What follows belongs to an exercise in optimizing a design on an open flow for small area, a short achievable clock period and few clock cycles; a production flow would make more cautious choices. Where RTL was checked, it was by simulation tests only, not by an equivalence proof against the original. The series may have gaps, and a smaller design here may also do less where the tests do not look. No functional check of the RTL was part of runs 2 to 6.

Figure 1. Metal 3 (run 1).
The bar under the picture is 50 um long.
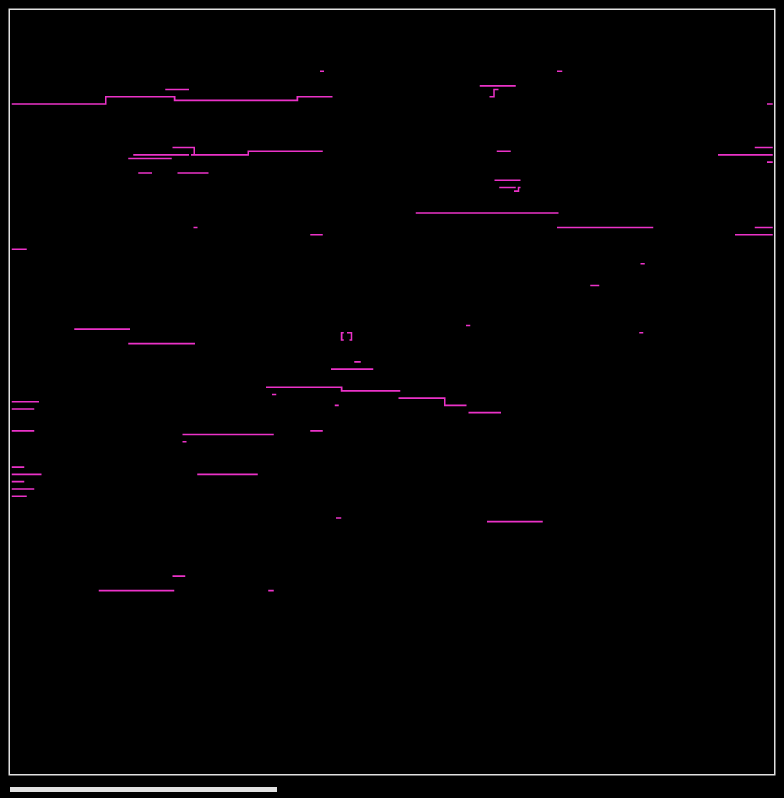
Figure 2. Port wiring (run 1).
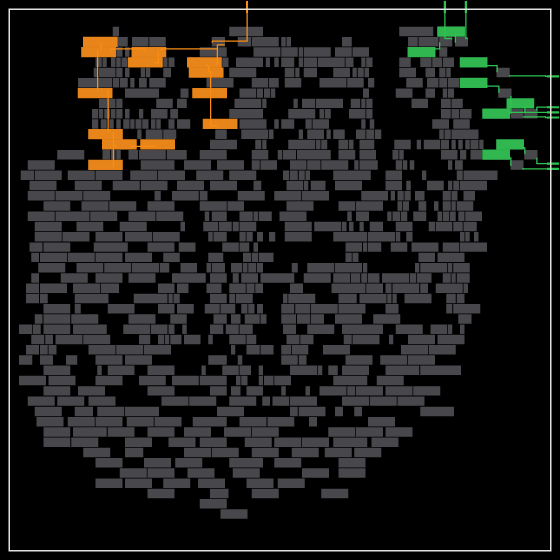
Figure 3. CTS result over the die (run 1).
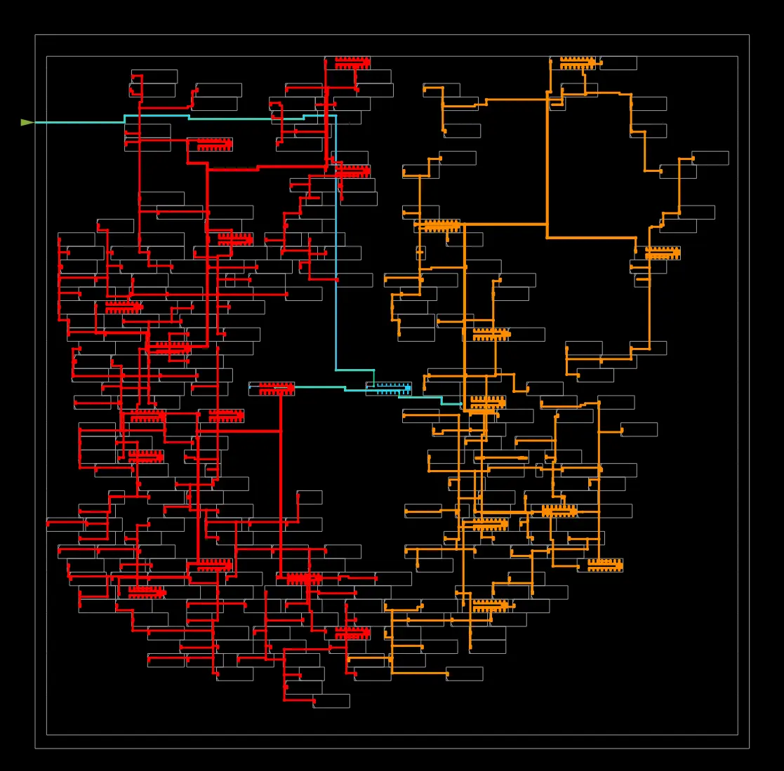
Figure 4. Routed clock nets over the placement (run 1).
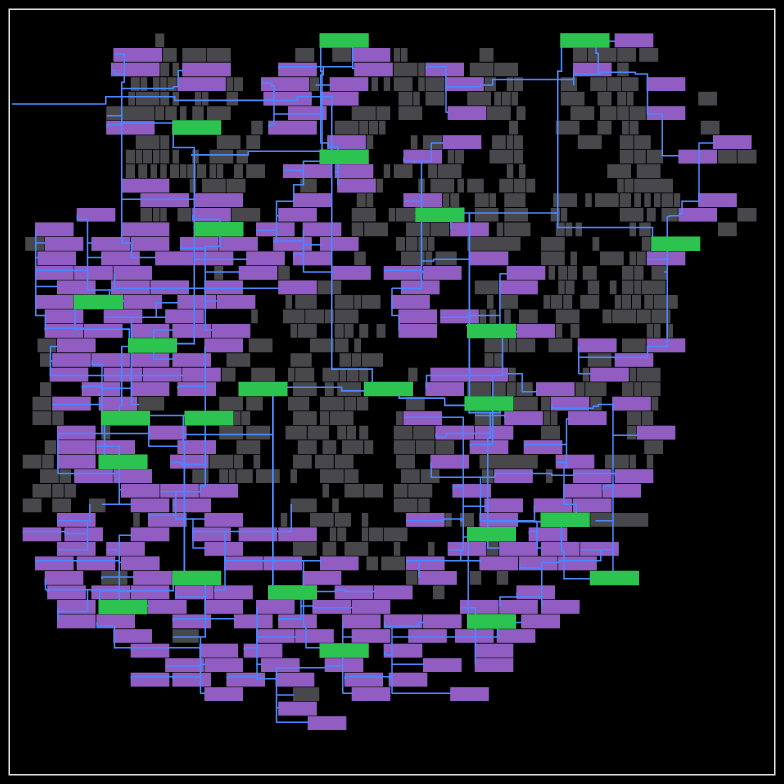
--- flow/run.sh ---
#!/bin/bash
# synth_recipe.tcl (not shown) runs the flow's synth.tcl, then flattens the netlist and writes it again
# the make line also repeats each setting of config.mk as NAME=value (left out here)
make -C /OpenROAD-flow-scripts/flow DESIGN_CONFIG=/design/flow/config.mk WORK_HOME=/design/flow/orfs CLKGATE_MAP_FILE= SYNTH_SCRIPT=/design/flow/synth_recipe.tcl finish
--- flow/config.mk ---
export PLATFORM = sky130hd
export DESIGN_NAME = MF
export DESIGN_NICKNAME = MF
export VERILOG_FILES = /design/flow/design.v
export SDC_FILE = /design/flow/constraint.sdc
export NUM_CORES = 4
export LEC_CHECK = 0
export CAP_MARGIN = 20
export CORE_MARGIN = 2
export CORE_UTILIZATION = 40
export SLEW_MARGIN = 20
--- flow/constraint.sdc ---
create_clock -name core_clock -period 10.0 [get_ports {clk}]
set_input_delay 2.0000 -clock core_clock [delete_from_list [all_inputs] [get_ports {clk}]]
set_output_delay 2.0000 -clock core_clock [all_outputs]
set_load 0.01 [all_outputs]
--- flow/design.v ---
module MF(
	clk,
	rst_n,
	invalid,
	image_in,
	outvalid,
	image_out
);
input				clk,rst_n,invalid;
input 		[7:0]	image_in;
output	reg 		outvalid;
output	reg [7:0]	image_out;
reg			act;
reg [3:0]	row;
reg [3:0]	col;
reg			hc0, hb, hv;	 
wire last = (row == 4'd11);
wire row1_next = act & ((row == 4'd0 & col == 4'd9) | (row == 4'd1 & col != 4'd9));
always @(posedge clk or negedge rst_n) begin
	if (!rst_n) begin
		act <= 1'b0; row <= 4'd0; col <= 4'd0;
	end else if (act & !last) begin
		col <= (col == 4'd9) ? 4'd0 : col + 4'd1;
		row <= (col == 4'd9) ? row + 4'd1 : row;
	end else if (invalid) begin
		act <= 1'b1; row <= 4'd0; col <= 4'd0;
	end else begin
		act <= 1'b0;
	end
end
always @(posedge clk or negedge rst_n) begin
	if (!rst_n) begin
		hc0 <= 1'b0; hb <= 1'b0; hv <= 1'b0; outvalid <= 1'b0;
	end else begin
		hc0 <= (col == 4'd0);
		hb  <= (col <= 4'd1) | (row == 4'd1) | (row == 4'd10);
		hv  <= act & ((row >= 4'd2) | (row == 4'd1 & col != 4'd0));
		outvalid <= hv;
	end
end
reg [7:0]	in_r;
reg [7:0]	lb [1:20];
integer i;
always @(posedge clk) begin
	in_r <= invalid ? image_in : 8'd0;
	lb[1] <= in_r;
	for (i = 2; i <= 19; i = i + 1) lb[i] <= lb[i-1];
	lb[20] <= row1_next ? 8'd0 : lb[19];
end
wire [7:0] a = in_r, b = lb[10], c = lb[20];
wire ab = a >= b, ac = a >= c, bc = b >= c;
wire [7:0] vmax = (ab & ac) ? a : (!ab & bc) ? b : c;
wire [7:0] vmin = (!ab & !ac) ? a : (ab & !bc) ? b : c;
reg [7:0] vx, vn;		 
reg [7:0] lx, ln;		 
reg [7:0] px, pn;		 
always @(posedge clk) begin
	vx <= vmax;
	vn <= vmin;
end
wire [7:0] mx = (hc0 | px >= vx) ? px : vx;
wire [7:0] mn = hb ? 8'd0 : (pn <= vn) ? pn : vn;
wire [8:0] sum = {1'b0, mx} + {1'b0, mn};
always @(posedge clk) begin
	lx <= vx;
	ln <= vn;
	px <= (hc0 | vx >= lx) ? vx : lx;
	pn <= (vn <= ln) ? vn : ln;
	image_out <= sum[8:1];
end
endmodule
==> reports/qor.log, run 1 <==
INFO  cts            post-cts-setup-buffer-count=0
INFO  floorplanning  core.rowCount=50
INFO  critical_path  largest_stage_delay_on_the_critical_path=0.79ns
INFO  min_path       worst_hold_path.num_cells=0
INFO  route          route.antenna.remaining_nets=0
INFO  yosys          synthesis.area=7730squm
INFO  critical_path  reg2reg_from=vn[1]
INFO  critical_path  critical_path_rt=10.45ns
INFO  min_path       worst_hold_path.endpoint=lb[17][4]
INFO  grt            globalRouteTotalUtil=12.6%
INFO  place          detailed_place.area=8220squm
INFO  place          gp_congestion=0.815
INFO  route          route.detailed.drc=0
INFO  sta            fin_setup_tns=0ns
INFO  yosys          synth-warning-count=2
INFO  grt            first_pass_grt_wire_length=20,900um
INFO  critical_path  timing.critical_path.buf_inv=1
INFO  grt            grt_pass1_vias=4,493
INFO  critical_path  crit-reg2reg-capture=image_out[7]
INFO  cells_and_area nNetsFinal=761
INFO  cells_and_area layoutNonFillerInstCount=956
INFO  yosys          post_synth_inst_count=638
INFO  yosys          ys_seq_elements=237
INFO  yosys          synth-simple-area-share=7.47%
INFO  job            max_cap_viol_count=0
INFO  critical_path  worst_setup_path_end_kind=flip-flop
INFO  floorplanning  die_width=143um
INFO  cells_and_area filler_cell_count_in_the_final_layout=1,644
INFO  yosys          proportion_of_synthesized_area_in_mux_cells=6.00%
INFO  yosys          synth-xor-area-share=0.566%
INFO  sta            maxSlewHeadroom=33.2%
INFO  cells_and_area fin_area=9070squm
INFO  sta            period_share=37.5%
INFO  place          dpl.cell_count=912
INFO  cells_and_area layout-area-overhead-vs-synth=17.2%
INFO  cts            cts_resized=0
INFO  route          average_vias_per_placed_instance=4.58
INFO  yosys          synth_top_family_by_area=adder cells
INFO  route          routedWlPerCell=12.7um
INFO  critical_path  timing.critical_path.cells=inv_1, ha_1, nor2b_1, o211ai_1, a21oi_1, o22ai_1, a21oi_1, or2_1, fa_1, nor2b_1, o21ai_1, nand2b_1, a21oi_1, o21bai_1, a21o_1, a21o_1
INFO  route          routed_wl=12,100um
INFO  outcome        outcome=complete, no violations
INFO  critical_path  regToRegSetupSlack=6.25ns
INFO  sta            setup_viol_count_final=0
INFO  critical_path  worst_setup_path_start_kind=flip-flop
INFO  route          tritonroute_pass_1_iters=4
INFO  grt            grt_remaining_overflow=0
INFO  cells_and_area antenna_cells=0
INFO  sta            setup_repair_after_global_routing_missed_its_margin=no
INFO  critical_path  crit_arrival=4.20ns
INFO  yosys          syn_avg_cell_area=12.1squm
INFO  critical_path  critical_path_class=reg -> reg
INFO  cts            cts_hold_repair.buffers=0
INFO  cts            cts-htree-levels=1
INFO  place          hpwl_after_detailed_placement=8780um
INFO  sta            final-max-slew-violation-count=0
INFO  critical_path  critPathSlowestCell=o22ai_1
INFO  yosys          synthArstFlopShare=5.49%
INFO  sta            max_clock_freq=0.266GHz
INFO  critical_path  path_common_cell=a21oi_1
INFO  critical_path  r2r.worst_path.cells=16
INFO  yosys          synth_compound_area_share=8.74%
INFO  floorplanning  die_h=143um
INFO  floorplanning  core_area=18,800squm
INFO  route          detail_route.iter0.violations=151
INFO  cts            clkTransAtPathRegs=0.06ns
INFO  critical_path  critPathTopFamily=compound AO/OA/AOI/OAI gates
INFO  sta            report.final.hold_viol_count=0
INFO  cells_and_area post_route_cells_drive_above_1_share=9.34%
INFO  yosys          ys_dominant_reg_cell=dfxtp_1
INFO  yosys          synthesis.nets=721
INFO  yosys          synth_cell_type_count=54
INFO  floorplanning  initial_core_util=41.1%
INFO  cts            tritoncts=yes
Testbench counts for the RTL of run 1, summed over its fixed seeds: cycles 14,464.
Notes on Figure 1 above:
The layer carries 385 um of wire. 38 nets have wire on it.
via count: 4,378
met3 routing resource usage after global routing: 2.45%

Notes on Figure 2 above:
Green stands for `image_out`, bits 8, direction output, end cells 8, buffers 8, wire 90.6 um. Orange stands for `rst_n`, bits 1, direction input, end cells 13, buffers 1, wire 114 um.
number of port buffers: 19
I/O pin count: 20

Notes on Figure 3 above:
TritonCTS buffer count: 24
number of sinks driven by the clock tree: 237
Seq cells: 237
buffer cell driving the clock tree root: clkbuf_16

Notes on Figure 4 above:
Blue stands for clock wires, length 2,420 um. Green stands for clock drivers, count 24. Purple stands for flip-flops, count 237.
There are 25 routed clock nets.
clock network latency to the later pin of the worst-skew pair: 0.52 ns
setup clock skew after layout: 0.0181 ns

==> run 1: worst max-delay path by stage <==
stage                     start            to  cells after the start  slack (ns)
after floorplan           vn[1]  image_out[7]                     17        6.87
after global placement    vn[1]  image_out[7]                     16        6.49
after detailed placement  vn[1]  image_out[7]                     16        6.28
after CTS                 vn[1]  image_out[7]                     16        6.28
after global routing      vn[1]  image_out[7]                     17        5.89
final                     vn[1]  image_out[7]                     16        6.25
==> run 1: layer usage <==
| metal | GRT usage, % | wire (um) | vias up |
|---|---|---|---|
| met5 | 0 | 0 | - |
| met4 | 4.48 | 300 | 0 |
| met3 | 2.45 | 385 | 24 |
| met2 | 20.6 | 5520 | 83 |
| met1 | 16.6 | 5910 | 2029 |
| li1 | - | - | 2242 |
==> run 1: synthesized netlist by cell type (all sizes together) (2+ instances only) <==
cell,number,area (sq um)
nand4,3,18.8
nor2,27,109
and3,2,12.5
inv,61,229
o21ai,37,189
mux2,11,124
or2,4,25.0
nand3,11,55.1
o21a,6,45.0
clkbuf,3,11.3
xnor2,2,17.5
dfrtp,13,325
xor2,3,26.3
a21o,9,67.6
dfxtp,224,4480
a21oi,27,143
a211oi,4,35.0
o2111ai,2,17.5
o31ai,3,32.5
ha,71,888
buf,2,15.0
nand2b,9,63.8
nor2b,12,75.1
nand2,25,96.4
a2111oi,2,36.3
o211ai,3,22.5
mux2i,34,340
and4,2,20.0
o22ai,3,25.0
and2,10,62.6
a21boi,2,15.0
nor4,2,12.5
==> run 1: area by class of cell <==
type	instances	area (sq um)	share of cell area (%)
Multi-Input combinational cell	335	2670	29.4
Sequential cell	237	4810	53.0
Timing Repair Buffer	19	190	2.10
Inverter	61	229	2.53
Tap cell	260	325	3.59
Clock inverter	12	131	1.45
Clock buffer	32	712	7.85
==> run 1: per-stage QoR <==
| stage | worst slack, ns | util, % | hold slack, ns |
|---|---|---|---|
| 2_1_floorplan | 6.87 | - | 0.310 |
| 3_3_place_gp | 6.49 | 43.7 | 0.310 |
| 3_5_place_dp | 6.28 | 43.7 | 0.312 |
| 4_1_cts | 6.28 | 48.2 | 0.314 |
| 5_1_grt | 5.89 | 48.2 | 0.326 |
| 6_report | 6.25 | 48.2 | 0.320 |
==> run 1: registers in the layout (all words and copies together), names as in the netlist <==
name       flops
lb           160
image_out      8
in_r           8
ln             8
lx             8
pn             8
px             8
vn             8
vx             8
col            4
row            4
act            1
hb             1
hc0            1
hv             1
outvalid       1
==> run 1: cells in the final DEF (no fill, tap or decap), types with 3 or more instances in the layout <==
| cell | Yosys | routed |
|---|---|---|
| dfxtp_1 | 224 | 224 |
| ha_1 | 71 | 71 |
| inv_1 | 61 | 61 |
| mux2i_1 | 34 | 34 |
| nor2_1 | 26 | 26 |
| a21oi_1 | 25 | 25 |
| clkbuf_16 | 0 | 25 |
| nand2_1 | 24 | 24 |
| o21ai_1 | 23 | 23 |
| clkdlybuf4s50_1 | 0 | 19 |
| o21ai_0 | 13 | 13 |
| dfrtp_1 | 13 | 13 |
| nor2b_1 | 12 | 12 |
| nand3_1 | 11 | 11 |
| and2_1 | 10 | 10 |
| a21o_1 | 9 | 9 |
| nand2b_1 | 8 | 8 |
| mux2_2 | 7 | 7 |
| o21a_1 | 6 | 6 |
| clkbuf_8 | 0 | 6 |
| mux2_1 | 4 | 4 |
| clkinv_2 | 0 | 4 |
| clkinv_4 | 0 | 4 |
| nand4_1 | 3 | 3 |
| o211ai_1 | 3 | 3 |
| or2_1 | 3 | 3 |
| xor2_1 | 3 | 3 |
| a211oi_1 | 3 | 3 |
==> run 1: cells by family after synthesis <==
| family | after synthesis |
|---|---|
| and+or+nand+nor | 110 |
| adders and majority gates | 72 |
| xor gates and xnor gates | 5 |
| DFF | 237 |
| buffers and inverters | 66 |
| muxes | 45 |
| AOI/OAI and AO/OA | 103 |
Figure 5. M2 wires (run 1).
The bar under the picture is 50 um long.
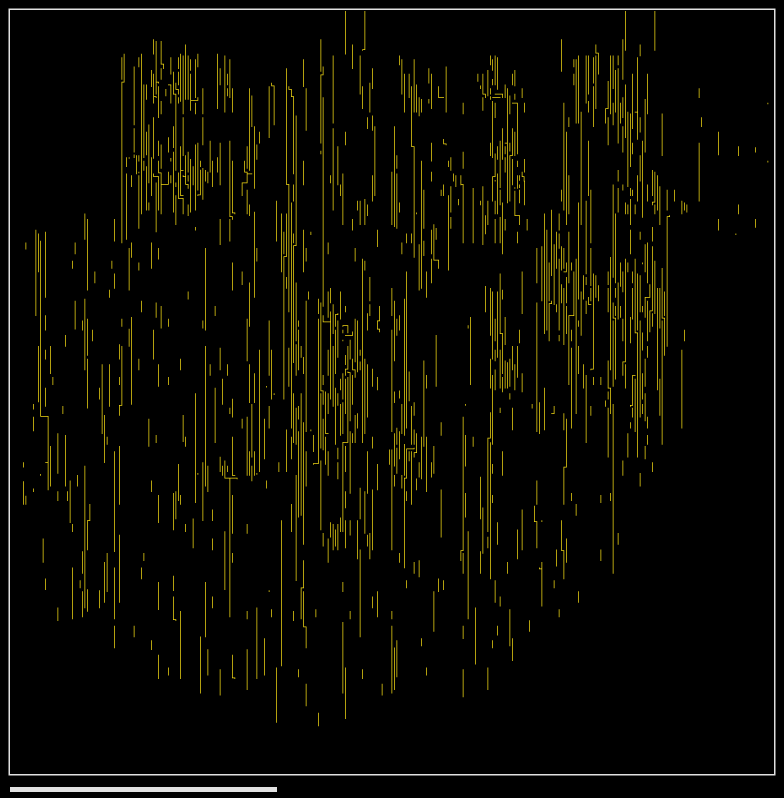

## Run 2: what changed since run 1
--- a/flow/design.v
+++ b/flow/design.v
@@ -14,5 +14,5 @@
 reg [3:0]	row;
 reg [3:0]	col;
-reg			hc0, hb, hv;	 
+reg			hb, hv;		 
 wire last = (row == 4'd11);
 wire row1_next = act & ((row == 4'd0 & col == 4'd9) | (row == 4'd1 & col != 4'd9));
@@ -31,7 +31,6 @@
 always @(posedge clk or negedge rst_n) begin
 	if (!rst_n) begin
-		hc0 <= 1'b0; hb <= 1'b0; hv <= 1'b0; outvalid <= 1'b0;
+		hb <= 1'b0; hv <= 1'b0; outvalid <= 1'b0;
 	end else begin
-		hc0 <= (col == 4'd0);
 		hb  <= (col <= 4'd1) | (row == 4'd1) | (row == 4'd10);
 		hv  <= act & ((row >= 4'd2) | (row == 4'd1 & col != 4'd0));
@@ -52,20 +51,22 @@
 wire [7:0] vmax = (ab & ac) ? a : (!ab & bc) ? b : c;
 wire [7:0] vmin = (!ab & !ac) ? a : (ab & !bc) ? b : c;
-reg [7:0] vx, vn;		 
-reg [7:0] lx, ln;		 
-reg [7:0] px, pn;		 
+reg [7:0] x0, x1, x2;	 
+reg [7:0] n0, n1, n2;	 
+reg       psx, hx, psn, hn;
+wire       psx_d = (x0 >= x1) | (col == 4'd1);	 
+wire [7:0] px = psx_d ? x0 : x1;
+wire       hx_d = (vmax > px) & (col != 4'd0);	 
+wire       psn_d = (n0 <= n1);
+wire [7:0] pn = psn_d ? n0 : n1;
+wire       hn_d = (vmin < pn);
 always @(posedge clk) begin
-	vx <= vmax;
-	vn <= vmin;
+	x0 <= vmax; x1 <= x0; x2 <= x1;
+	n0 <= vmin; n1 <= n0; n2 <= n1;
+	psx <= psx_d; hx <= hx_d;
+	psn <= psn_d; hn <= hn_d;
 end
-wire [7:0] mx = (hc0 | px >= vx) ? px : vx;
-wire [7:0] mn = hb ? 8'd0 : (pn <= vn) ? pn : vn;
+wire [7:0] mx = hx ? x0 : psx ? x1 : x2;
+wire [7:0] mn = hb ? 8'd0 : hn ? n0 : psn ? n1 : n2;
 wire [8:0] sum = {1'b0, mx} + {1'b0, mn};
-always @(posedge clk) begin
-	lx <= vx;
-	ln <= vn;
-	px <= (hc0 | vx >= lx) ? vx : lx;
-	pn <= (vn <= ln) ? vn : ln;
-	image_out <= sum[8:1];
-end
+always @(posedge clk) image_out <= sum[8:1];
 endmodule
==> flow/flow/run.sh (new file) <==
#!/bin/bash
set -euo pipefail
bash standard.sh SETUP_SLACK_MARGIN=7.2 finish > orfs_flow.log 2>&1
==> flow/standard.sh (new file) <==
#!/bin/bash
# synth_recipe.tcl (not shown) runs the flow's synth.tcl, then flattens the netlist and writes it again
# the make line also repeats each setting of config.mk as NAME=value (left out here)
make -C /OpenROAD-flow-scripts/flow DESIGN_CONFIG=/design/flow/config.mk WORK_HOME=/design/flow/orfs CLKGATE_MAP_FILE= SYNTH_SCRIPT=/design/flow/synth_recipe.tcl "${@:-finish}"
removed: flow/run.sh
Figure 6. M2 wires (run 2).
The bar under the picture is 50 um long.
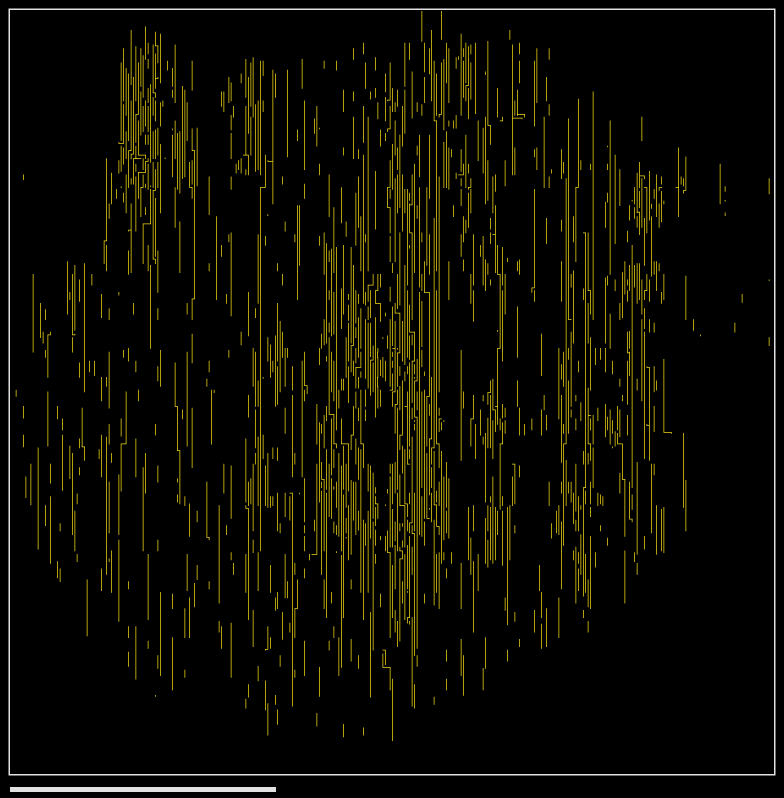
686 nets have wire on it. The layer holds 48% of the routed length. The layer carries 6,930 um of wire. The longest straight run is 68.4 um.
met2 Resource Use GR: 24.1%
total detailed-routing wirelength: 14,300 um
via count: 4,769

Figure 7. Port wiring (run 2).
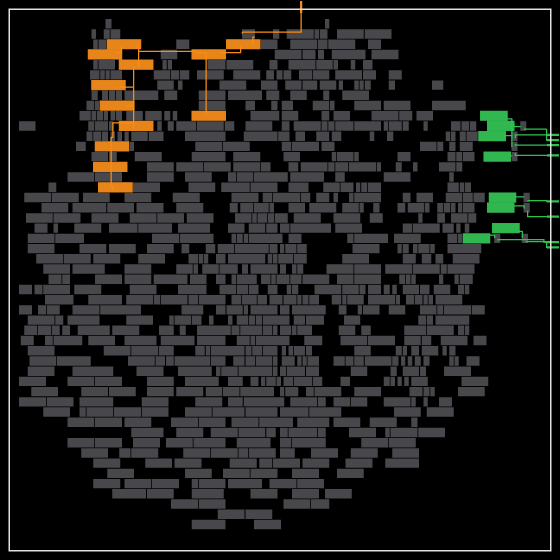
Orange stands for `rst_n`, bits 1, direction input, end cells 12, buffers 1, wire 121 um. Green stands for `image_out`, bits 8, direction output, end cells 8, buffers 8, wire 95.8 um.

==> run 2 against run 1 <==
  * Still clean
  * Maximum frequency rose by 25%
  * Clock-buffer cell count fell by 2
  * Sequential share of layout area fell by 3.1 points
  * Cell count rose by 5.5%
  * Via count rose by 8.9%
  * Wire length rose by 18%
  * First-iteration DRC count rose by 15%
  * Non-clock buffer count rose by 33
==> reports/qor.log, run 2 <==
INFO  cells_and_area layout_commonest_cell=dfxtp_1
INFO  cells_and_area largest_register_ffs=160
INFO  critical_path  timing.critical_path.buf_inv=1
INFO  critical_path  worst_setup_path_end_kind=primary output
INFO  min_path       worst_hold_path_class=reg -> reg
INFO  yosys          post_synth_inst_count=658
INFO  cells_and_area layout.core_utilization=51.0%
INFO  cts            cts_hold_repair.buffers=0
INFO  cells_and_area antenna_cells=0
INFO  critical_path  largest_stage_delay_on_the_critical_path=0.35ns
INFO  grt            first_pass_grt_wire_length=23,100um
INFO  sta            fin_setup_tns=0ns
INFO  yosys          synth_cell_type_count=52
INFO  cells_and_area nNetsFinal=808
INFO  yosys          synth-warning-count=2
INFO  floorplanning  die_area=20,700squm
INFO  critical_path  crit_fanout=1
INFO  yosys          synth-edff-count=0
INFO  cts            cts-htree-levels=1
INFO  cts            clk-insertion-delay-late=0.51ns
INFO  route          tritonroute_pass_1_iters=4
INFO  place          detailed_place.area=8320squm
INFO  outcome        outcome=complete, no violations
INFO  critical_path  worst_setup_path_start_kind=flip-flop
INFO  min_path       worst_hold_path.num_cells=0
INFO  cts            tritoncts=yes
INFO  critical_path  critical_path_rt=8.00ns
INFO  critical_path  r2r.worst_path.cells=13
INFO  grt            globalRouteTotalUtil=14.1%
INFO  yosys          synth.most_common_cell=dfxtp_1
INFO  yosys          synth_top_area_share=58.4%
INFO  floorplanning  floorplan.io_pins=20
INFO  place          port_buffers=19
INFO  cts            cts.root.buffer_cell=clkbuf_16
INFO  grt            number_of_antenna_violations_at_the_first_check_in_global_routing=0
INFO  floorplanning  core.rowCount=51
INFO  sta            final_period_minus_worst_setup_slack=2.99ns
INFO  sta            period_share=29.9%
INFO  critical_path  timing.critical_path.cells=buf_2
INFO  sta            setup_viol_count_final=0
INFO  yosys          synthesis.nets=740
INFO  grt            grt_remaining_overflow=0
INFO  critical_path  regToRegSetupSlack=7.01ns
INFO  critical_path  critPathTopFamily=flip-flops
INFO  critical_path  crit_arrival=0.99ns
INFO  cts            tritoncts_buffer_count=24
INFO  route          average_vias_per_placed_instance=4.73
INFO  floorplanning  die_width=144um
INFO  yosys          synth_area_leaders=dfxtp_1 58%, ha_1 11%, mux2i_1 5.3%
INFO  critical_path  critPathSlowestCell=dfrtp_1
INFO  cts            clkTransAtPathRegs=0.06ns
INFO  sta            setup_repair_after_global_routing_missed_its_margin=yes
INFO  sta            maxSlewHeadroom=32.7%
INFO  critical_path  critical_path_depth=1
INFO  sta            worst_margin_slew=1.01ns
INFO  floorplanning  initial_core_util=40.4%
INFO  route          routedWlPerCell=14.2um
INFO  yosys          synth_sequential_area_ratio=62.3%
INFO  grt            grt_start_max_net_pins=18
INFO  yosys          synth.top_cells.by_count=228 x dfxtp_1, 70 x ha_1, 42 x inv_1, 41 x mux2i_1, 39 x a21oi_1
INFO  route          route.detailed.drc=0
INFO  floorplanning  die_h=144um
INFO  sta            final-max-slew-violation-count=0
INFO  job            max_cap_viol_count=0
INFO  cells_and_area fin_area=9860squm
INFO  cts            clock_path_buffers=3
INFO  yosys          syn_avg_cell_area=11.9squm
INFO  sta            report.final.hold_viol_count=0
INFO  grt            grt_pass1_vias=4,806
INFO  place          hpwl_after_detailed_placement=9470um
INFO  cells_and_area layout-area-overhead-vs-synth=26.2%
INFO  route          detail_route.iter0.violations=174
INFO  yosys          synth_top_area_cell=dfxtp_1
INFO  cells_and_area largest-register=lb
INFO  place          gp_congestion=0.813
INFO  route          route.antenna.remaining_nets=0
INFO  cells_and_area post_route_cells_drive_above_1_share=22.2%
INFO  critical_path  critical_path_class=reg -> out
INFO  sta            max_clock_freq=0.334GHz
INFO  yosys          ys_seq_elements=240
INFO  yosys          synthesis.area=7810squm
INFO  floorplanning  core_area=19,300squm
INFO  yosys          ys_dominant_reg_cell=dfxtp_1
INFO  yosys          synthArstFlopShare=5.00%
INFO  cells_and_area mostFrequentLayoutCells=208 x dfxtp_1, 59 x ha_1, 37 x mux2i_1
INFO  sta            finalClockSkew=0.00935ns
INFO  cts            tritoncts_num_sinks=240
Figure 8. Metal 3 (run 2).
The bar under the picture is 50 um long.
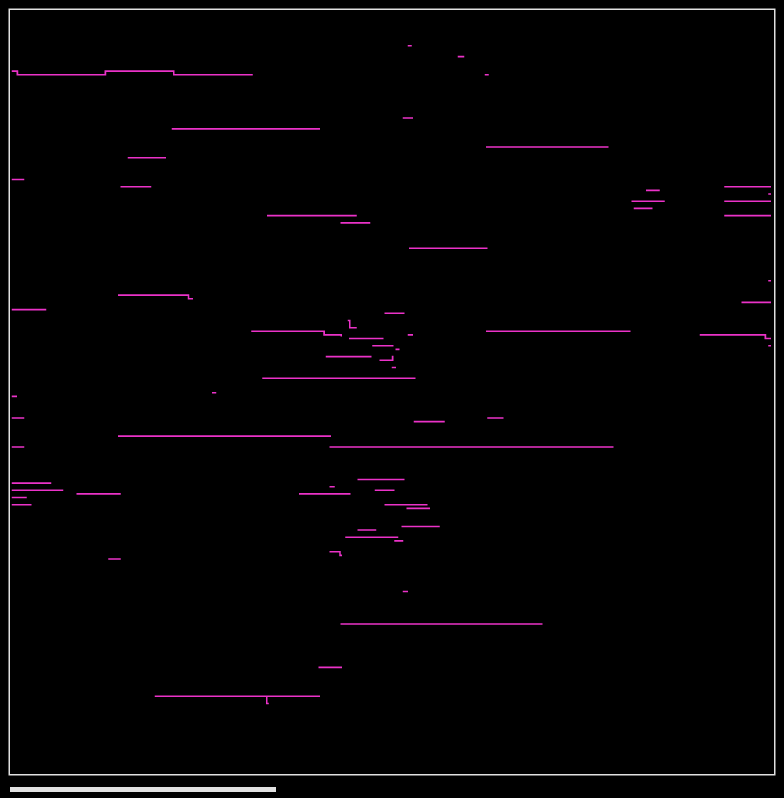
44 nets have wire on it. The wires run mostly horizontal. The layer holds 4.2% of the routed length. The longest straight run is 53.1 um. The layer carries 602 um of wire.
met3 routing resource usage after global routing: 3.10%

## run 2: cell types whose count changed after synthesis, moves of 4 or more
cell,delta
a21o_1,+4
a21oi_1,+14
buf_2,+5
dfxtp_1,+4
inv_1,-19
mux2_1,-4
mux2_2,-6
mux2i_1,+7
nand2_1,+11
nand4_1,+6
nor2_1,+11
o21ai_0,+18
o21ai_1,-22
## run 2: routing by layer
metal | up-vias | wire (um) | global-route usage, %
li1 | 2395 | - | -
met1 | 2248 | 6420 | 17.3
met2 | 97 | 6930 | 24.1
met3 | 29 | 601 | 3.10
met4 | 0 | 341 | 5.31
met5 | - | 0 | 0
## run 2: cells by family (layout without fill, tap and decap cells)
group / count (synthesis) / after routing / share of synthesized area [%]
multiplexers: 43 / 43 / 5.59
buffers and inverters: 52 / 138 / 2.58
adder cells (fa/ha/maj): 71 / 71 / 11.5
AND/OR/NAND/NOR: 136 / 136 / 8.68
flip-flops: 240 / 240 / 62.3
XOR/XNOR: 5 / 5 / 0.561
AO/OA/AOI/OAI: 111 / 111 / 8.86
## run 2: layout make-up
| type | instances | area, sq um |
|---|---|---|
| clock buffer | 30 | 664 |
| multi-input combinational | 366 | 3110 |
| fill | 1639 | 9480 |
| inverter | 42 | 160 |
| sequential | 240 | 4920 |
| timing repair buffer | 52 | 460 |
| tap | 265 | 332 |
| clock inverter | 14 | 208 |
## run 2: final timing paths
| check | start | to |
|---|---|---|
| max | outvalid | outvalid |
| min | lb[3][6] | lb[4][6] |
| max reg2reg | lb[20][6] | hn |
| min reg2reg | lb[3][6] | lb[4][6] |
| max in group asynchronous | rst_n | hb |
| min in group asynchronous | rst_n | row[2] |
## run 2: per-stage QoR
step	instances	worst slack, ns	hold WS [ns]
CTS	994	6.98	0.321
global placement	932	6.69	0.310
detailed placement	932	6.56	0.312
floorplan	658	7.20	0.310
finish	1009	7.01	0.320
global route	1009	6.89	0.314
## run 2: what timing repair did
action                                  in CTS  in global routing
setup buffers                               18                 14
gates cloned                                 0                  1
pin swaps                                   22                 24
hold endpoints to repair                     0                  0
endpoints found under the setup margin      15                 15
gates resized for setup                     91                 45
Figure 9. CTS result over the die (run 2).
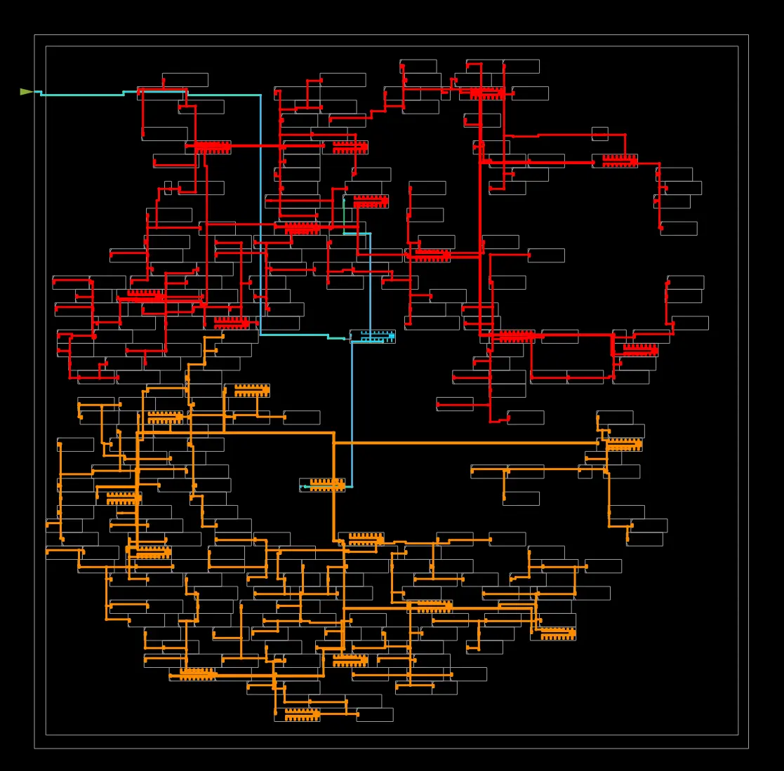

## Run 3: what changed since run 2
--- a/flow/config.mk
+++ b/flow/config.mk
@@ -8,4 +8,7 @@
 export CAP_MARGIN = 20
 export CORE_MARGIN = 2
-export CORE_UTILIZATION = 40
+export CORE_UTILIZATION = 65
+export CTS_BUF_LIST = sky130_fd_sc_hd__clkbuf_16
+export CTS_CLUSTER_DIAMETER = 60
+export CTS_CLUSTER_SIZE = 24
 export SLEW_MARGIN = 20
Figure 10. CTS result over the die (run 3).
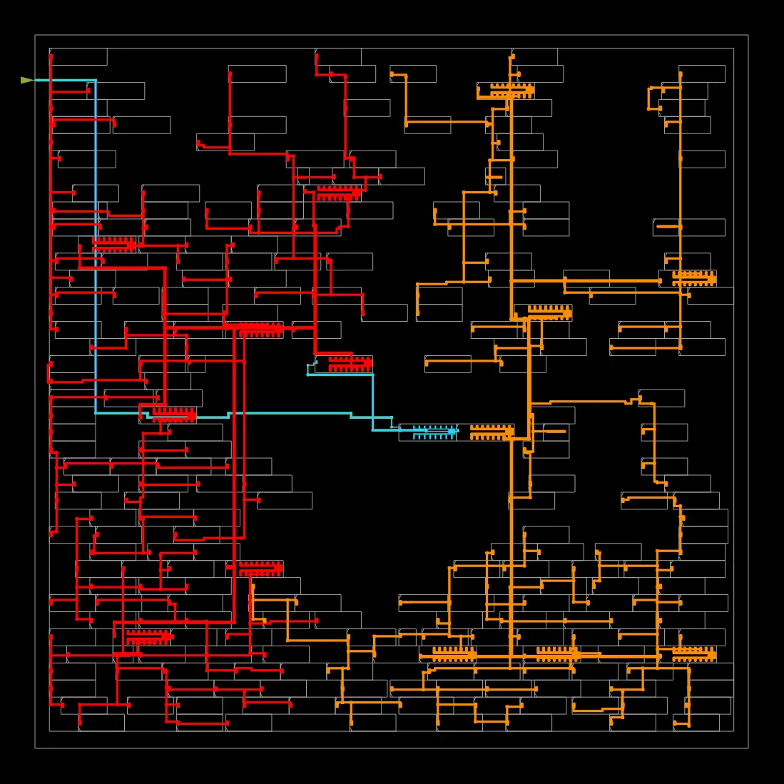
deepest level of the CTS H-tree: 1
number of sinks driven by the clock tree: 240
TritonCTS buffer count: 15
Seq cells: 240

Figure 11. Metal 3 (run 3).
The bar under the picture is 20 um long.
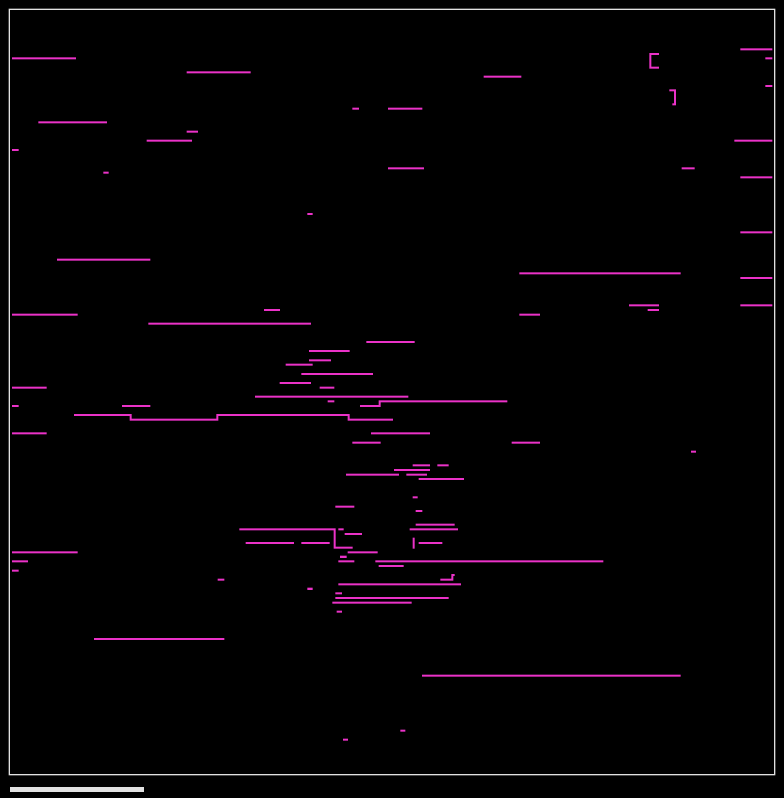
The layer carries 576 um of wire. The layer holds 4.0% of the routed length.
met3 routing resource usage after global routing: 3.56%
via count: 4,725

==> run 3 against run 2 <==
  * Non-clock buffer count up 7
  * Still clean
  * Via count is 0.92% lower
  * Sequential cell count unchanged
  * Wire length decreased by 0.20%
==> reports/qor.log, run 3 <==
INFO  critical_path  worst_setup_path_start_kind=flip-flop
INFO  sta            period_share=30.2%
INFO  route          average_vias_per_placed_instance=5.39
INFO  route          tritonroute_pass_1_iters=5
INFO  min_path       worst_hold_path.endpoint=lb[6][3]
INFO  cts            clk-insertion-delay-late=0.47ns
INFO  cells_and_area largest-register=lb
INFO  sta            final_period_minus_worst_setup_slack=3.02ns
INFO  yosys          synth.top_cells.by_count=228 x dfxtp_1, 70 x ha_1, 42 x inv_1, 41 x mux2i_1, 39 x a21oi_1
INFO  place          gp_congestion=0.858
INFO  cells_and_area layout_commonest_cell=dfxtp_1
INFO  yosys          synth_cell_type_count=52
INFO  cells_and_area layout-area-overhead-vs-synth=17.9%
INFO  cts            cts.root.buffer_cell=clkbuf_16
INFO  cells_and_area largest_register_ffs=160
INFO  grt            grt_pass1_vias=4,728
INFO  min_path       hold_path_startpoint=lb[5][3]
INFO  route          detail_route.iter0.violations=299
INFO  yosys          synthesis.nets=740
INFO  floorplanning  die_h=114um
INFO  place          port_buffers=19
INFO  sta            finalClockSkew=0.0131ns
INFO  yosys          post_synth_inst_count=658
INFO  sta            fin_setup_tns=0ns
INFO  outcome        outcome=complete, no violations
INFO  critical_path  r2r.worst_path.cells=15
INFO  sta            maxSlewHeadroom=62.5%
INFO  yosys          ys_seq_elements=240
INFO  yosys          synth-warning-count=2
INFO  sta            setup_repair_after_global_routing_missed_its_margin=yes
INFO  critical_path  critical_path_rt=10.38ns
INFO  floorplanning  core.rowCount=40
INFO  sta            final-max-slew-violation-count=0
INFO  yosys          syn_avg_cell_area=11.9squm
INFO  grt            first_pass_grt_wire_length=22,500um
INFO  cts            cts_hold_repair.buffers=0
INFO  grt            globalRouteTotalUtil=21.7%
INFO  sta            worst_margin_slew=0.561ns
INFO  critical_path  worst_setup_path_end_kind=flip-flop
INFO  yosys          synth_sequential_area_ratio=62.3%
INFO  cells_and_area nNetsFinal=806
INFO  cts            clkTransAtPathRegs=0.09ns
INFO  sta            max_clock_freq=0.331GHz
INFO  critical_path  regToRegSetupSlack=6.98ns
INFO  place          hpwl_after_detailed_placement=8980um
INFO  min_path       worst_hold_path_class=reg -> reg
INFO  floorplanning  die_area=12,900squm
INFO  floorplanning  die_width=114um
INFO  min_path       worst_hold_path.num_cells=0
INFO  route          route.antenna.remaining_nets=0
INFO  sta            setup_viol_count_final=0
INFO  yosys          synthArstFlopShare=5.00%
INFO  critical_path  reg2reg_from=in_r[0]
INFO  grt            grt_remaining_overflow=0
INFO  floorplanning  floorplan.io_pins=20
INFO  critical_path  critical_path_class=reg -> reg
INFO  critical_path  crit_fanout=5
INFO  job            max_cap_viol_count=0
INFO  critical_path  crit-reg2reg-capture=hn
INFO  cells_and_area antenna_cells=0
INFO  cells_and_area post_route_cells_drive_above_1_share=20.5%
INFO  route          route.detailed.drc=0
INFO  sta            report.final.hold_viol_count=0
INFO  yosys          synthesis.area=7810squm
INFO  yosys          synth_top_area_cell=dfxtp_1
INFO  critical_path  crit_arrival=3.40ns
INFO  cts            tritoncts=yes
INFO  floorplanning  initial_core_util=65.9%
INFO  grt            grt_start_max_net_pins=26
INFO  yosys          synth_area_leaders=dfxtp_1 58%, ha_1 11%, mux2i_1 5.3%
INFO  yosys          synth-edff-count=0
INFO  yosys          synth_top_area_share=58.4%
INFO  route          routedWlPerCell=16.3um
INFO  cts            clock_path_buffers=3
INFO  sta            fin_hold_ws=0.320ns
INFO  floorplanning  core_area=11,900squm
INFO  cells_and_area mostFrequentLayoutCells=205 x dfxtp_1, 62 x ha_1, 40 x inv_1
INFO  yosys          ys_dominant_reg_cell=dfxtp_1
INFO  grt            number_of_antenna_violations_at_the_first_check_in_global_routing=0
INFO  yosys          synth.most_common_cell=dfxtp_1
Figure 12. M2 wires (run 3).
The bar under the picture is 20 um long.
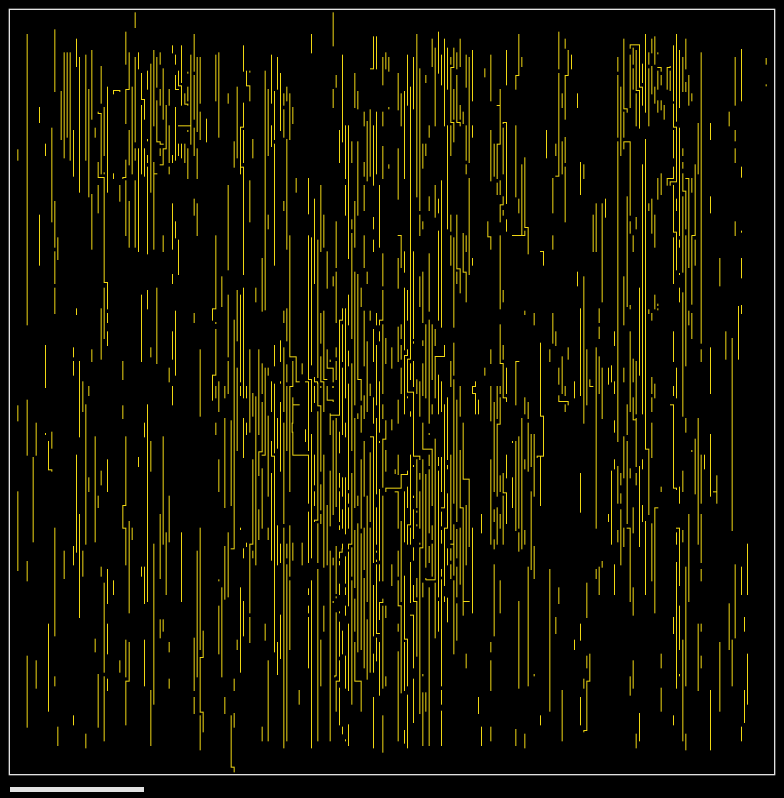
The wires run mostly vertical. The longest straight run is 46.0 um.
met2 Resource Use GR: 35.4%
total detailed-routing wirelength: 14,300 um

==> run 3: layout make-up <==
cell class / instances / area, sq um
sequential: 240 / 4920
timing repair buffer: 59 / 460
tap: 147 / 184
multi-input combinational: 366 / 3050
clock buffer: 15 / 375
fill: 720 / 2650
inverter: 42 / 158
clock inverter: 8 / 63.8
==> run 3: layer usage <==
| metal | vias to the layer above | share of wire, % | global-route usage [%] |
|---|---|---|---|
| met5 | - | 0 | 0 |
| met4 | 0 | 4.3 | 9.59 |
| met3 | 47 | 4.0 | 3.56 |
| met2 | 121 | 46 | 35.4 |
| met1 | 2179 | 46 | 28.9 |
| li1 | 2378 | - | - |
==> run 3: what timing repair did <==
action                     CTS  global route
gates cloned                 0             1
buffers inserted            27            11
resized for setup           84            46
setup endpoints to repair   15            11
pin swaps                   27            26
==> run 3: worst max path at each step <==
stage	start	end	slack, ns	cells past startpoint
after global routing	lb[20][1]	hn	6.86	14
after floorplan	lb[10][4]	hx	7.20	14
final	in_r[0]	hn	6.98	15
after global placement	invalid	col[2]	6.71	5
after CTS	outvalid	outvalid	7.03	1
after detailed placement	invalid	col[3]	6.62	5
==> run 3: critical path, cell delays in order (launching register included) <==
cell	delay, ns
dfxtp_4	0.35
inv_1	0.05
ha_1	0.28
nand2b_4	0.15
a2111oi_4	0.42
o31ai_4	0.14
nor2_2	0.17
buf_6	0.14
nand2_2	0.06
o21ai_2	0.07
ha_1	0.27
a21o_1	0.19
a21o_1	0.17
a21oi_2	0.15
nand2_1	0.09
o31ai_2	0.23
==> run 3: logic make-up (layout without fill, tap and decap cells) <==
group	after synthesis	count (layout)	synth area share, %
buffers and inverters	52	124	2.58
DFF	240	240	62.3
and+or+nand+nor	136	136	8.68
muxes	43	43	5.59
AOI/OAI and AO/OA	111	111	8.86
adders and majority gates	71	71	11.5
xor gates and xnor gates	5	5	0.561
==> run 3: per-stage QoR <==
| step | std cells | setup WS (ns) | cell area, sq um | util (%) |
|---|---|---|---|---|
| after floorplan | 658 | 7.20 | 7840 | - |
| after global placement | 815 | 6.71 | 8170 | 68.9 |
| after detailed placement | 815 | 6.62 | 8170 | 68.9 |
| after CTS | 865 | 7.03 | 8960 | 75.5 |
| after global routing | 877 | 6.86 | 9210 | 77.7 |
| final | 877 | 6.98 | 9210 | 77.7 |
Figure 13. Port wiring (run 3).
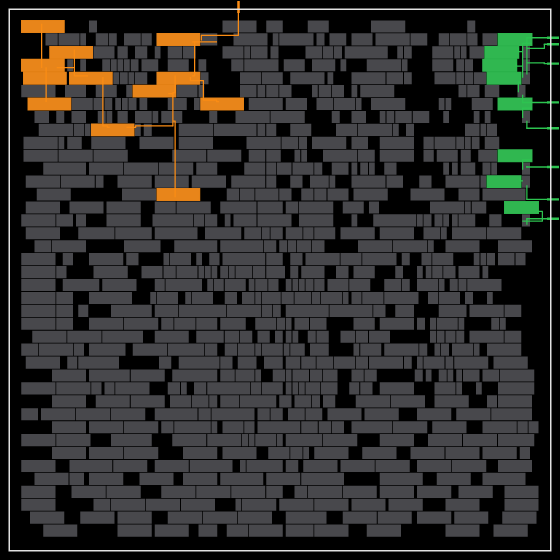

## Run 4: what changed since run 3
--- a/flow/config.mk
+++ b/flow/config.mk
@@ -9,6 +9,6 @@
 export CORE_MARGIN = 2
 export CORE_UTILIZATION = 65
-export CTS_BUF_LIST = sky130_fd_sc_hd__clkbuf_16
-export CTS_CLUSTER_DIAMETER = 60
-export CTS_CLUSTER_SIZE = 24
+export CTS_BUF_LIST = sky130_fd_sc_hd__clkbuf_8
+export CTS_CLUSTER_DIAMETER = 50
+export CTS_CLUSTER_SIZE = 16
 export SLEW_MARGIN = 20
Figure 14. Port wiring (run 4).
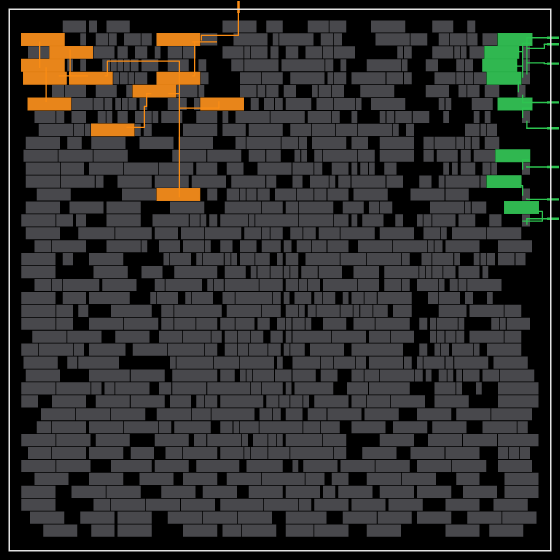
Orange stands for `rst_n`, bits 1, direction input, end cells 12, buffers 1, wire 122 um. Green stands for `image_out`, bits 8, direction output, end cells 8, buffers 8, wire 81.7 um.

Figure 15. Metal 3 (run 4).
The bar under the picture is 20 um long.
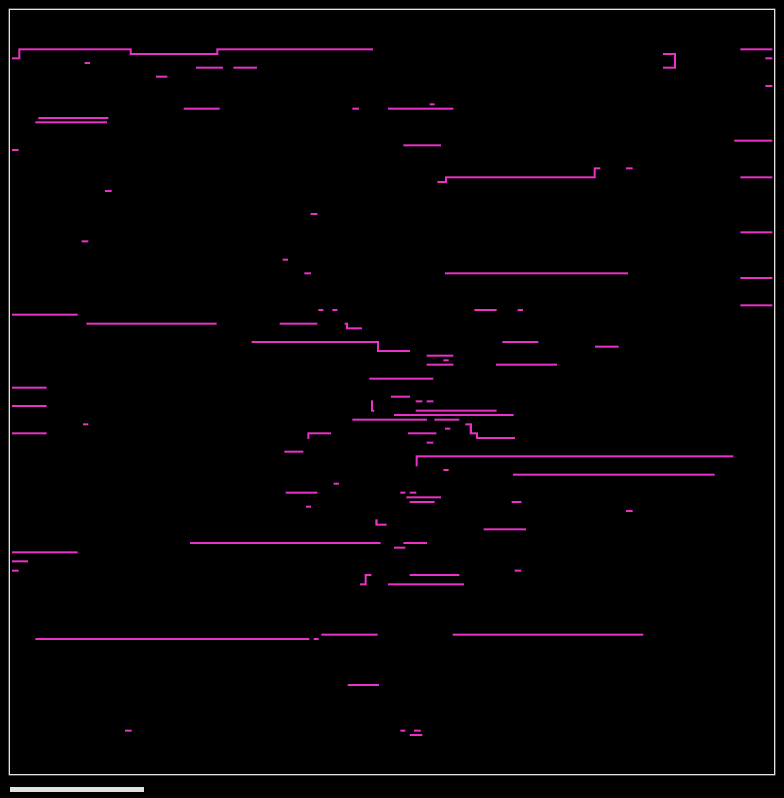
58 nets have wire on it. The wires run mostly horizontal.
total detailed-routing wirelength: 15,600 um
met3 routing resource usage after global routing: 3.88%
via count: 4,874

Figure 16. CTS result over the die (run 4).
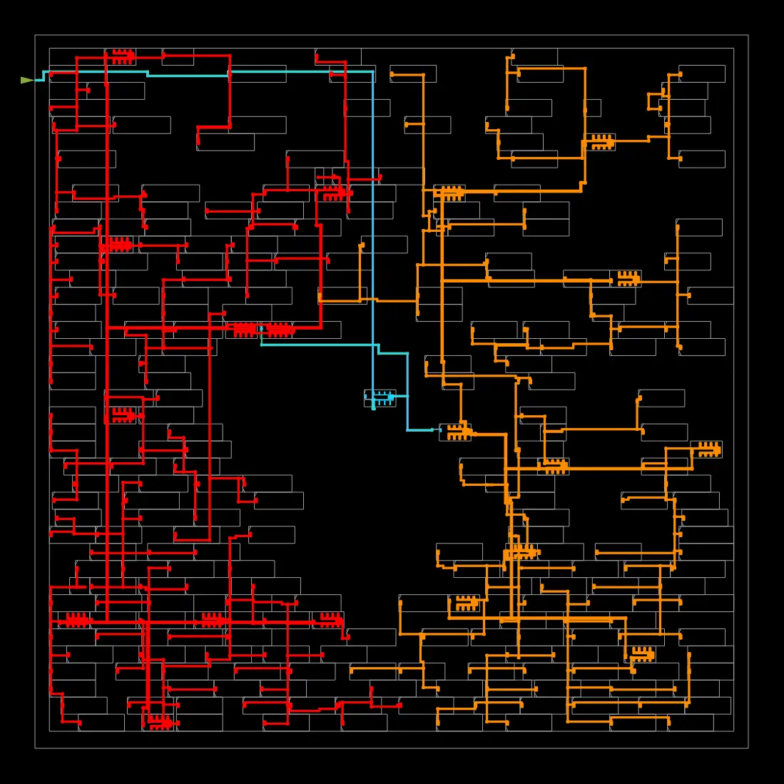
TritonCTS buffer count: 20
buffer cell driving the clock tree root: clkbuf_8

==> run 4 against run 3 <==
  * Still clean on timing, DRC and antenna
  * Worst hold slack got worse by 0.0031 ns
  * Core utilization increased by 1.3 points
  * Via count increased by 3.2%
==> reports/qor.log, run 4 <==
INFO  outcome        outcome=complete, no violations
INFO  yosys          ys_seq_elements=240
INFO  critical_path  worst_setup_path_end_kind=flip-flop
INFO  route          route.detailed.drc=0
INFO  grt            number_of_antenna_violations_at_the_first_check_in_global_routing=0
INFO  yosys          synth.top_cells.by_count=228 x dfxtp_1, 70 x ha_1, 42 x inv_1, 41 x mux2i_1, 39 x a21oi_1
INFO  yosys          synth_cell_type_count=52
INFO  cells_and_area antenna_cells=0
INFO  critical_path  crit_fanout=5
INFO  yosys          synth_area_leaders=dfxtp_1 58%, ha_1 11%, mux2i_1 5.3%
INFO  yosys          synth_sequential_area_ratio=62.3%
INFO  yosys          synth-edff-count=0
INFO  cells_and_area mostFrequentLayoutCells=205 x dfxtp_1, 56 x ha_1, 39 x inv_1
INFO  sta            setup_viol_count_final=0
INFO  yosys          synthArstFlopShare=5.00%
INFO  sta            max_clock_freq=0.314GHz
INFO  grt            grt_start_max_net_pins=18
INFO  grt            grt_remaining_overflow=0
INFO  yosys          syn_avg_cell_area=11.9squm
INFO  critical_path  crit_arrival=3.57ns
INFO  critical_path  critPathSlowestCell=dfxtp_4
INFO  critical_path  timing.critical_path.cells=inv_2, ha_4, a21oi_1, o21ai_1, a21oi_2, buf_12, nand2_4, buf_12, mux2i_1, o21ai_1, ha_1, a211oi_2, nor2b_2, o31ai_2, o31ai_2
INFO  floorplanning  core_area=11,900squm
INFO  critical_path  critical_path_class=reg -> reg
INFO  critical_path  largest_stage_delay_on_the_critical_path=0.38ns
INFO  floorplanning  floorplan.io_pins=20
INFO  place          port_buffers=19
INFO  floorplanning  core.rowCount=40
INFO  sta            report.final.hold_viol_count=0
INFO  sta            finalClockSkew=0.0178ns
INFO  cts            clock_path_buffers=3
INFO  cells_and_area layout.core_utilization=79.0%
INFO  sta            period_share=31.8%
INFO  sta            maxSlewHeadroom=61.3%
INFO  place          gp_congestion=0.858
INFO  yosys          ys_dominant_reg_cell=dfxtp_1
INFO  grt            grt_pass1_vias=4,749
INFO  sta            worst_margin_slew=0.579ns
INFO  sta            setup_repair_after_global_routing_missed_its_margin=yes
INFO  cells_and_area nNetsFinal=817
INFO  cts            clk-insertion-delay-late=0.51ns
INFO  cells_and_area post_route_cells_drive_above_1_share=23.4%
INFO  place          hpwl_after_detailed_placement=8980um
INFO  floorplanning  die_width=114um
INFO  place          dpl.cell_count=815
INFO  job            max_cap_viol_count=0
INFO  route          detail_route.iter0.violations=307
INFO  yosys          synth_top_area_cell=dfxtp_1
INFO  grt            first_pass_grt_wire_length=22,600um
INFO  sta            final-max-slew-violation-count=0
INFO  cells_and_area layout_commonest_cell=dfxtp_1
INFO  cells_and_area layout-area-overhead-vs-synth=19.9%
INFO  cells_and_area largest-register=lb
INFO  floorplanning  die_area=12,900squm
INFO  yosys          synthesis.nets=740
INFO  yosys          synthesis.area=7810squm
INFO  sta            fin_setup_tns=0ns
INFO  yosys          synth.most_common_cell=dfxtp_1
INFO  critical_path  worst_setup_path_start_kind=flip-flop
INFO  cells_and_area filler_cell_count_in_the_final_layout=736
INFO  yosys          synth_top_area_share=58.4%
INFO  critical_path  critical_path_rt=10.39ns
INFO  cells_and_area layoutNonFillerInstCount=890
INFO  floorplanning  die_h=114um
INFO  sta            final_period_minus_worst_setup_slack=3.18ns
INFO  cts            cts-htree-levels=1
INFO  critical_path  crit_start=lb[20][5]
INFO  route          routedWlPerCell=17.6um
INFO  grt            globalRouteTotalUtil=22.0%
INFO  route          tritonroute_pass_1_iters=5
INFO  yosys          post_synth_inst_count=658
INFO  yosys          synth-warning-count=2
INFO  cts            tritoncts_num_sinks=240
INFO  cts            clkTransAtPathRegs=0.09ns
INFO  cts            tritoncts=yes
[run 4: cell types whose count changed in the layout (fill, tap and decap cells not counted), sizes merged]
cell          change
buf               +5
clkbuf            +9
dlygate4sd2       -1
inv               -1
bufinv            +1
clkinvlp          -1
dlymetal6s2s      +1
[run 4: worst paths after layout]
check / to / slack [ns] / depth (start not counted)
setup / recovery: hn / 6.82 / 15
hold / removal: lb[16][3] / 0.32 / 0
setup reg to reg: hn / 6.82 / 15
hold reg to reg: lb[16][3] / 0.32 / 0
max in group asynchronous: hv / 7.77 / 1
min in group asynchronous: col[3] / 1.85 / 1
[run 4: per-layer routing]
metal  up-vias  routed length, um  global-route usage [%]
li1       2401                  -                       -
met1      2284               6780                    29.0
met2       125               7310                    36.5
met3        64                633                    3.88
met4         0                897                    8.46
met5         -                  0                       0
[run 4: final cells by class]
cell class / instances / area (sq um) / area share (%)
well taps: 147 / 184 / 1.96
clock buffers: 23 / 317 / 3.38
inverters: 42 / 158 / 1.68
flip-flops and latches: 240 / 4920 / 52.5
repair buffers: 65 / 547 / 5.84
multi-input cells: 366 / 3170 / 33.8
clock inverters: 7 / 70.1 / 0.748
[run 4: cells by family (layout without fill, tap and decap cells)]
| group | after synthesis | in the layout | synth area share, % |
|---|---|---|---|
| flops | 240 | 240 | 62.3 |
| simple gates | 136 | 136 | 8.68 |
| compound gates | 111 | 111 | 8.86 |
| fa+ha+maj | 71 | 71 | 11.5 |
| buf+inv | 52 | 137 | 2.58 |
| mux | 43 | 43 | 5.59 |
| xor+xnor | 5 | 5 | 0.561 |
[run 4: critical path, delay by kind of cell (launching register included)]
| family | cells | cell delay [ns] |
|---|---|---|
| AOI/OAI and AO/OA | 7 | 1.19 |
| adders and majority gates | 2 | 0.57 |
| buffers and inverters | 3 | 0.44 |
| DFF | 1 | 0.38 |
| and+or+nand+nor | 2 | 0.25 |
| muxes | 1 | 0.23 |
[run 4: per-stage QoR]
| step | hold slack, ns | area (sq um) | setup WS [ns] |
|---|---|---|---|
| 6_report | 0.317 | 9370 | 6.82 |
| 5_1_grt | 0.316 | 9370 | 6.71 |
| 4_1_cts | 0.316 | 8980 | 6.97 |
| 3_5_place_dp | 0.312 | 8170 | 6.62 |
| 3_3_place_gp | 0.310 | 8170 | 6.71 |
| 2_1_floorplan | 0.310 | 7840 | 7.20 |
[run 4: what timing repair did]
action | in CTS | in global routing
pin swaps | 23 | 27
hold buffers | 0 | 0
setup endpoints to repair | 15 | 15
gates resized for setup | 102 | 50
hold endpoints to repair | 0 | 0
setup buffers | 25 | 20
Figure 17. M2 wires (run 4).
The bar under the picture is 20 um long.
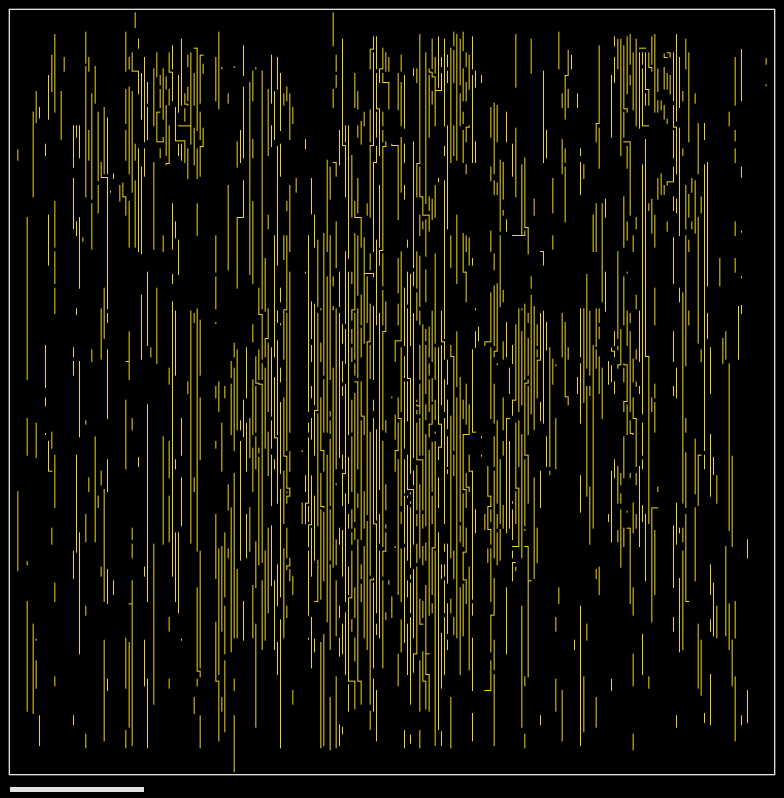

## Run 5: what changed since run 4
--- a/flow/design.v
+++ b/flow/design.v
@@ -40,22 +40,28 @@
 reg [7:0]	in_r;
 reg [7:0]	lb [1:20];
+reg			ab, ac, bc;
 integer i;
+wire [7:0] a_d = invalid ? image_in : 8'd0;
+wire [7:0] c_d = row1_next ? 8'd0 : lb[19];
 always @(posedge clk) begin
-	in_r <= invalid ? image_in : 8'd0;
+	in_r <= a_d;
 	lb[1] <= in_r;
 	for (i = 2; i <= 19; i = i + 1) lb[i] <= lb[i-1];
-	lb[20] <= row1_next ? 8'd0 : lb[19];
+	lb[20] <= c_d;
+	ab <= invalid ? image_in >= lb[9] : lb[9] == 8'd0;
+	ac <= row1_next | (invalid ? image_in >= lb[19] : lb[19] == 8'd0);
+	bc <= row1_next | lb[9] >= lb[19];
 end
 wire [7:0] a = in_r, b = lb[10], c = lb[20];
-wire ab = a >= b, ac = a >= c, bc = b >= c;
 wire [7:0] vmax = (ab & ac) ? a : (!ab & bc) ? b : c;
 wire [7:0] vmin = (!ab & !ac) ? a : (ab & !bc) ? b : c;
 reg [7:0] x0, x1, x2;	 
 reg [7:0] n0, n1, n2;	 
+reg       gx, gn;		 
 reg       psx, hx, psn, hn;
-wire       psx_d = (x0 >= x1) | (col == 4'd1);	 
+wire       psx_d = gx | (col == 4'd1);	 
 wire [7:0] px = psx_d ? x0 : x1;
 wire       hx_d = (vmax > px) & (col != 4'd0);	 
-wire       psn_d = (n0 <= n1);
+wire       psn_d = gn;
 wire [7:0] pn = psn_d ? n0 : n1;
 wire       hn_d = (vmin < pn);
@@ -63,4 +69,5 @@
 	x0 <= vmax; x1 <= x0; x2 <= x1;
 	n0 <= vmin; n1 <= n0; n2 <= n1;
+	gx <= vmax >= x0; gn <= vmin <= n0;
 	psx <= psx_d; hx <= hx_d;
 	psn <= psn_d; hn <= hn_d;
==> flow/flow/run.sh (replaced) <==
#!/bin/bash
set -euo pipefail
bash standard.sh SETUP_SLACK_MARGIN=7.5 finish > orfs_flow.log 2>&1
--- a/flow/config.mk
+++ b/flow/config.mk
@@ -9,6 +9,6 @@
 export CORE_MARGIN = 2
 export CORE_UTILIZATION = 65
-export CTS_BUF_LIST = sky130_fd_sc_hd__clkbuf_8
-export CTS_CLUSTER_DIAMETER = 50
-export CTS_CLUSTER_SIZE = 16
+export CTS_BUF_LIST = sky130_fd_sc_hd__clkbuf_16
+export CTS_CLUSTER_DIAMETER = 60
+export CTS_CLUSTER_SIZE = 24
 export SLEW_MARGIN = 20
Figure 18. M2 wires (run 5).
The bar under the picture is 20 um long.
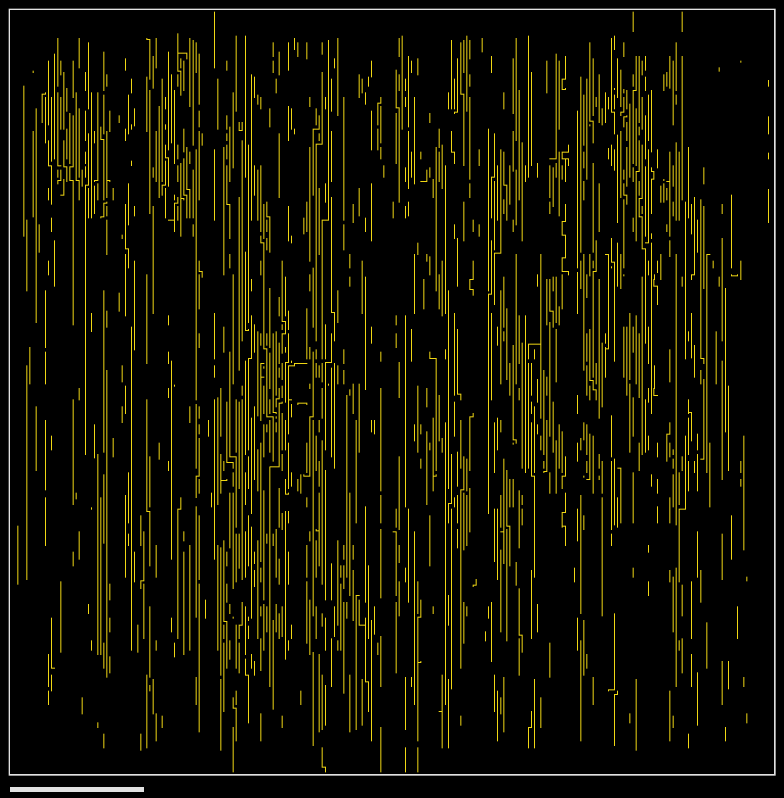
The layer holds 49% of the routed length. The layer carries 6,920 um of wire.
total detailed-routing wirelength: 14,100 um
met2 Resource Use GR: 39.3%
via count: 4,627

Figure 19. Port wiring (run 5).
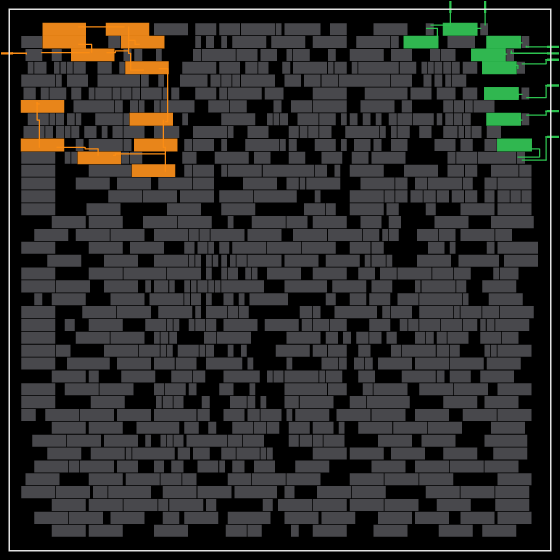

Figure 20. Routed clock nets over the placement (run 5).
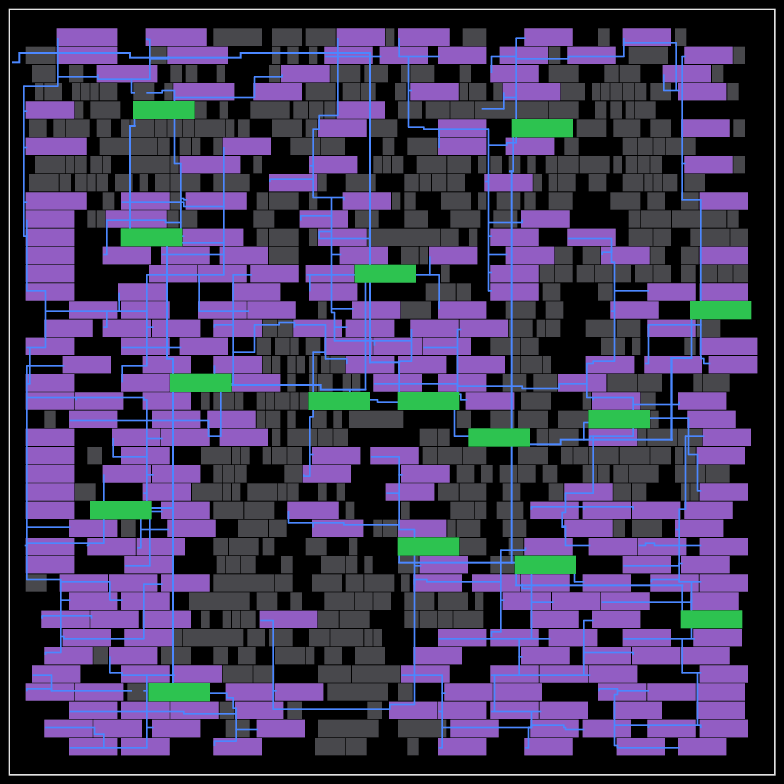
Blue stands for clock wires, length 2,150 um. Green stands for clock drivers, count 15. Purple stands for flip-flops, count 245.
Position of the flops: all over the die.
clock network latency to the later pin of the worst-skew pair: 0.46 ns
setup clock skew after layout: 0.0162 ns

==> run 5 against run 4 <==
  * Still clean on timing, DRC and antenna
  * Non-clock buffer count shrank 41
  * Worst hold slack gained 0.0062 ns
  * Clock-buffer cell count decreased by 8
  * Maximum frequency is 7.5% higher
  * Area after synthesis increased by 1.1%
  * Sequential share of layout area grew 3.6 points
  * Worst setup slack gained 0.22 ns
  * Critical endpoint is now outvalid
==> reports/qor.log, run 5 <==
INFO  outcome        outcome=complete, no violations
INFO  critical_path  critPathSlowestCell=dfrtp_1
INFO  place          port_buffers=19
INFO  grt            grt_pass1_vias=4,605
INFO  critical_path  timing.critical_path.buf_inv=1
INFO  min_path       worst_hold_path_class=reg -> reg
INFO  place          dpl.cell_count=813
INFO  route          route.antenna.remaining_nets=0
INFO  cts            cts_hold_repair.buffers=0
INFO  sta            max_clock_freq=0.338GHz
INFO  route          detail_route.iter0.violations=257
INFO  cells_and_area mostFrequentLayoutCells=226 x dfxtp_1, 63 x ha_1, 41 x inv_1
INFO  cts            tritoncts_num_sinks=245
INFO  cts            clkTransAtPathRegs=0.09ns
INFO  yosys          synth.top_cells.by_count=233 x dfxtp_1, 69 x ha_1, 42 x inv_1, 38 x nor2_1, 32 x mux2i_1
INFO  yosys          ys_seq_elements=245
INFO  cells_and_area multiInputGateArea=2870squm
INFO  sta            setup_repair_after_global_routing_missed_its_margin=yes
INFO  floorplanning  floorplan.io_pins=20
INFO  yosys          synth.most_common_cell=dfxtp_1
INFO  critical_path  timing.critical_path.cells=buf_2
INFO  yosys          synthArstFlopShare=4.90%
INFO  cells_and_area layoutNonFillerInstCount=839
INFO  sta            worst_margin_slew=0.632ns
INFO  cells_and_area post_route_cells_drive_above_1_share=11.0%
INFO  yosys          synth_top_area_share=59.1%
INFO  critical_path  crit_arrival=0.96ns
INFO  critical_path  worst_setup_path_end_kind=primary output
INFO  cells_and_area largest-register=lb
INFO  sta            final.setup.worst_slack=7.04ns
INFO  yosys          synth_sequential_area_ratio=62.9%
INFO  cts            tritoncts=yes
INFO  yosys          syn_avg_cell_area=12.0squm
INFO  cells_and_area nNetsFinal=769
INFO  yosys          synth-warning-count=2
INFO  yosys          post_synth_inst_count=658
INFO  grt            grt_start_max_net_pins=25
INFO  cells_and_area largest_register_ffs=160
INFO  floorplanning  initial_core_util=66.3%
INFO  sta            maxSlewHeadroom=57.7%
INFO  sta            final-max-slew-violation-count=0
INFO  job            max_cap_viol_count=0
INFO  critical_path  crit_fanout=1
INFO  grt            grt_remaining_overflow=0
INFO  place          hpwl_after_detailed_placement=9800um
INFO  sta            fin_hold_ws=0.323ns
INFO  place          gp_congestion=0.878
INFO  yosys          ys_dominant_reg_cell=dfxtp_1
INFO  sta            final_period_minus_worst_setup_slack=2.96ns
INFO  critical_path  critical_path_class=reg -> out
INFO  yosys          synthesis.nets=739
INFO  place          pre_cts_worst_setup_slack=6.10ns
INFO  cts            cts-htree-levels=1
INFO  yosys          synth_area_leaders=dfxtp_1 59%, ha_1 11%, mux2i_1 4.1%
INFO  sta            report.final.hold_viol_count=0
INFO  route          tritonroute_pass_1_iters=4
INFO  floorplanning  die_h=114um
INFO  yosys          synth_cell_type_count=49
INFO  cells_and_area seqCellArea=4980squm
INFO  cells_and_area layout_commonest_cell=dfxtp_1
INFO  yosys          synthesis.area=7900squm
INFO  cts            cts.root.buffer_cell=clkbuf_16
INFO  grt            globalRouteTotalUtil=22.3%
INFO  sta            fin_setup_tns=0ns
INFO  critical_path  worst_setup_path_start_kind=flip-flop
INFO  cts            clock_path_buffers=3
INFO  route          average_vias_per_placed_instance=5.51
INFO  critical_path  critical_path_rt=8.00ns
INFO  floorplanning  die_area=13,000squm
INFO  cells_and_area layout-area-overhead-vs-synth=12.3%
INFO  sta            setup_viol_count_final=0
INFO  yosys          synth_top_area_cell=dfxtp_1
INFO  sta            period_share=29.6%
INFO  route          route.detailed.drc=0
INFO  critical_path  largest_stage_delay_on_the_critical_path=0.37ns
INFO  cells_and_area filler_cell_count_in_the_final_layout=798
INFO  floorplanning  die_width=114um
INFO  yosys          synth-edff-count=0
INFO  floorplanning  core_area=11,900squm
INFO  cts            tritoncts_buffer_count=15
INFO  cells_and_area antenna_cells=0
INFO  grt            first_pass_grt_wire_length=22,900um
INFO  route          routedWlPerCell=16.8um
INFO  critical_path  critPathTopFamily=flip-flops
INFO  floorplanning  core.rowCount=40
INFO  grt            number_of_antenna_violations_at_the_first_check_in_global_routing=0
run 5: through the flow:
stage | instance area, sq um | utilization, %
after floorplan | 7990 | -
after global placement | 8320 | 69.8
after detailed placement | 8320 | 69.8
after CTS | 8800 | 73.9
after global routing | 8870 | 74.5
final | 8870 | 74.5
run 5: kinds of logic (layout without fill, tap and decap cells):
logic type | count (synthesis) | in the layout | share of synthesized area (%)
AOI/OAI and AO/OA | 121 | 121 | 9.79
xor gates and xnor gates | 5 | 5 | 0.555
adders and majority gates | 70 | 70 | 11.2
buffers and inverters | 53 | 87 | 2.60
DFF | 245 | 245 | 62.9
muxes | 35 | 35 | 4.48
and+or+nand+nor | 129 | 129 | 8.52
run 5: routing by layer:
| layer | global-route usage, % | up-vias | part of all wire [%] |
|---|---|---|---|
| li1 | - | 2331 | - |
| met1 | 29.1 | 2215 | 46 |
| met2 | 39.3 | 62 | 49 |
| met3 | 2.91 | 19 | 2.5 |
| met4 | 5.53 | 0 | 2.0 |
| met5 | 0 | - | 0 |
run 5: path summary, 6_finish.rpt:
path                                endpoint       from  depth (start not counted)  slack [ns]
worst min register to register     lb[16][7]  lb[15][7]                          0        0.32
worst max-delay path                outvalid   outvalid                          1        7.04
min in group asynchronous                act      rst_n                          1        1.90
worst max register to register  image_out[5]        psx                          9        7.65
worst min-delay path               lb[16][7]  lb[15][7]                          0        0.32
max in group asynchronous             row[3]      rst_n                          1        7.73
run 5: layout make-up:
class / count / share of cell area, %
clock buffers: 15 / 4.23
clock inverters: 6 / 1.16
inverters: 42 / 1.96
repair buffers: 24 / 2.02
multi-input cells: 360 / 32.4
flip-flops and latches: 245 / 56.2
well taps: 147 / 2.07
run 5: timing repair:
item | CTS | global route
pin swaps | 4 | 10
endpoints found under the setup margin | 33 | 16
setup buffers | 2 | 3
resized for setup | 80 | 16
Figure 21. Metal 3 (run 5).
The bar under the picture is 20 um long.
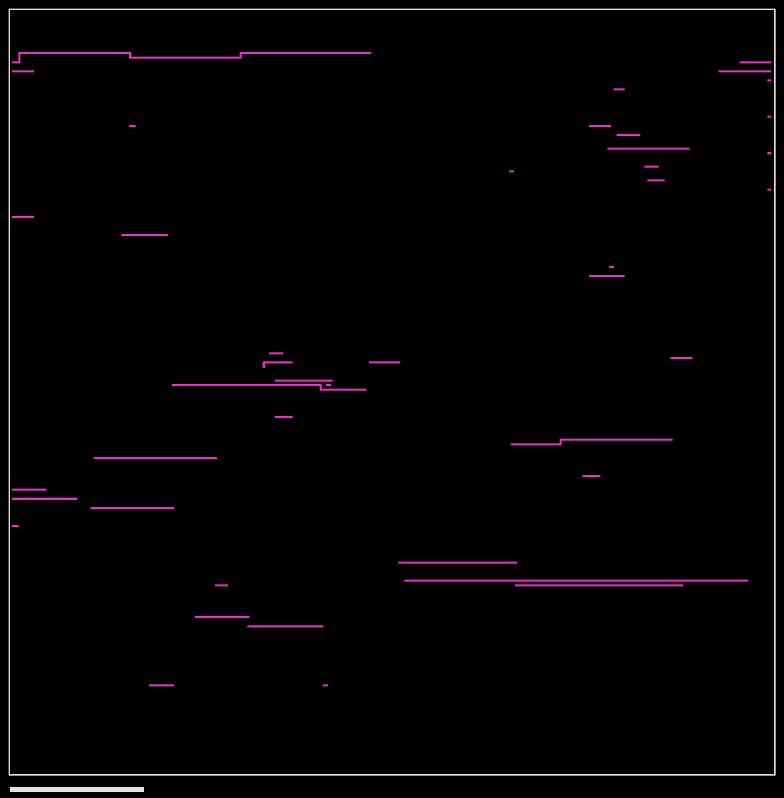

## Run 6: what changed since run 5
==> flow/flow/run.sh (replaced) <==
#!/bin/bash
set -euo pipefail
bash standard.sh SETUP_SLACK_MARGIN=7.2 finish > orfs_flow.log 2>&1
Figure 22. Metal 3 (run 6).
The bar under the picture is 20 um long.
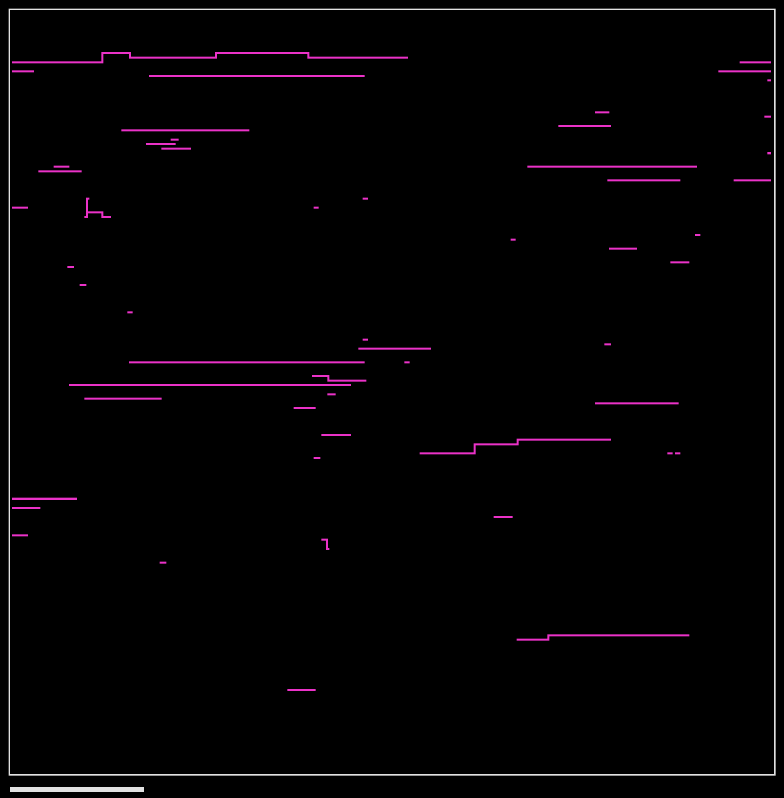
The wires run mostly horizontal. The longest straight run is 41.9 um. The layer carries 427 um of wire. The layer holds 3.1% of the routed length. 35 nets have wire on it.
met3 routing resource usage after global routing: 3.23%
total detailed-routing wirelength: 13,700 um
via count: 4,566

Figure 23. Routed clock nets over the placement (run 6).
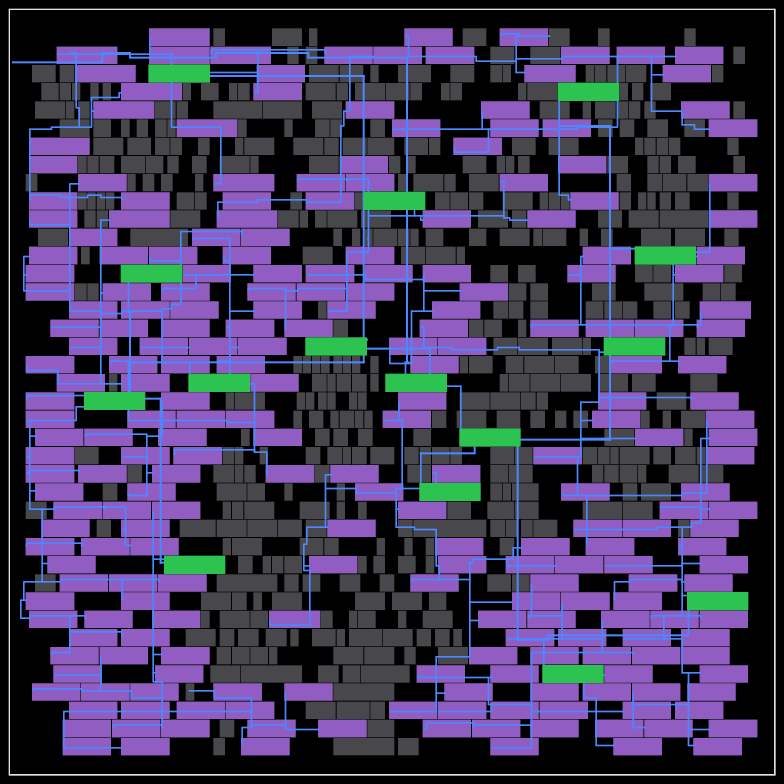
Green stands for clock drivers, count 15. Purple stands for flip-flops, count 245. Blue stands for clock wires, length 2,270 um.
There are 16 routed clock nets.
setup clock skew after layout: 0.0142 ns

==> run 6 against run 5 <==
  * Cell count decreased by 0.36%
  * Register-to-register slack got worse by 0.23 ns
  * Clock-buffer cell count unchanged
  * First-iteration DRC count increased by 5.1%
  * Worst setup slack improved by 0.014 ns
  * Non-clock buffer count decreased by 5
  * Sequential cell count unchanged
  * Core utilization decreased by 1.1 points
  * Sequential share of layout area increased by 0.67 points
  * Highest routed layer unchanged
==> reports/qor.log, run 6 <==
INFO  cells_and_area layout-area-overhead-vs-synth=10.7%
INFO  cts            clock_path_buffers=3
INFO  floorplanning  core_area=11,900squm
INFO  sta            report.final.hold_viol_count=0
INFO  floorplanning  die_area=13,000squm
INFO  critical_path  critPathTopFamily=flip-flops
INFO  cts            post-cts-setup-buffer-count=0
INFO  floorplanning  core.rowCount=40
INFO  route          route.detailed.drc=0
INFO  job            max_cap_viol_count=0
INFO  critical_path  crit_arrival=0.94ns
INFO  cells_and_area layoutNonFillerInstCount=836
INFO  grt            number_of_antenna_violations_at_the_first_check_in_global_routing=0
INFO  grt            grt_pass1_vias=4,599
INFO  min_path       worst_hold_path_class=reg -> reg
INFO  route          average_vias_per_placed_instance=5.46
INFO  cells_and_area post_route_cells_drive_above_1_share=8.56%
INFO  place          gp_congestion=0.878
INFO  sta            setup_repair_after_global_routing_missed_its_margin=yes
INFO  route          routedWlPerCell=16.4um
INFO  yosys          ys_dominant_reg_cell=dfxtp_1
INFO  min_path       hold_path_startpoint=lb[7][2]
INFO  cts            clkTransAtPathRegs=0.08ns
INFO  critical_path  critPathSlowestCell=dfrtp_1
INFO  grt            first_pass_grt_wire_length=22,600um
INFO  cts            cts_hold_repair.buffers=0
INFO  yosys          synth-edff-count=0
INFO  yosys          synthArstFlopShare=4.90%
INFO  yosys          synth_sequential_area_ratio=62.9%
INFO  sta            max_clock_freq=0.340GHz
INFO  cells_and_area largest_register_ffs=160
INFO  yosys          synth_top_area_share=59.1%
INFO  critical_path  crit_fanout=1
INFO  cts            cts-htree-levels=1
INFO  sta            fin_setup_tns=0ns
INFO  cells_and_area mostFrequentLayoutCells=229 x dfxtp_1, 64 x ha_1, 44 x inv_1
INFO  critical_path  timing.critical_path.buf_inv=1
INFO  floorplanning  initial_core_util=66.3%
INFO  floorplanning  floorplan.io_pins=20
INFO  yosys          synth-warning-count=2
INFO  place          dpl.cell_count=813
INFO  cells_and_area seqCellArea=4970squm
INFO  yosys          synth.most_common_cell=dfxtp_1
INFO  cells_and_area layout_commonest_cell=dfxtp_1
INFO  yosys          synth_top_area_cell=dfxtp_1
INFO  sta            final-max-slew-violation-count=0
INFO  grt            grt_remaining_overflow=0
INFO  place          hpwl_after_detailed_placement=9860um
INFO  floorplanning  die_h=114um
INFO  cts            clk-insertion-delay-late=0.46ns
INFO  outcome        outcome=complete, no violations
INFO  critical_path  critical_path_class=reg -> out
INFO  yosys          ys_seq_elements=245
INFO  sta            worst_margin_slew=0.613ns
INFO  yosys          syn_avg_cell_area=12.0squm
INFO  critical_path  worst_setup_path_start_kind=flip-flop
INFO  sta            setup_viol_count_final=0
INFO  sta            final.setup.worst_slack=7.06ns
INFO  sta            maxSlewHeadroom=59.0%
INFO  yosys          synth_cell_type_count=49
INFO  cells_and_area multiInputGateArea=2820squm
INFO  critical_path  worst_setup_path_end_kind=primary output
INFO  cells_and_area nNetsFinal=764
INFO  critical_path  timing.critical_path.cells=buf_2
INFO  cells_and_area largest-register=lb
INFO  yosys          synthesis.area=7900squm
INFO  cells_and_area antenna_cells=0
INFO  grt            grt_start_max_net_pins=26
INFO  sta            final_period_minus_worst_setup_slack=2.94ns
INFO  critical_path  largest_stage_delay_on_the_critical_path=0.36ns
INFO  place          pre_cts_worst_setup_slack=6.17ns
INFO  grt            globalRouteTotalUtil=21.7%
INFO  yosys          synth_area_leaders=dfxtp_1 59%, ha_1 11%, mux2i_1 4.1%
INFO  cells_and_area layout.core_utilization=73.4%
INFO  route          detail_route.iter0.violations=270
INFO  cells_and_area filler_cell_count_in_the_final_layout=837
INFO  floorplanning  die_width=114um
INFO  route          tritonroute_pass_1_iters=4
INFO  yosys          post_synth_inst_count=658
INFO  critical_path  reg2reg_from=bc
INFO  place          port_buffers=19
INFO  cts            tritoncts=yes
INFO  yosys          synthesis.nets=739
INFO  critical_path  crit_start=outvalid
INFO  route          route.antenna.remaining_nets=0
INFO  sta            period_share=29.4%
INFO  yosys          synth.top_cells.by_count=233 x dfxtp_1, 69 x ha_1, 42 x inv_1, 38 x nor2_1, 32 x mux2i_1
INFO  critical_path  critical_path_rt=8.00ns
Figure 24. CTS result over the die (run 6).
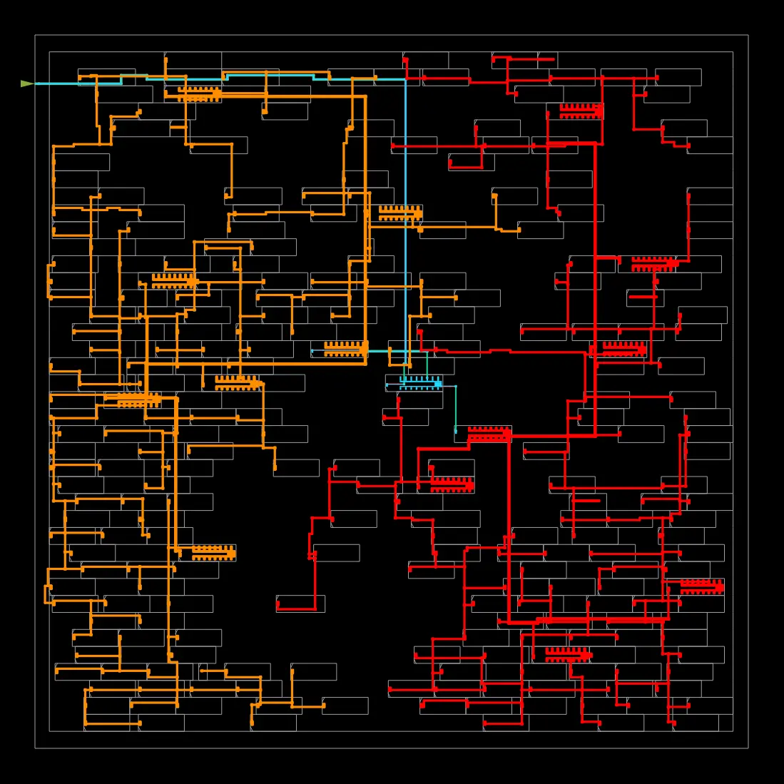
Seq cells: 245
buffer cell driving the clock tree root: clkbuf_16
TritonCTS buffer count: 15
number of sinks driven by the clock tree: 245

[run 6: logic make-up (layout without fill, tap and decap cells)]
| logic type | count (synthesis) | count (layout) | synth area share [%] |
|---|---|---|---|
| DFF | 245 | 245 | 62.9 |
| and+or+nand+nor | 129 | 129 | 8.52 |
| AOI/OAI and AO/OA | 121 | 121 | 9.79 |
| adders and majority gates | 70 | 70 | 11.2 |
| buffers and inverters | 53 | 84 | 2.60 |
| muxes | 35 | 35 | 4.48 |
| xor gates and xnor gates | 5 | 5 | 0.555 |
[run 6: layer usage]
metal / up-vias / part of all wire, % / track usage [%]
met1: 2145 / 48 / 29.8
met4: 0 / 2.8 / 7.48
li1: 2317 / - / -
met5: - / 0 / 0
met2: 71 / 46 / 35.4
met3: 33 / 3.1 / 3.23
[run 6: final cells by class]
class	count	share of cell area, %
flip-flops and latches	245	56.8
multi-input cells	360	32.2
clock buffers	15	4.29
well taps	147	2.10
inverters	42	1.99
repair buffers	19	1.49
clock inverters	8	1.04
[run 6: path summary, 6_finish.rpt]
| path | endpoint | depth (start not counted) | slack [ns] |
|---|---|---|---|
| worst max-delay path | outvalid | 1 | 7.06 |
| worst min-delay path | lb[8][2] | 0 | 0.33 |
| worst max register to register | gx | 8 | 7.42 |
| worst min register to register | lb[8][2] | 0 | 0.33 |
| max in group asynchronous | col[2] | 1 | 7.73 |
| min in group asynchronous | col[1] | 1 | 1.89 |
[run 6: stage by stage]
| step | area (sq um) | hold slack [ns] |
|---|---|---|
| floorplan | 7980 | 0.310 |
| global placement | 8310 | 0.310 |
| detailed placement | 8310 | 0.312 |
| CTS | 8730 | 0.332 |
| global route | 8740 | 0.334 |
| finish | 8740 | 0.330 |
[run 6: repair_timing]
| item | 4_1_cts | 5_1_grt |
|---|---|---|
| hold endpoints to repair | 0 | 0 |
| gates resized for setup | 56 | 18 |
| setup endpoints to repair | 20 | 21 |
| pin swaps | 4 | 4 |
Figure 25. Port wiring (run 6).
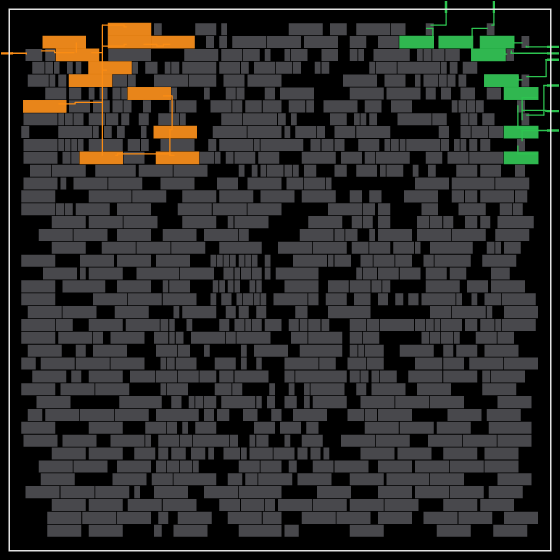

## Run 7: what changed since run 6
--- a/flow/design.v
+++ b/flow/design.v
@@ -31,11 +31,11 @@
 always @(posedge clk or negedge rst_n) begin
 	if (!rst_n) begin
-		hb <= 1'b0; hv <= 1'b0; outvalid <= 1'b0;
+		hb <= 1'b0; hv <= 1'b0;
 	end else begin
 		hb  <= (col <= 4'd1) | (row == 4'd1) | (row == 4'd10);
 		hv  <= act & ((row >= 4'd2) | (row == 4'd1 & col != 4'd0));
-		outvalid <= hv;
 	end
 end
+always @(posedge clk) outvalid <= hv;
 reg [7:0]	in_r;
 reg [7:0]	lb [1:20];
Figure 26. Port wiring (run 7).
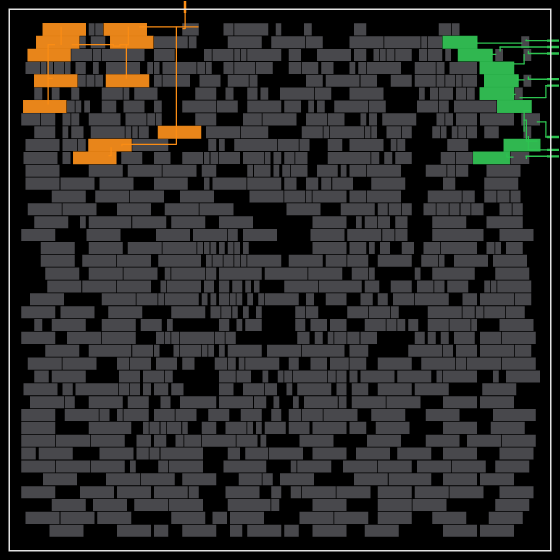
Orange stands for `rst_n`, bits 1, direction input, end cells 11, buffers 1, wire 97.9 um. Green stands for `image_out`, bits 8, direction output, end cells 8, buffers 8, wire 83.9 um.

Figure 27. Metal 3 (run 7).
The bar under the picture is 20 um long.
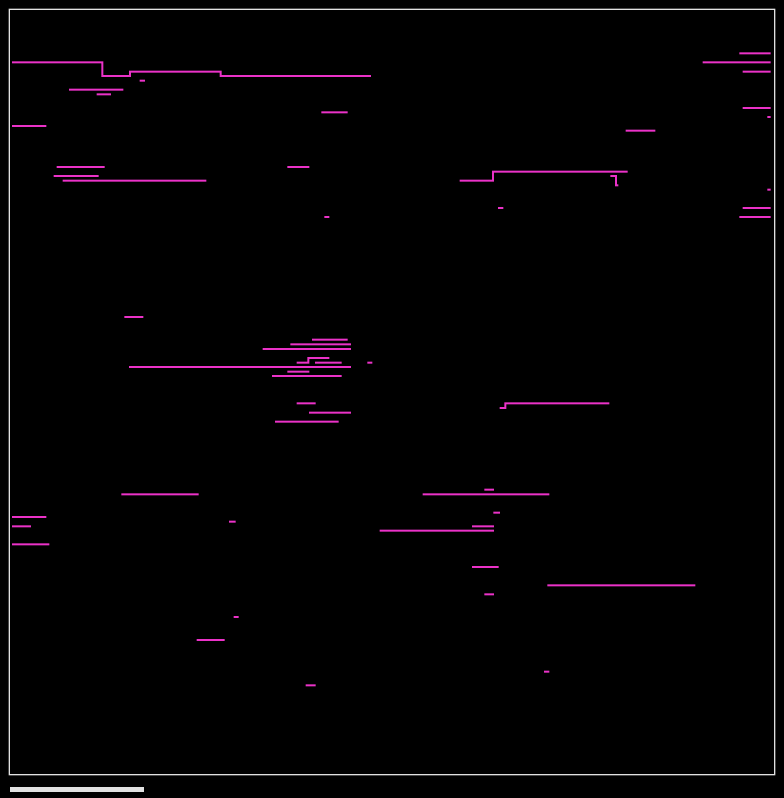
met3 routing resource usage after global routing: 2.65%
via count: 4,490

==> run 7 against run 6 <==
  * Sequential share of layout area is 0.23 points lower
  * Clock skew about the same
  * Clock-buffer cell count did not move
  * Cell count decreased by 0.24%
  * Worst hold slack worse by 0.0019 ns
  * Critical path depth did not move
  * Die area about the same
==> reports/qor.log, run 7 <==
INFO  outcome        outcome=complete, no violations
INFO  floorplanning  die_h=114um
INFO  cells_and_area largest-register=lb
INFO  critical_path  critical_path_class=reg -> out
INFO  critical_path  critPathTopFamily=flip-flops
INFO  yosys          ys_dominant_reg_cell=dfxtp_1
INFO  cts            tritoncts=yes
INFO  cts            tritoncts_num_sinks=245
INFO  cts            clock_path_buffers=3
INFO  yosys          synth-xor-area-share=0.776%
INFO  floorplanning  die_width=114um
INFO  yosys          synth.most_common_cell=dfxtp_1
INFO  route          route.detailed.drc=0
INFO  min_path       worst_hold_path_class=reg -> reg
INFO  cts            cts-htree-levels=1
INFO  critical_path  timing.critical_path.cells=buf_2
INFO  grt            grt_start_max_net_pins=26
INFO  yosys          synth_top_area_cell=dfxtp_1
INFO  sta            report.final.hold_viol_count=0
INFO  sta            period_share=28.8%
INFO  grt            grt_remaining_overflow=0
INFO  yosys          post_synth_inst_count=654
INFO  critical_path  critical_path_rt=8.00ns
INFO  cells_and_area layoutNonFillerInstCount=834
INFO  yosys          synthesis.nets=735
INFO  yosys          synthArstFlopShare=4.49%
INFO  yosys          synth.top_cells.by_count=234 x dfxtp_1, 69 x ha_1, 43 x inv_1, 34 x nor2_1, 31 x mux2i_1
INFO  place          hpwl_after_detailed_placement=9640um
INFO  floorplanning  core_area=12,000squm
INFO  cts            cts_hold_repair.buffers=0
INFO  yosys          synth_area_leaders=dfxtp_1 59%, ha_1 11%, mux2i_1 3.9%
INFO  route          routed_wl=13,400um
INFO  yosys          synth_cell_type_count=52
INFO  critical_path  worst_setup_path_end_kind=primary output
INFO  cells_and_area layout-area-overhead-vs-synth=11.0%
INFO  yosys          synth_sequential_area_ratio=62.8%
INFO  sta            finalClockSkew=0.0143ns
INFO  sta            maxSlewHeadroom=59.7%
INFO  yosys          syn_avg_cell_area=12.1squm
INFO  critical_path  crit_arrival=0.88ns
INFO  sta            max_clock_freq=0.347GHz
INFO  sta            setup_repair_after_global_routing_missed_its_margin=yes
INFO  sta            fin_setup_tns=0ns
INFO  cts            cts.root.buffer_cell=clkbuf_16
INFO  yosys          synth_top_area_share=59.3%
INFO  sta            final_period_minus_worst_setup_slack=2.88ns
INFO  yosys          adder_cell_area_share_of_the_yosys_netlist=11.2%
INFO  yosys          synth-warning-count=2
INFO  yosys          ys_seq_elements=245
INFO  yosys          synth_compound_area_share=9.53%
INFO  place          dpl.cell_count=808
INFO  route          routedWlPerCell=16.1um
INFO  sta            final-max-slew-violation-count=0
INFO  critical_path  worst_setup_path_start_kind=flip-flop
INFO  route          average_vias_per_placed_instance=5.38
INFO  sta            fin_hold_ws=0.328ns
INFO  yosys          synthesis.area=7900squm
INFO  route          tritonroute_pass_1_iters=4
INFO  place          detailed_place.area=8290squm
INFO  route          route.antenna.remaining_nets=0
INFO  cells_and_area filler_cell_count_in_the_final_layout=825
INFO  cells_and_area layout_commonest_cell=dfxtp_1
INFO  cells_and_area largest_register_ffs=160
INFO  place          gp_congestion=0.901
INFO  floorplanning  floorplan.io_pins=20
INFO  cts            tritoncts_buffer_count=15
INFO  critical_path  critPathSlowestCell=dfxtp_1
INFO  sta            setup_viol_count_final=0
INFO  cells_and_area fin_area=8770squm
INFO  cells_and_area seqCellArea=4970squm
INFO  cells_and_area nNetsFinal=764
INFO  floorplanning  die_area=13,100squm
INFO  grt            grt_pass1_vias=4,576
INFO  job            max_cap_viol_count=0
INFO  yosys          synth-edff-count=0
INFO  floorplanning  core.rowCount=40
INFO  cts            clkTransAtPathRegs=0.09ns
INFO  sta            worst_margin_slew=0.600ns
INFO  yosys          synth_top_family_by_area=adder cells
INFO  cells_and_area mostFrequentLayoutCells=228 x dfxtp_1, 64 x ha_1, 43 x inv_1
INFO  cells_and_area antenna_cells=0
INFO  critical_path  crit_fanout=1
INFO  grt            first_pass_grt_wire_length=22,300um
INFO  route          detail_route.iter0.violations=259
Testbench counts for the RTL of run 7, summed over its fixed seeds: cycles 14,464.
Figure 28. CTS result over the die (run 7).
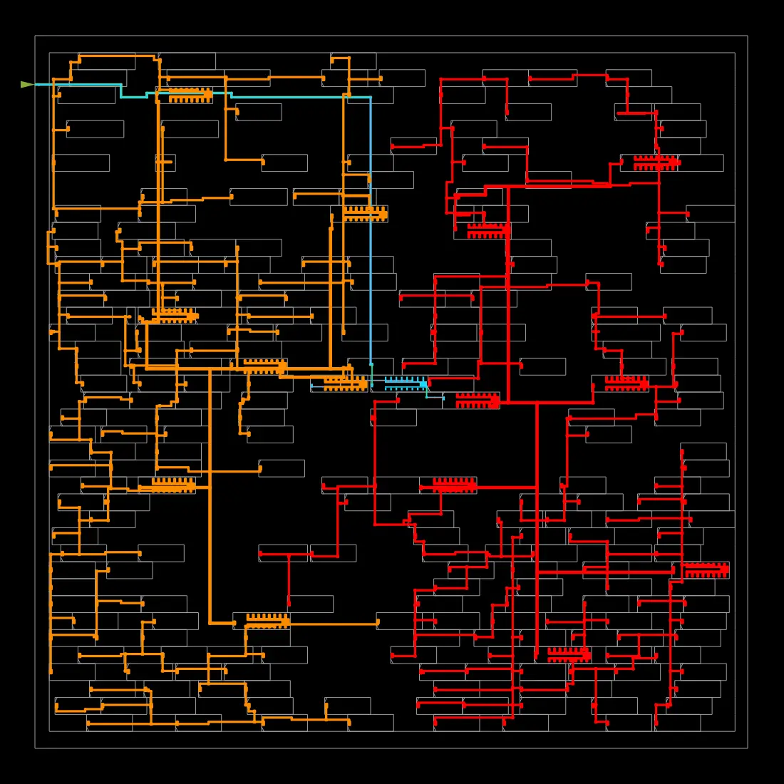

run 7: logic make-up after synthesis:
family	after synthesis
adders and majority gates	70
AOI/OAI and AO/OA	117
muxes	36
DFF	245
buffers and inverters	55
and+or+nand+nor	124
xor gates and xnor gates	7
run 7: layout make-up:
class,count,area share (%)
flip-flops and latches,245,56.6
well taps,147,2.10
inverters,43,2.02
multi-input cells,354,32.1
clock buffers,15,4.28
repair buffers,24,1.95
clock inverters,6,0.955
run 7: metrics by stage:
stage,utilization (%),setup WS (ns)
6_report,73.4,7.12
5_1_grt,73.4,7.08
4_1_cts,72.8,7.09
3_5_place_dp,69.3,6.18
3_3_place_gp,69.3,6.22
2_1_floorplan,-,7.00
run 7: repair_timing:
item / in CTS / in global routing
resized for setup: 60 / 13
setup endpoints to repair: 22 / 16
pin swaps: 5 / 2
setup buffers: 0 / 5
run 7: path summary, 6_finish.rpt:
path | start | endpoint | slack (ns) | cells after the start
max | image_out[6] | image_out[6] | 7.12 | 1
min | lb[3][1] | lb[4][1] | 0.33 | 0
max reg2reg | psn | image_out[5] | 7.31 | 9
min reg2reg | lb[3][1] | lb[4][1] | 0.33 | 0
max in group asynchronous | rst_n | hv | 7.79 | 1
min in group asynchronous | rst_n | hb | 1.87 | 1
run 7: per-layer routing:
metal | global-route usage [%] | part of all wire, %
met1 | 29.4 | 49
met2 | 35.7 | 46
met3 | 2.65 | 2.9
met4 | 6.50 | 2.8
met5 | 0 | 0
Figure 29. M2 wires (run 7).
The bar under the picture is 20 um long.
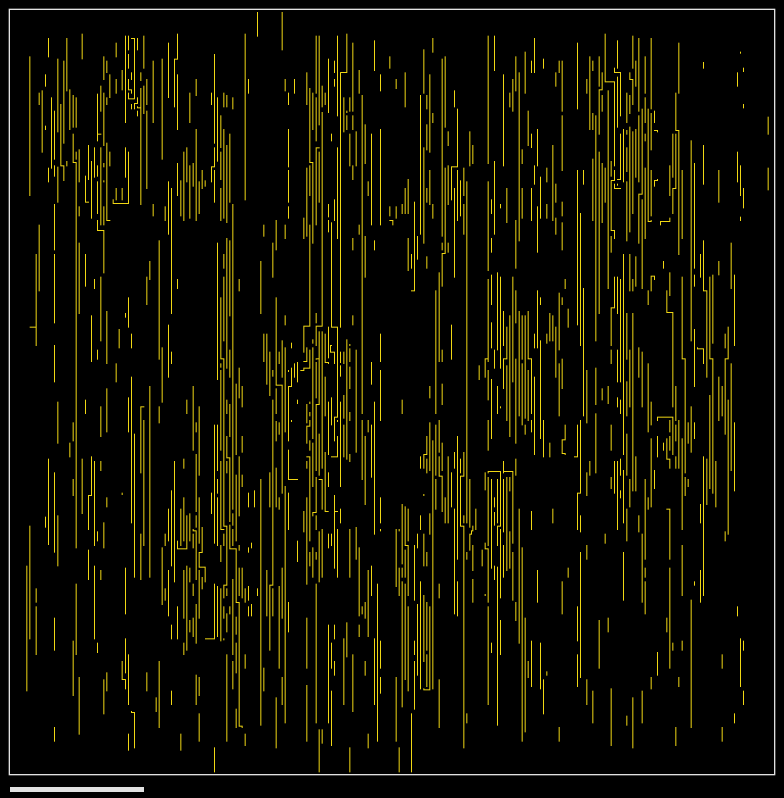

## Run 8: what changed since run 7
==> flow/flow/run.sh (replaced) <==
#!/bin/bash
set -euo pipefail
bash standard.sh SETUP_SLACK_MARGIN=7.2 ADDER_MAP_FILE= finish > orfs_flow.log 2>&1
Figure 30. M2 wires (run 8).
The bar under the picture is 20 um long.
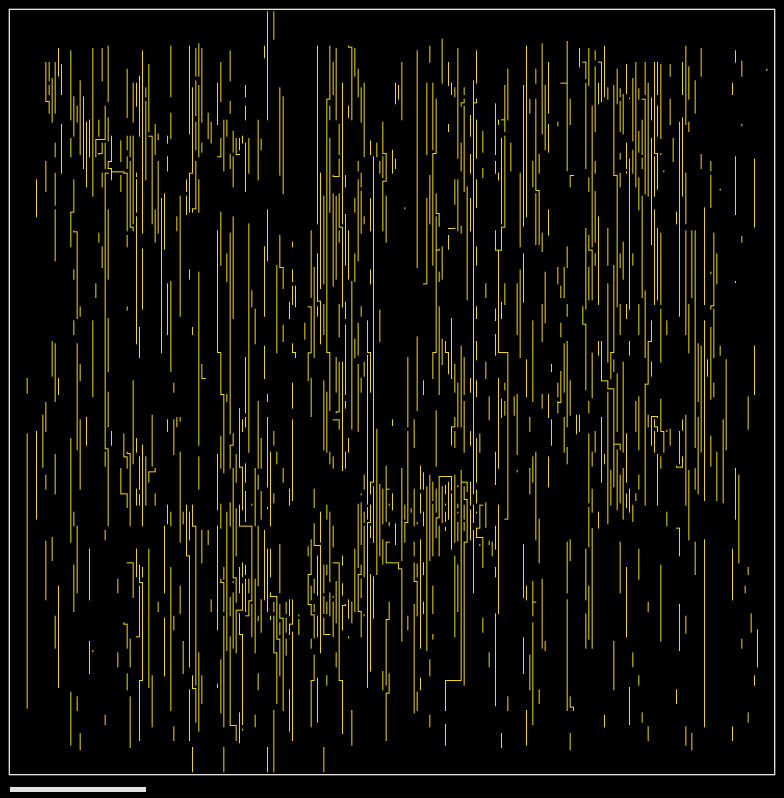
via count: 4,369
total detailed-routing wirelength: 12,700 um

Figure 31. Routed clock nets over the placement (run 8).
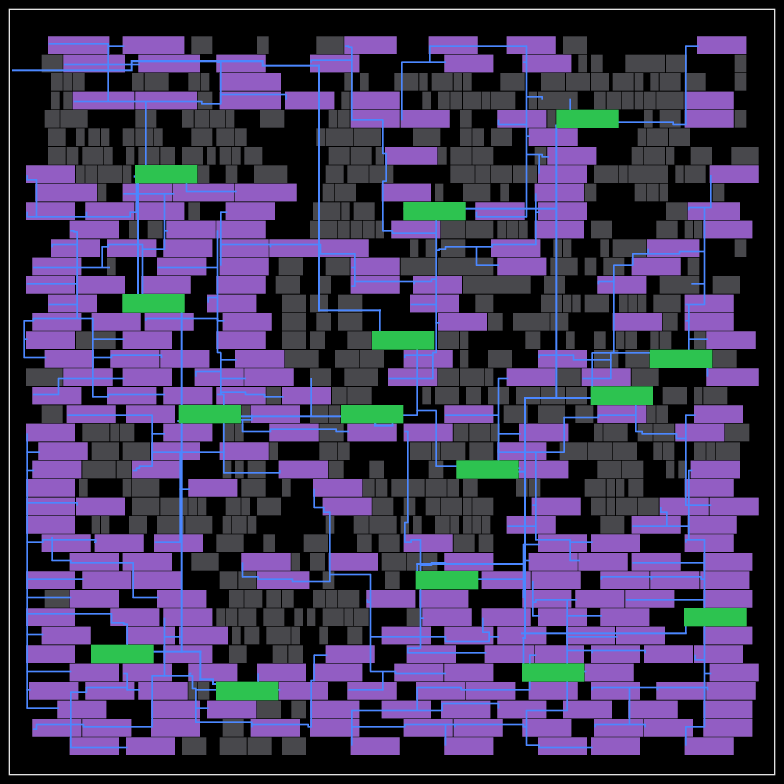
Purple stands for flip-flops, count 245. Blue stands for clock wires, length 2,130 um. Green stands for clock drivers, count 15.
Position of the flops: all over the die. There are 16 routed clock nets.
clock network latency to the later pin of the worst-skew pair: 0.47 ns
setup clock skew after layout: 0.0145 ns

==> run 8 against run 7 <==
  * Core utilization decreased by 0.18 points
  * Worst hold slack about the same
  * Cell area shrank 4.4%
  * Global-route usage decreased by 0.94 points
  * Clock-buffer cell count did not move
  * Clock skew about the same
==> reports/qor.log, run 8 <==
INFO  outcome        outcome=complete, no violations
INFO  min_path       hold_path_startpoint=lb[8][0]
INFO  sta            period_share=33.7%
INFO  sta            setup_repair_after_global_routing_missed_its_margin=yes
INFO  min_path       worst_hold_path.num_cells=0
INFO  place          gp_congestion=0.843
INFO  grt            globalRouteTotalUtil=20.4%
INFO  yosys          synth_top_area_cell=dfxtp_1
INFO  yosys          synthesis.area=7670squm
INFO  sta            report.final.hold_viol_count=0
INFO  cells_and_area largest_register_ffs=160
INFO  critical_path  r2r.worst_path.cells=8
INFO  route          detail_route.iter0.violations=301
INFO  critical_path  timing.critical_path.cells=buf_8, clkinv_8, maj3_2, maj3_2, maj3_2, maj3_2, maj3_2, o21ai_1
INFO  yosys          synth-edff-count=0
INFO  critical_path  critical_path_class=in -> reg
INFO  critical_path  timing.critical_path.buf_inv=2
INFO  min_path       worst_hold_path.endpoint=lb[9][0]
INFO  cts            tritoncts=yes
INFO  cells_and_area nNetsFinal=671
INFO  cells_and_area antenna_cells=0
INFO  cts            cts-htree-levels=1
INFO  yosys          synth.most_common_cell=dfxtp_1
INFO  critical_path  critPathSlowestCell=maj3_2
INFO  grt            number_of_antenna_violations_at_the_first_check_in_global_routing=0
INFO  cts            tritoncts_num_sinks=245
INFO  critical_path  crit_arrival=3.78ns
INFO  route          route.antenna.remaining_nets=0
INFO  yosys          synthArstFlopShare=4.49%
INFO  place          port_buffers=19
INFO  critical_path  crit-reg2reg-capture=gx
INFO  floorplanning  die_h=113um
INFO  grt            grt_pass1_vias=4,320
INFO  cells_and_area layout_commonest_cell=dfxtp_1
INFO  yosys          synthesis.nets=651
INFO  floorplanning  floorplan.io_pins=20
INFO  cts            clkTransAtPathRegs=0.09ns
INFO  critical_path  critical_path_rt=10.41ns
INFO  critical_path  worst_setup_path_start_kind=input port
INFO  cells_and_area multiInputGateArea=2470squm
INFO  floorplanning  die_width=113um
INFO  route          routedWlPerCell=15.7um
INFO  sta            final_period_minus_worst_setup_slack=3.37ns
INFO  floorplanning  die_area=12,700squm
INFO  critical_path  regToRegSetupSlack=7.19ns
INFO  place          hpwl_after_detailed_placement=8870um
INFO  critical_path  crit_fanout=3
INFO  cells_and_area largest-register=lb
INFO  yosys          ys_seq_elements=245
INFO  yosys          syn_avg_cell_area=12.0squm
INFO  job            max_cap_viol_count=0
INFO  floorplanning  initial_core_util=66.9%
INFO  yosys          synth_sequential_area_ratio=64.7%
INFO  floorplanning  core.rowCount=39
INFO  cells_and_area filler_cell_count_in_the_final_layout=812
INFO  yosys          ys_dominant_reg_cell=dfxtp_1
INFO  critical_path  worst_setup_path_end_kind=flip-flop
INFO  cells_and_area post_route_cells_drive_above_1_share=12.5%
INFO  grt            first_pass_grt_wire_length=21,200um
INFO  yosys          synth_top_area_share=61.1%
INFO  cells_and_area mostFrequentLayoutCells=228 x dfxtp_1, 36 x nand2_1, 36 x nor2_1, 36 x mux2i_1, 35 x inv_1
INFO  sta            maxSlewHeadroom=58.7%
INFO  sta            final-max-slew-violation-count=0
INFO  yosys          synth_area_leaders=dfxtp_1 61%, mux2i_1 4.7%, dfrtp_1 3.6%
INFO  cts            cts_hold_repair.buffers=0
INFO  cts            cts.root.buffer_cell=clkbuf_16
INFO  sta            fin_hold_ws=0.328ns
INFO  critical_path  largest_stage_delay_on_the_critical_path=0.31ns
INFO  grt            grt_start_max_net_pins=26
INFO  cts            clock_path_buffers=3
INFO  route          tritonroute_pass_1_iters=4
INFO  floorplanning  core_area=11,500squm
INFO  cts            tritoncts_buffer_count=15
INFO  sta            setup_viol_count_final=0
INFO  yosys          synth-warning-count=2
INFO  grt            grt_remaining_overflow=0
INFO  cells_and_area layout-area-overhead-vs-synth=9.47%
INFO  critical_path  path_common_cell=maj3_2
INFO  critical_path  critPathTopFamily=adder cells
INFO  critical_path  reg2reg_from=ac
INFO  route          route.detailed.drc=0
INFO  yosys          synth_cell_type_count=67
INFO  yosys          post_synth_inst_count=640
INFO  yosys          synth.top_cells.by_count=234 x dfxtp_1, 37 x nand2_1, 36 x mux2i_1, 36 x nor2_1, 35 x inv_1
INFO  sta            fin_setup_tns=0ns
INFO  route          average_vias_per_placed_instance=5.41
INFO  sta            worst_margin_slew=0.616ns
INFO  sta            max_clock_freq=0.296GHz
INFO  cells_and_area seqCellArea=4970squm
INFO  min_path       worst_hold_path_class=reg -> reg
Figure 32. CTS result over the die (run 8).
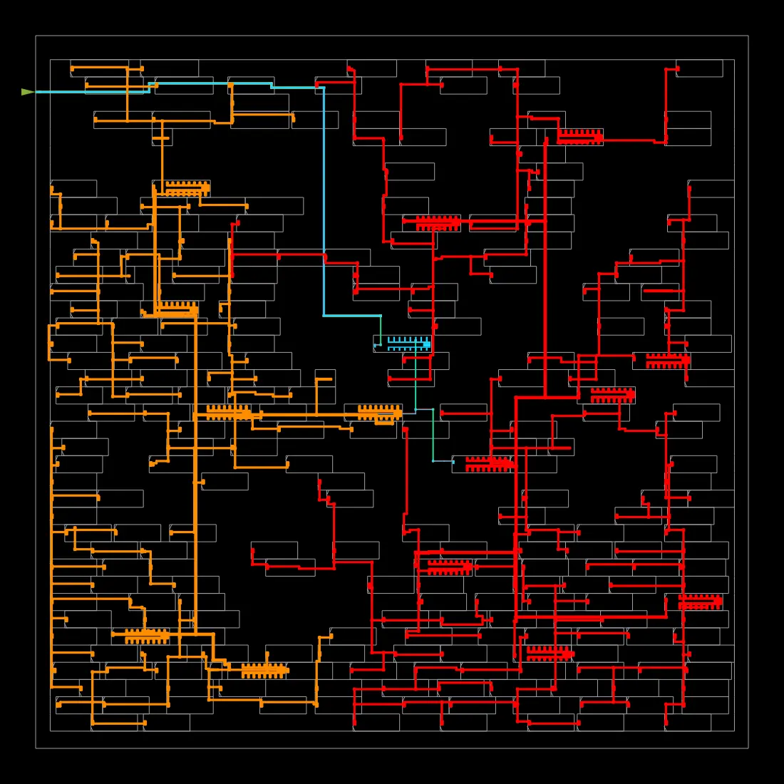

[run 8: what timing repair did]
item | CTS | global route
setup endpoints to repair | 24 | 17
buffers inserted | 0 | 1
pin swaps | 6 | 9
resized for setup | 56 | 9
[run 8: layout make-up]
| class | instances | area share [%] |
|---|---|---|
| clock buffer | 15 | 4.47 |
| tap | 143 | 2.13 |
| multi-input combinational | 340 | 29.5 |
| clock inverter | 7 | 0.835 |
| sequential | 245 | 59.2 |
| timing repair buffer | 20 | 2.04 |
| inverter | 38 | 1.85 |
[run 8: layer usage]
layer | share of wire (%) | global-route usage [%] | wire length [um] | up-vias
met5 | 0 | 0 | 0 | -
met4 | 2.5 | 5.93 | 313 | 0
met3 | 3.8 | 2.75 | 477 | 24
met2 | 46 | 33.8 | 5830 | 95
met1 | 48 | 28.4 | 6040 | 2045
li1 | - | - | - | 2205
[run 8: how the worst max path moves through the flow]
| stage | cells past startpoint | endpoint | slack, ns | start |
|---|---|---|---|---|
| final | 8 | ab | 6.63 | image_in[1] |
| after global routing | 9 | ac | 6.58 | image_in[1] |
| after CTS | 9 | ac | 6.64 | image_in[0] |
| after detailed placement | 8 | ab | 5.64 | image_in[1] |
| after global placement | 8 | ab | 5.66 | image_in[1] |
| after floorplan | 7 | ab | 6.33 | image_in[0] |
[run 8: logic make-up (layout without fill, tap and decap cells)]
| logic type | Yosys count | in the layout | share of synthesized area, % |
|---|---|---|---|
| compound gates | 87 | 87 | 8.14 |
| simple gates | 143 | 143 | 9.24 |
| buf+inv | 55 | 80 | 3.28 |
| fa+ha+maj | 33 | 33 | 4.59 |
| mux | 46 | 46 | 6.51 |
| xor+xnor | 31 | 31 | 3.54 |
| flops | 245 | 245 | 64.7 |
[run 8: stage by stage]
step | cells | worst slack [ns] | instance area [sq um] | util (%)
3_5_place_dp | 785 | 5.64 | 7950 | 69.4
6_report | 808 | 6.63 | 8390 | 73.2
2_1_floorplan | 640 | 6.33 | 7690 | -
4_1_cts | 807 | 6.64 | 8360 | 72.9
3_3_place_gp | 785 | 5.66 | 7950 | 69.4
5_1_grt | 808 | 6.58 | 8390 | 73.2

## Gallery

Routed clock nets over the placement.
Plate I
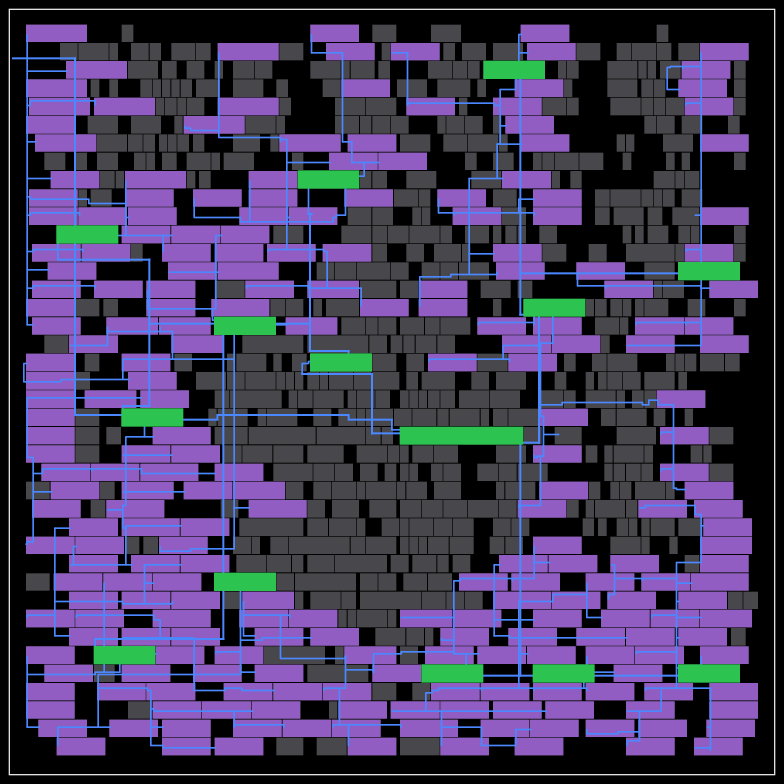
Plate II
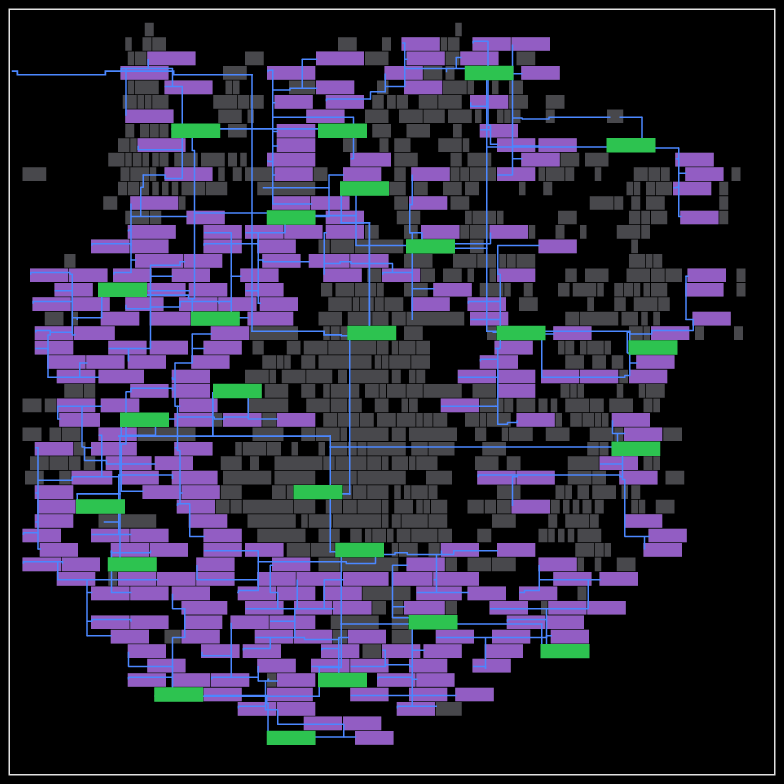
Plate III
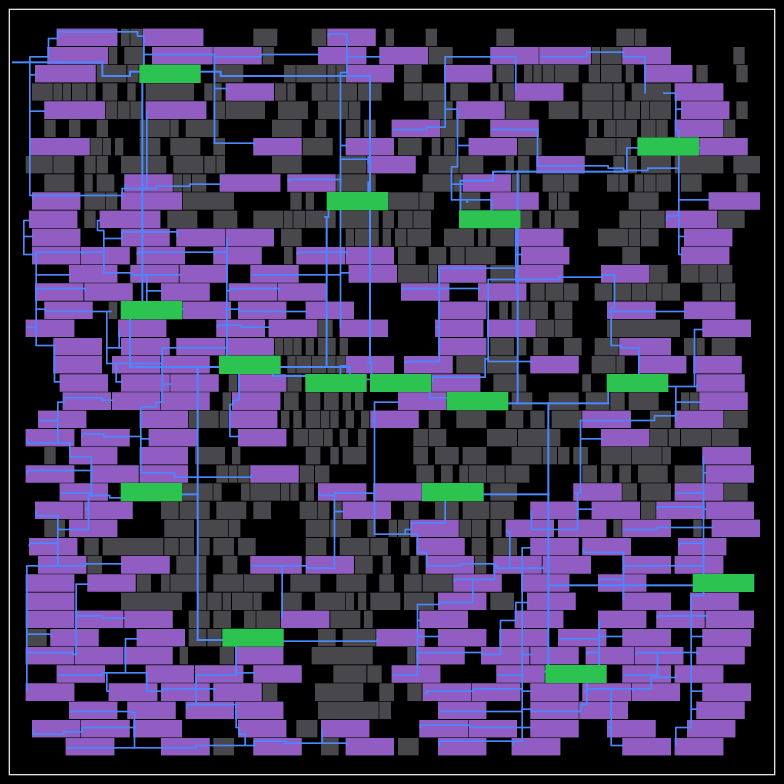
Plate I -> run 3
Plate II -> run 2
Plate III -> run 7

## static timing again, ports no longer ideal
Ports are ideal in the flow. The routed layouts listed here were re-timed in OpenROAD. Step 1 (the two cells are an assumption about what drives the block):
set clk [get_ports {clk}]
set_driving_cell -lib_cell sky130_fd_sc_hd__clkbuf_16 $clk
set_driving_cell -lib_cell sky130_fd_sc_hd__buf_2 [delete_from_list [all_inputs] $clk]
Step 2 adds t to the input delays and takes it off the output delays; t is the mean of the earliest and latest rising clock arrival at the registers after step 1. Input paths then give back, and output paths get back, about the clock's delay inside the block. Three values: no drivers, after step 1, after step 2; two values: the first two.
| run | shift t [ns] | slack for setup (ns) | slew at the worst register clock pin (ns) | worst data-port slew with drivers (ns) |
|---|---|---|---|---|
| run 1 | 0.552 | 6.247 / 6.247 / 6.247 | 0.06 / 0.06 | 0.03 |
| run 2 | 0.546 | 7.006 / 6.964 / 7.008 | 0.06 / 0.06 | 0.04 |
| run 3 | 0.502 | 6.979 / 6.979 / 6.979 | 0.09 / 0.09 | 0.04 |
| run 4 | 0.536 | 6.820 / 6.820 / 6.820 | 0.10 / 0.10 | 0.04 |
| run 5 | 0.496 | 7.042 / 7.002 / 6.707 | 0.09 / 0.09 | 0.06 |
| run 6 | 0.497 | 7.056 / 7.015 / 6.736 | 0.09 / 0.09 | 0.04 |
| run 7 | 0.495 | 7.117 / 7.078 / 6.767 | 0.09 / 0.09 | 0.03 |
| run 8 | 0.502 | 6.627 / 6.617 / 6.115 | 0.09 / 0.09 | 0.05 |
After both steps setup and hold are still met in every run listed. The setup slack of run 8, which loses most, moves by -0.010 ns with the drivers and by -0.512 ns with both steps.
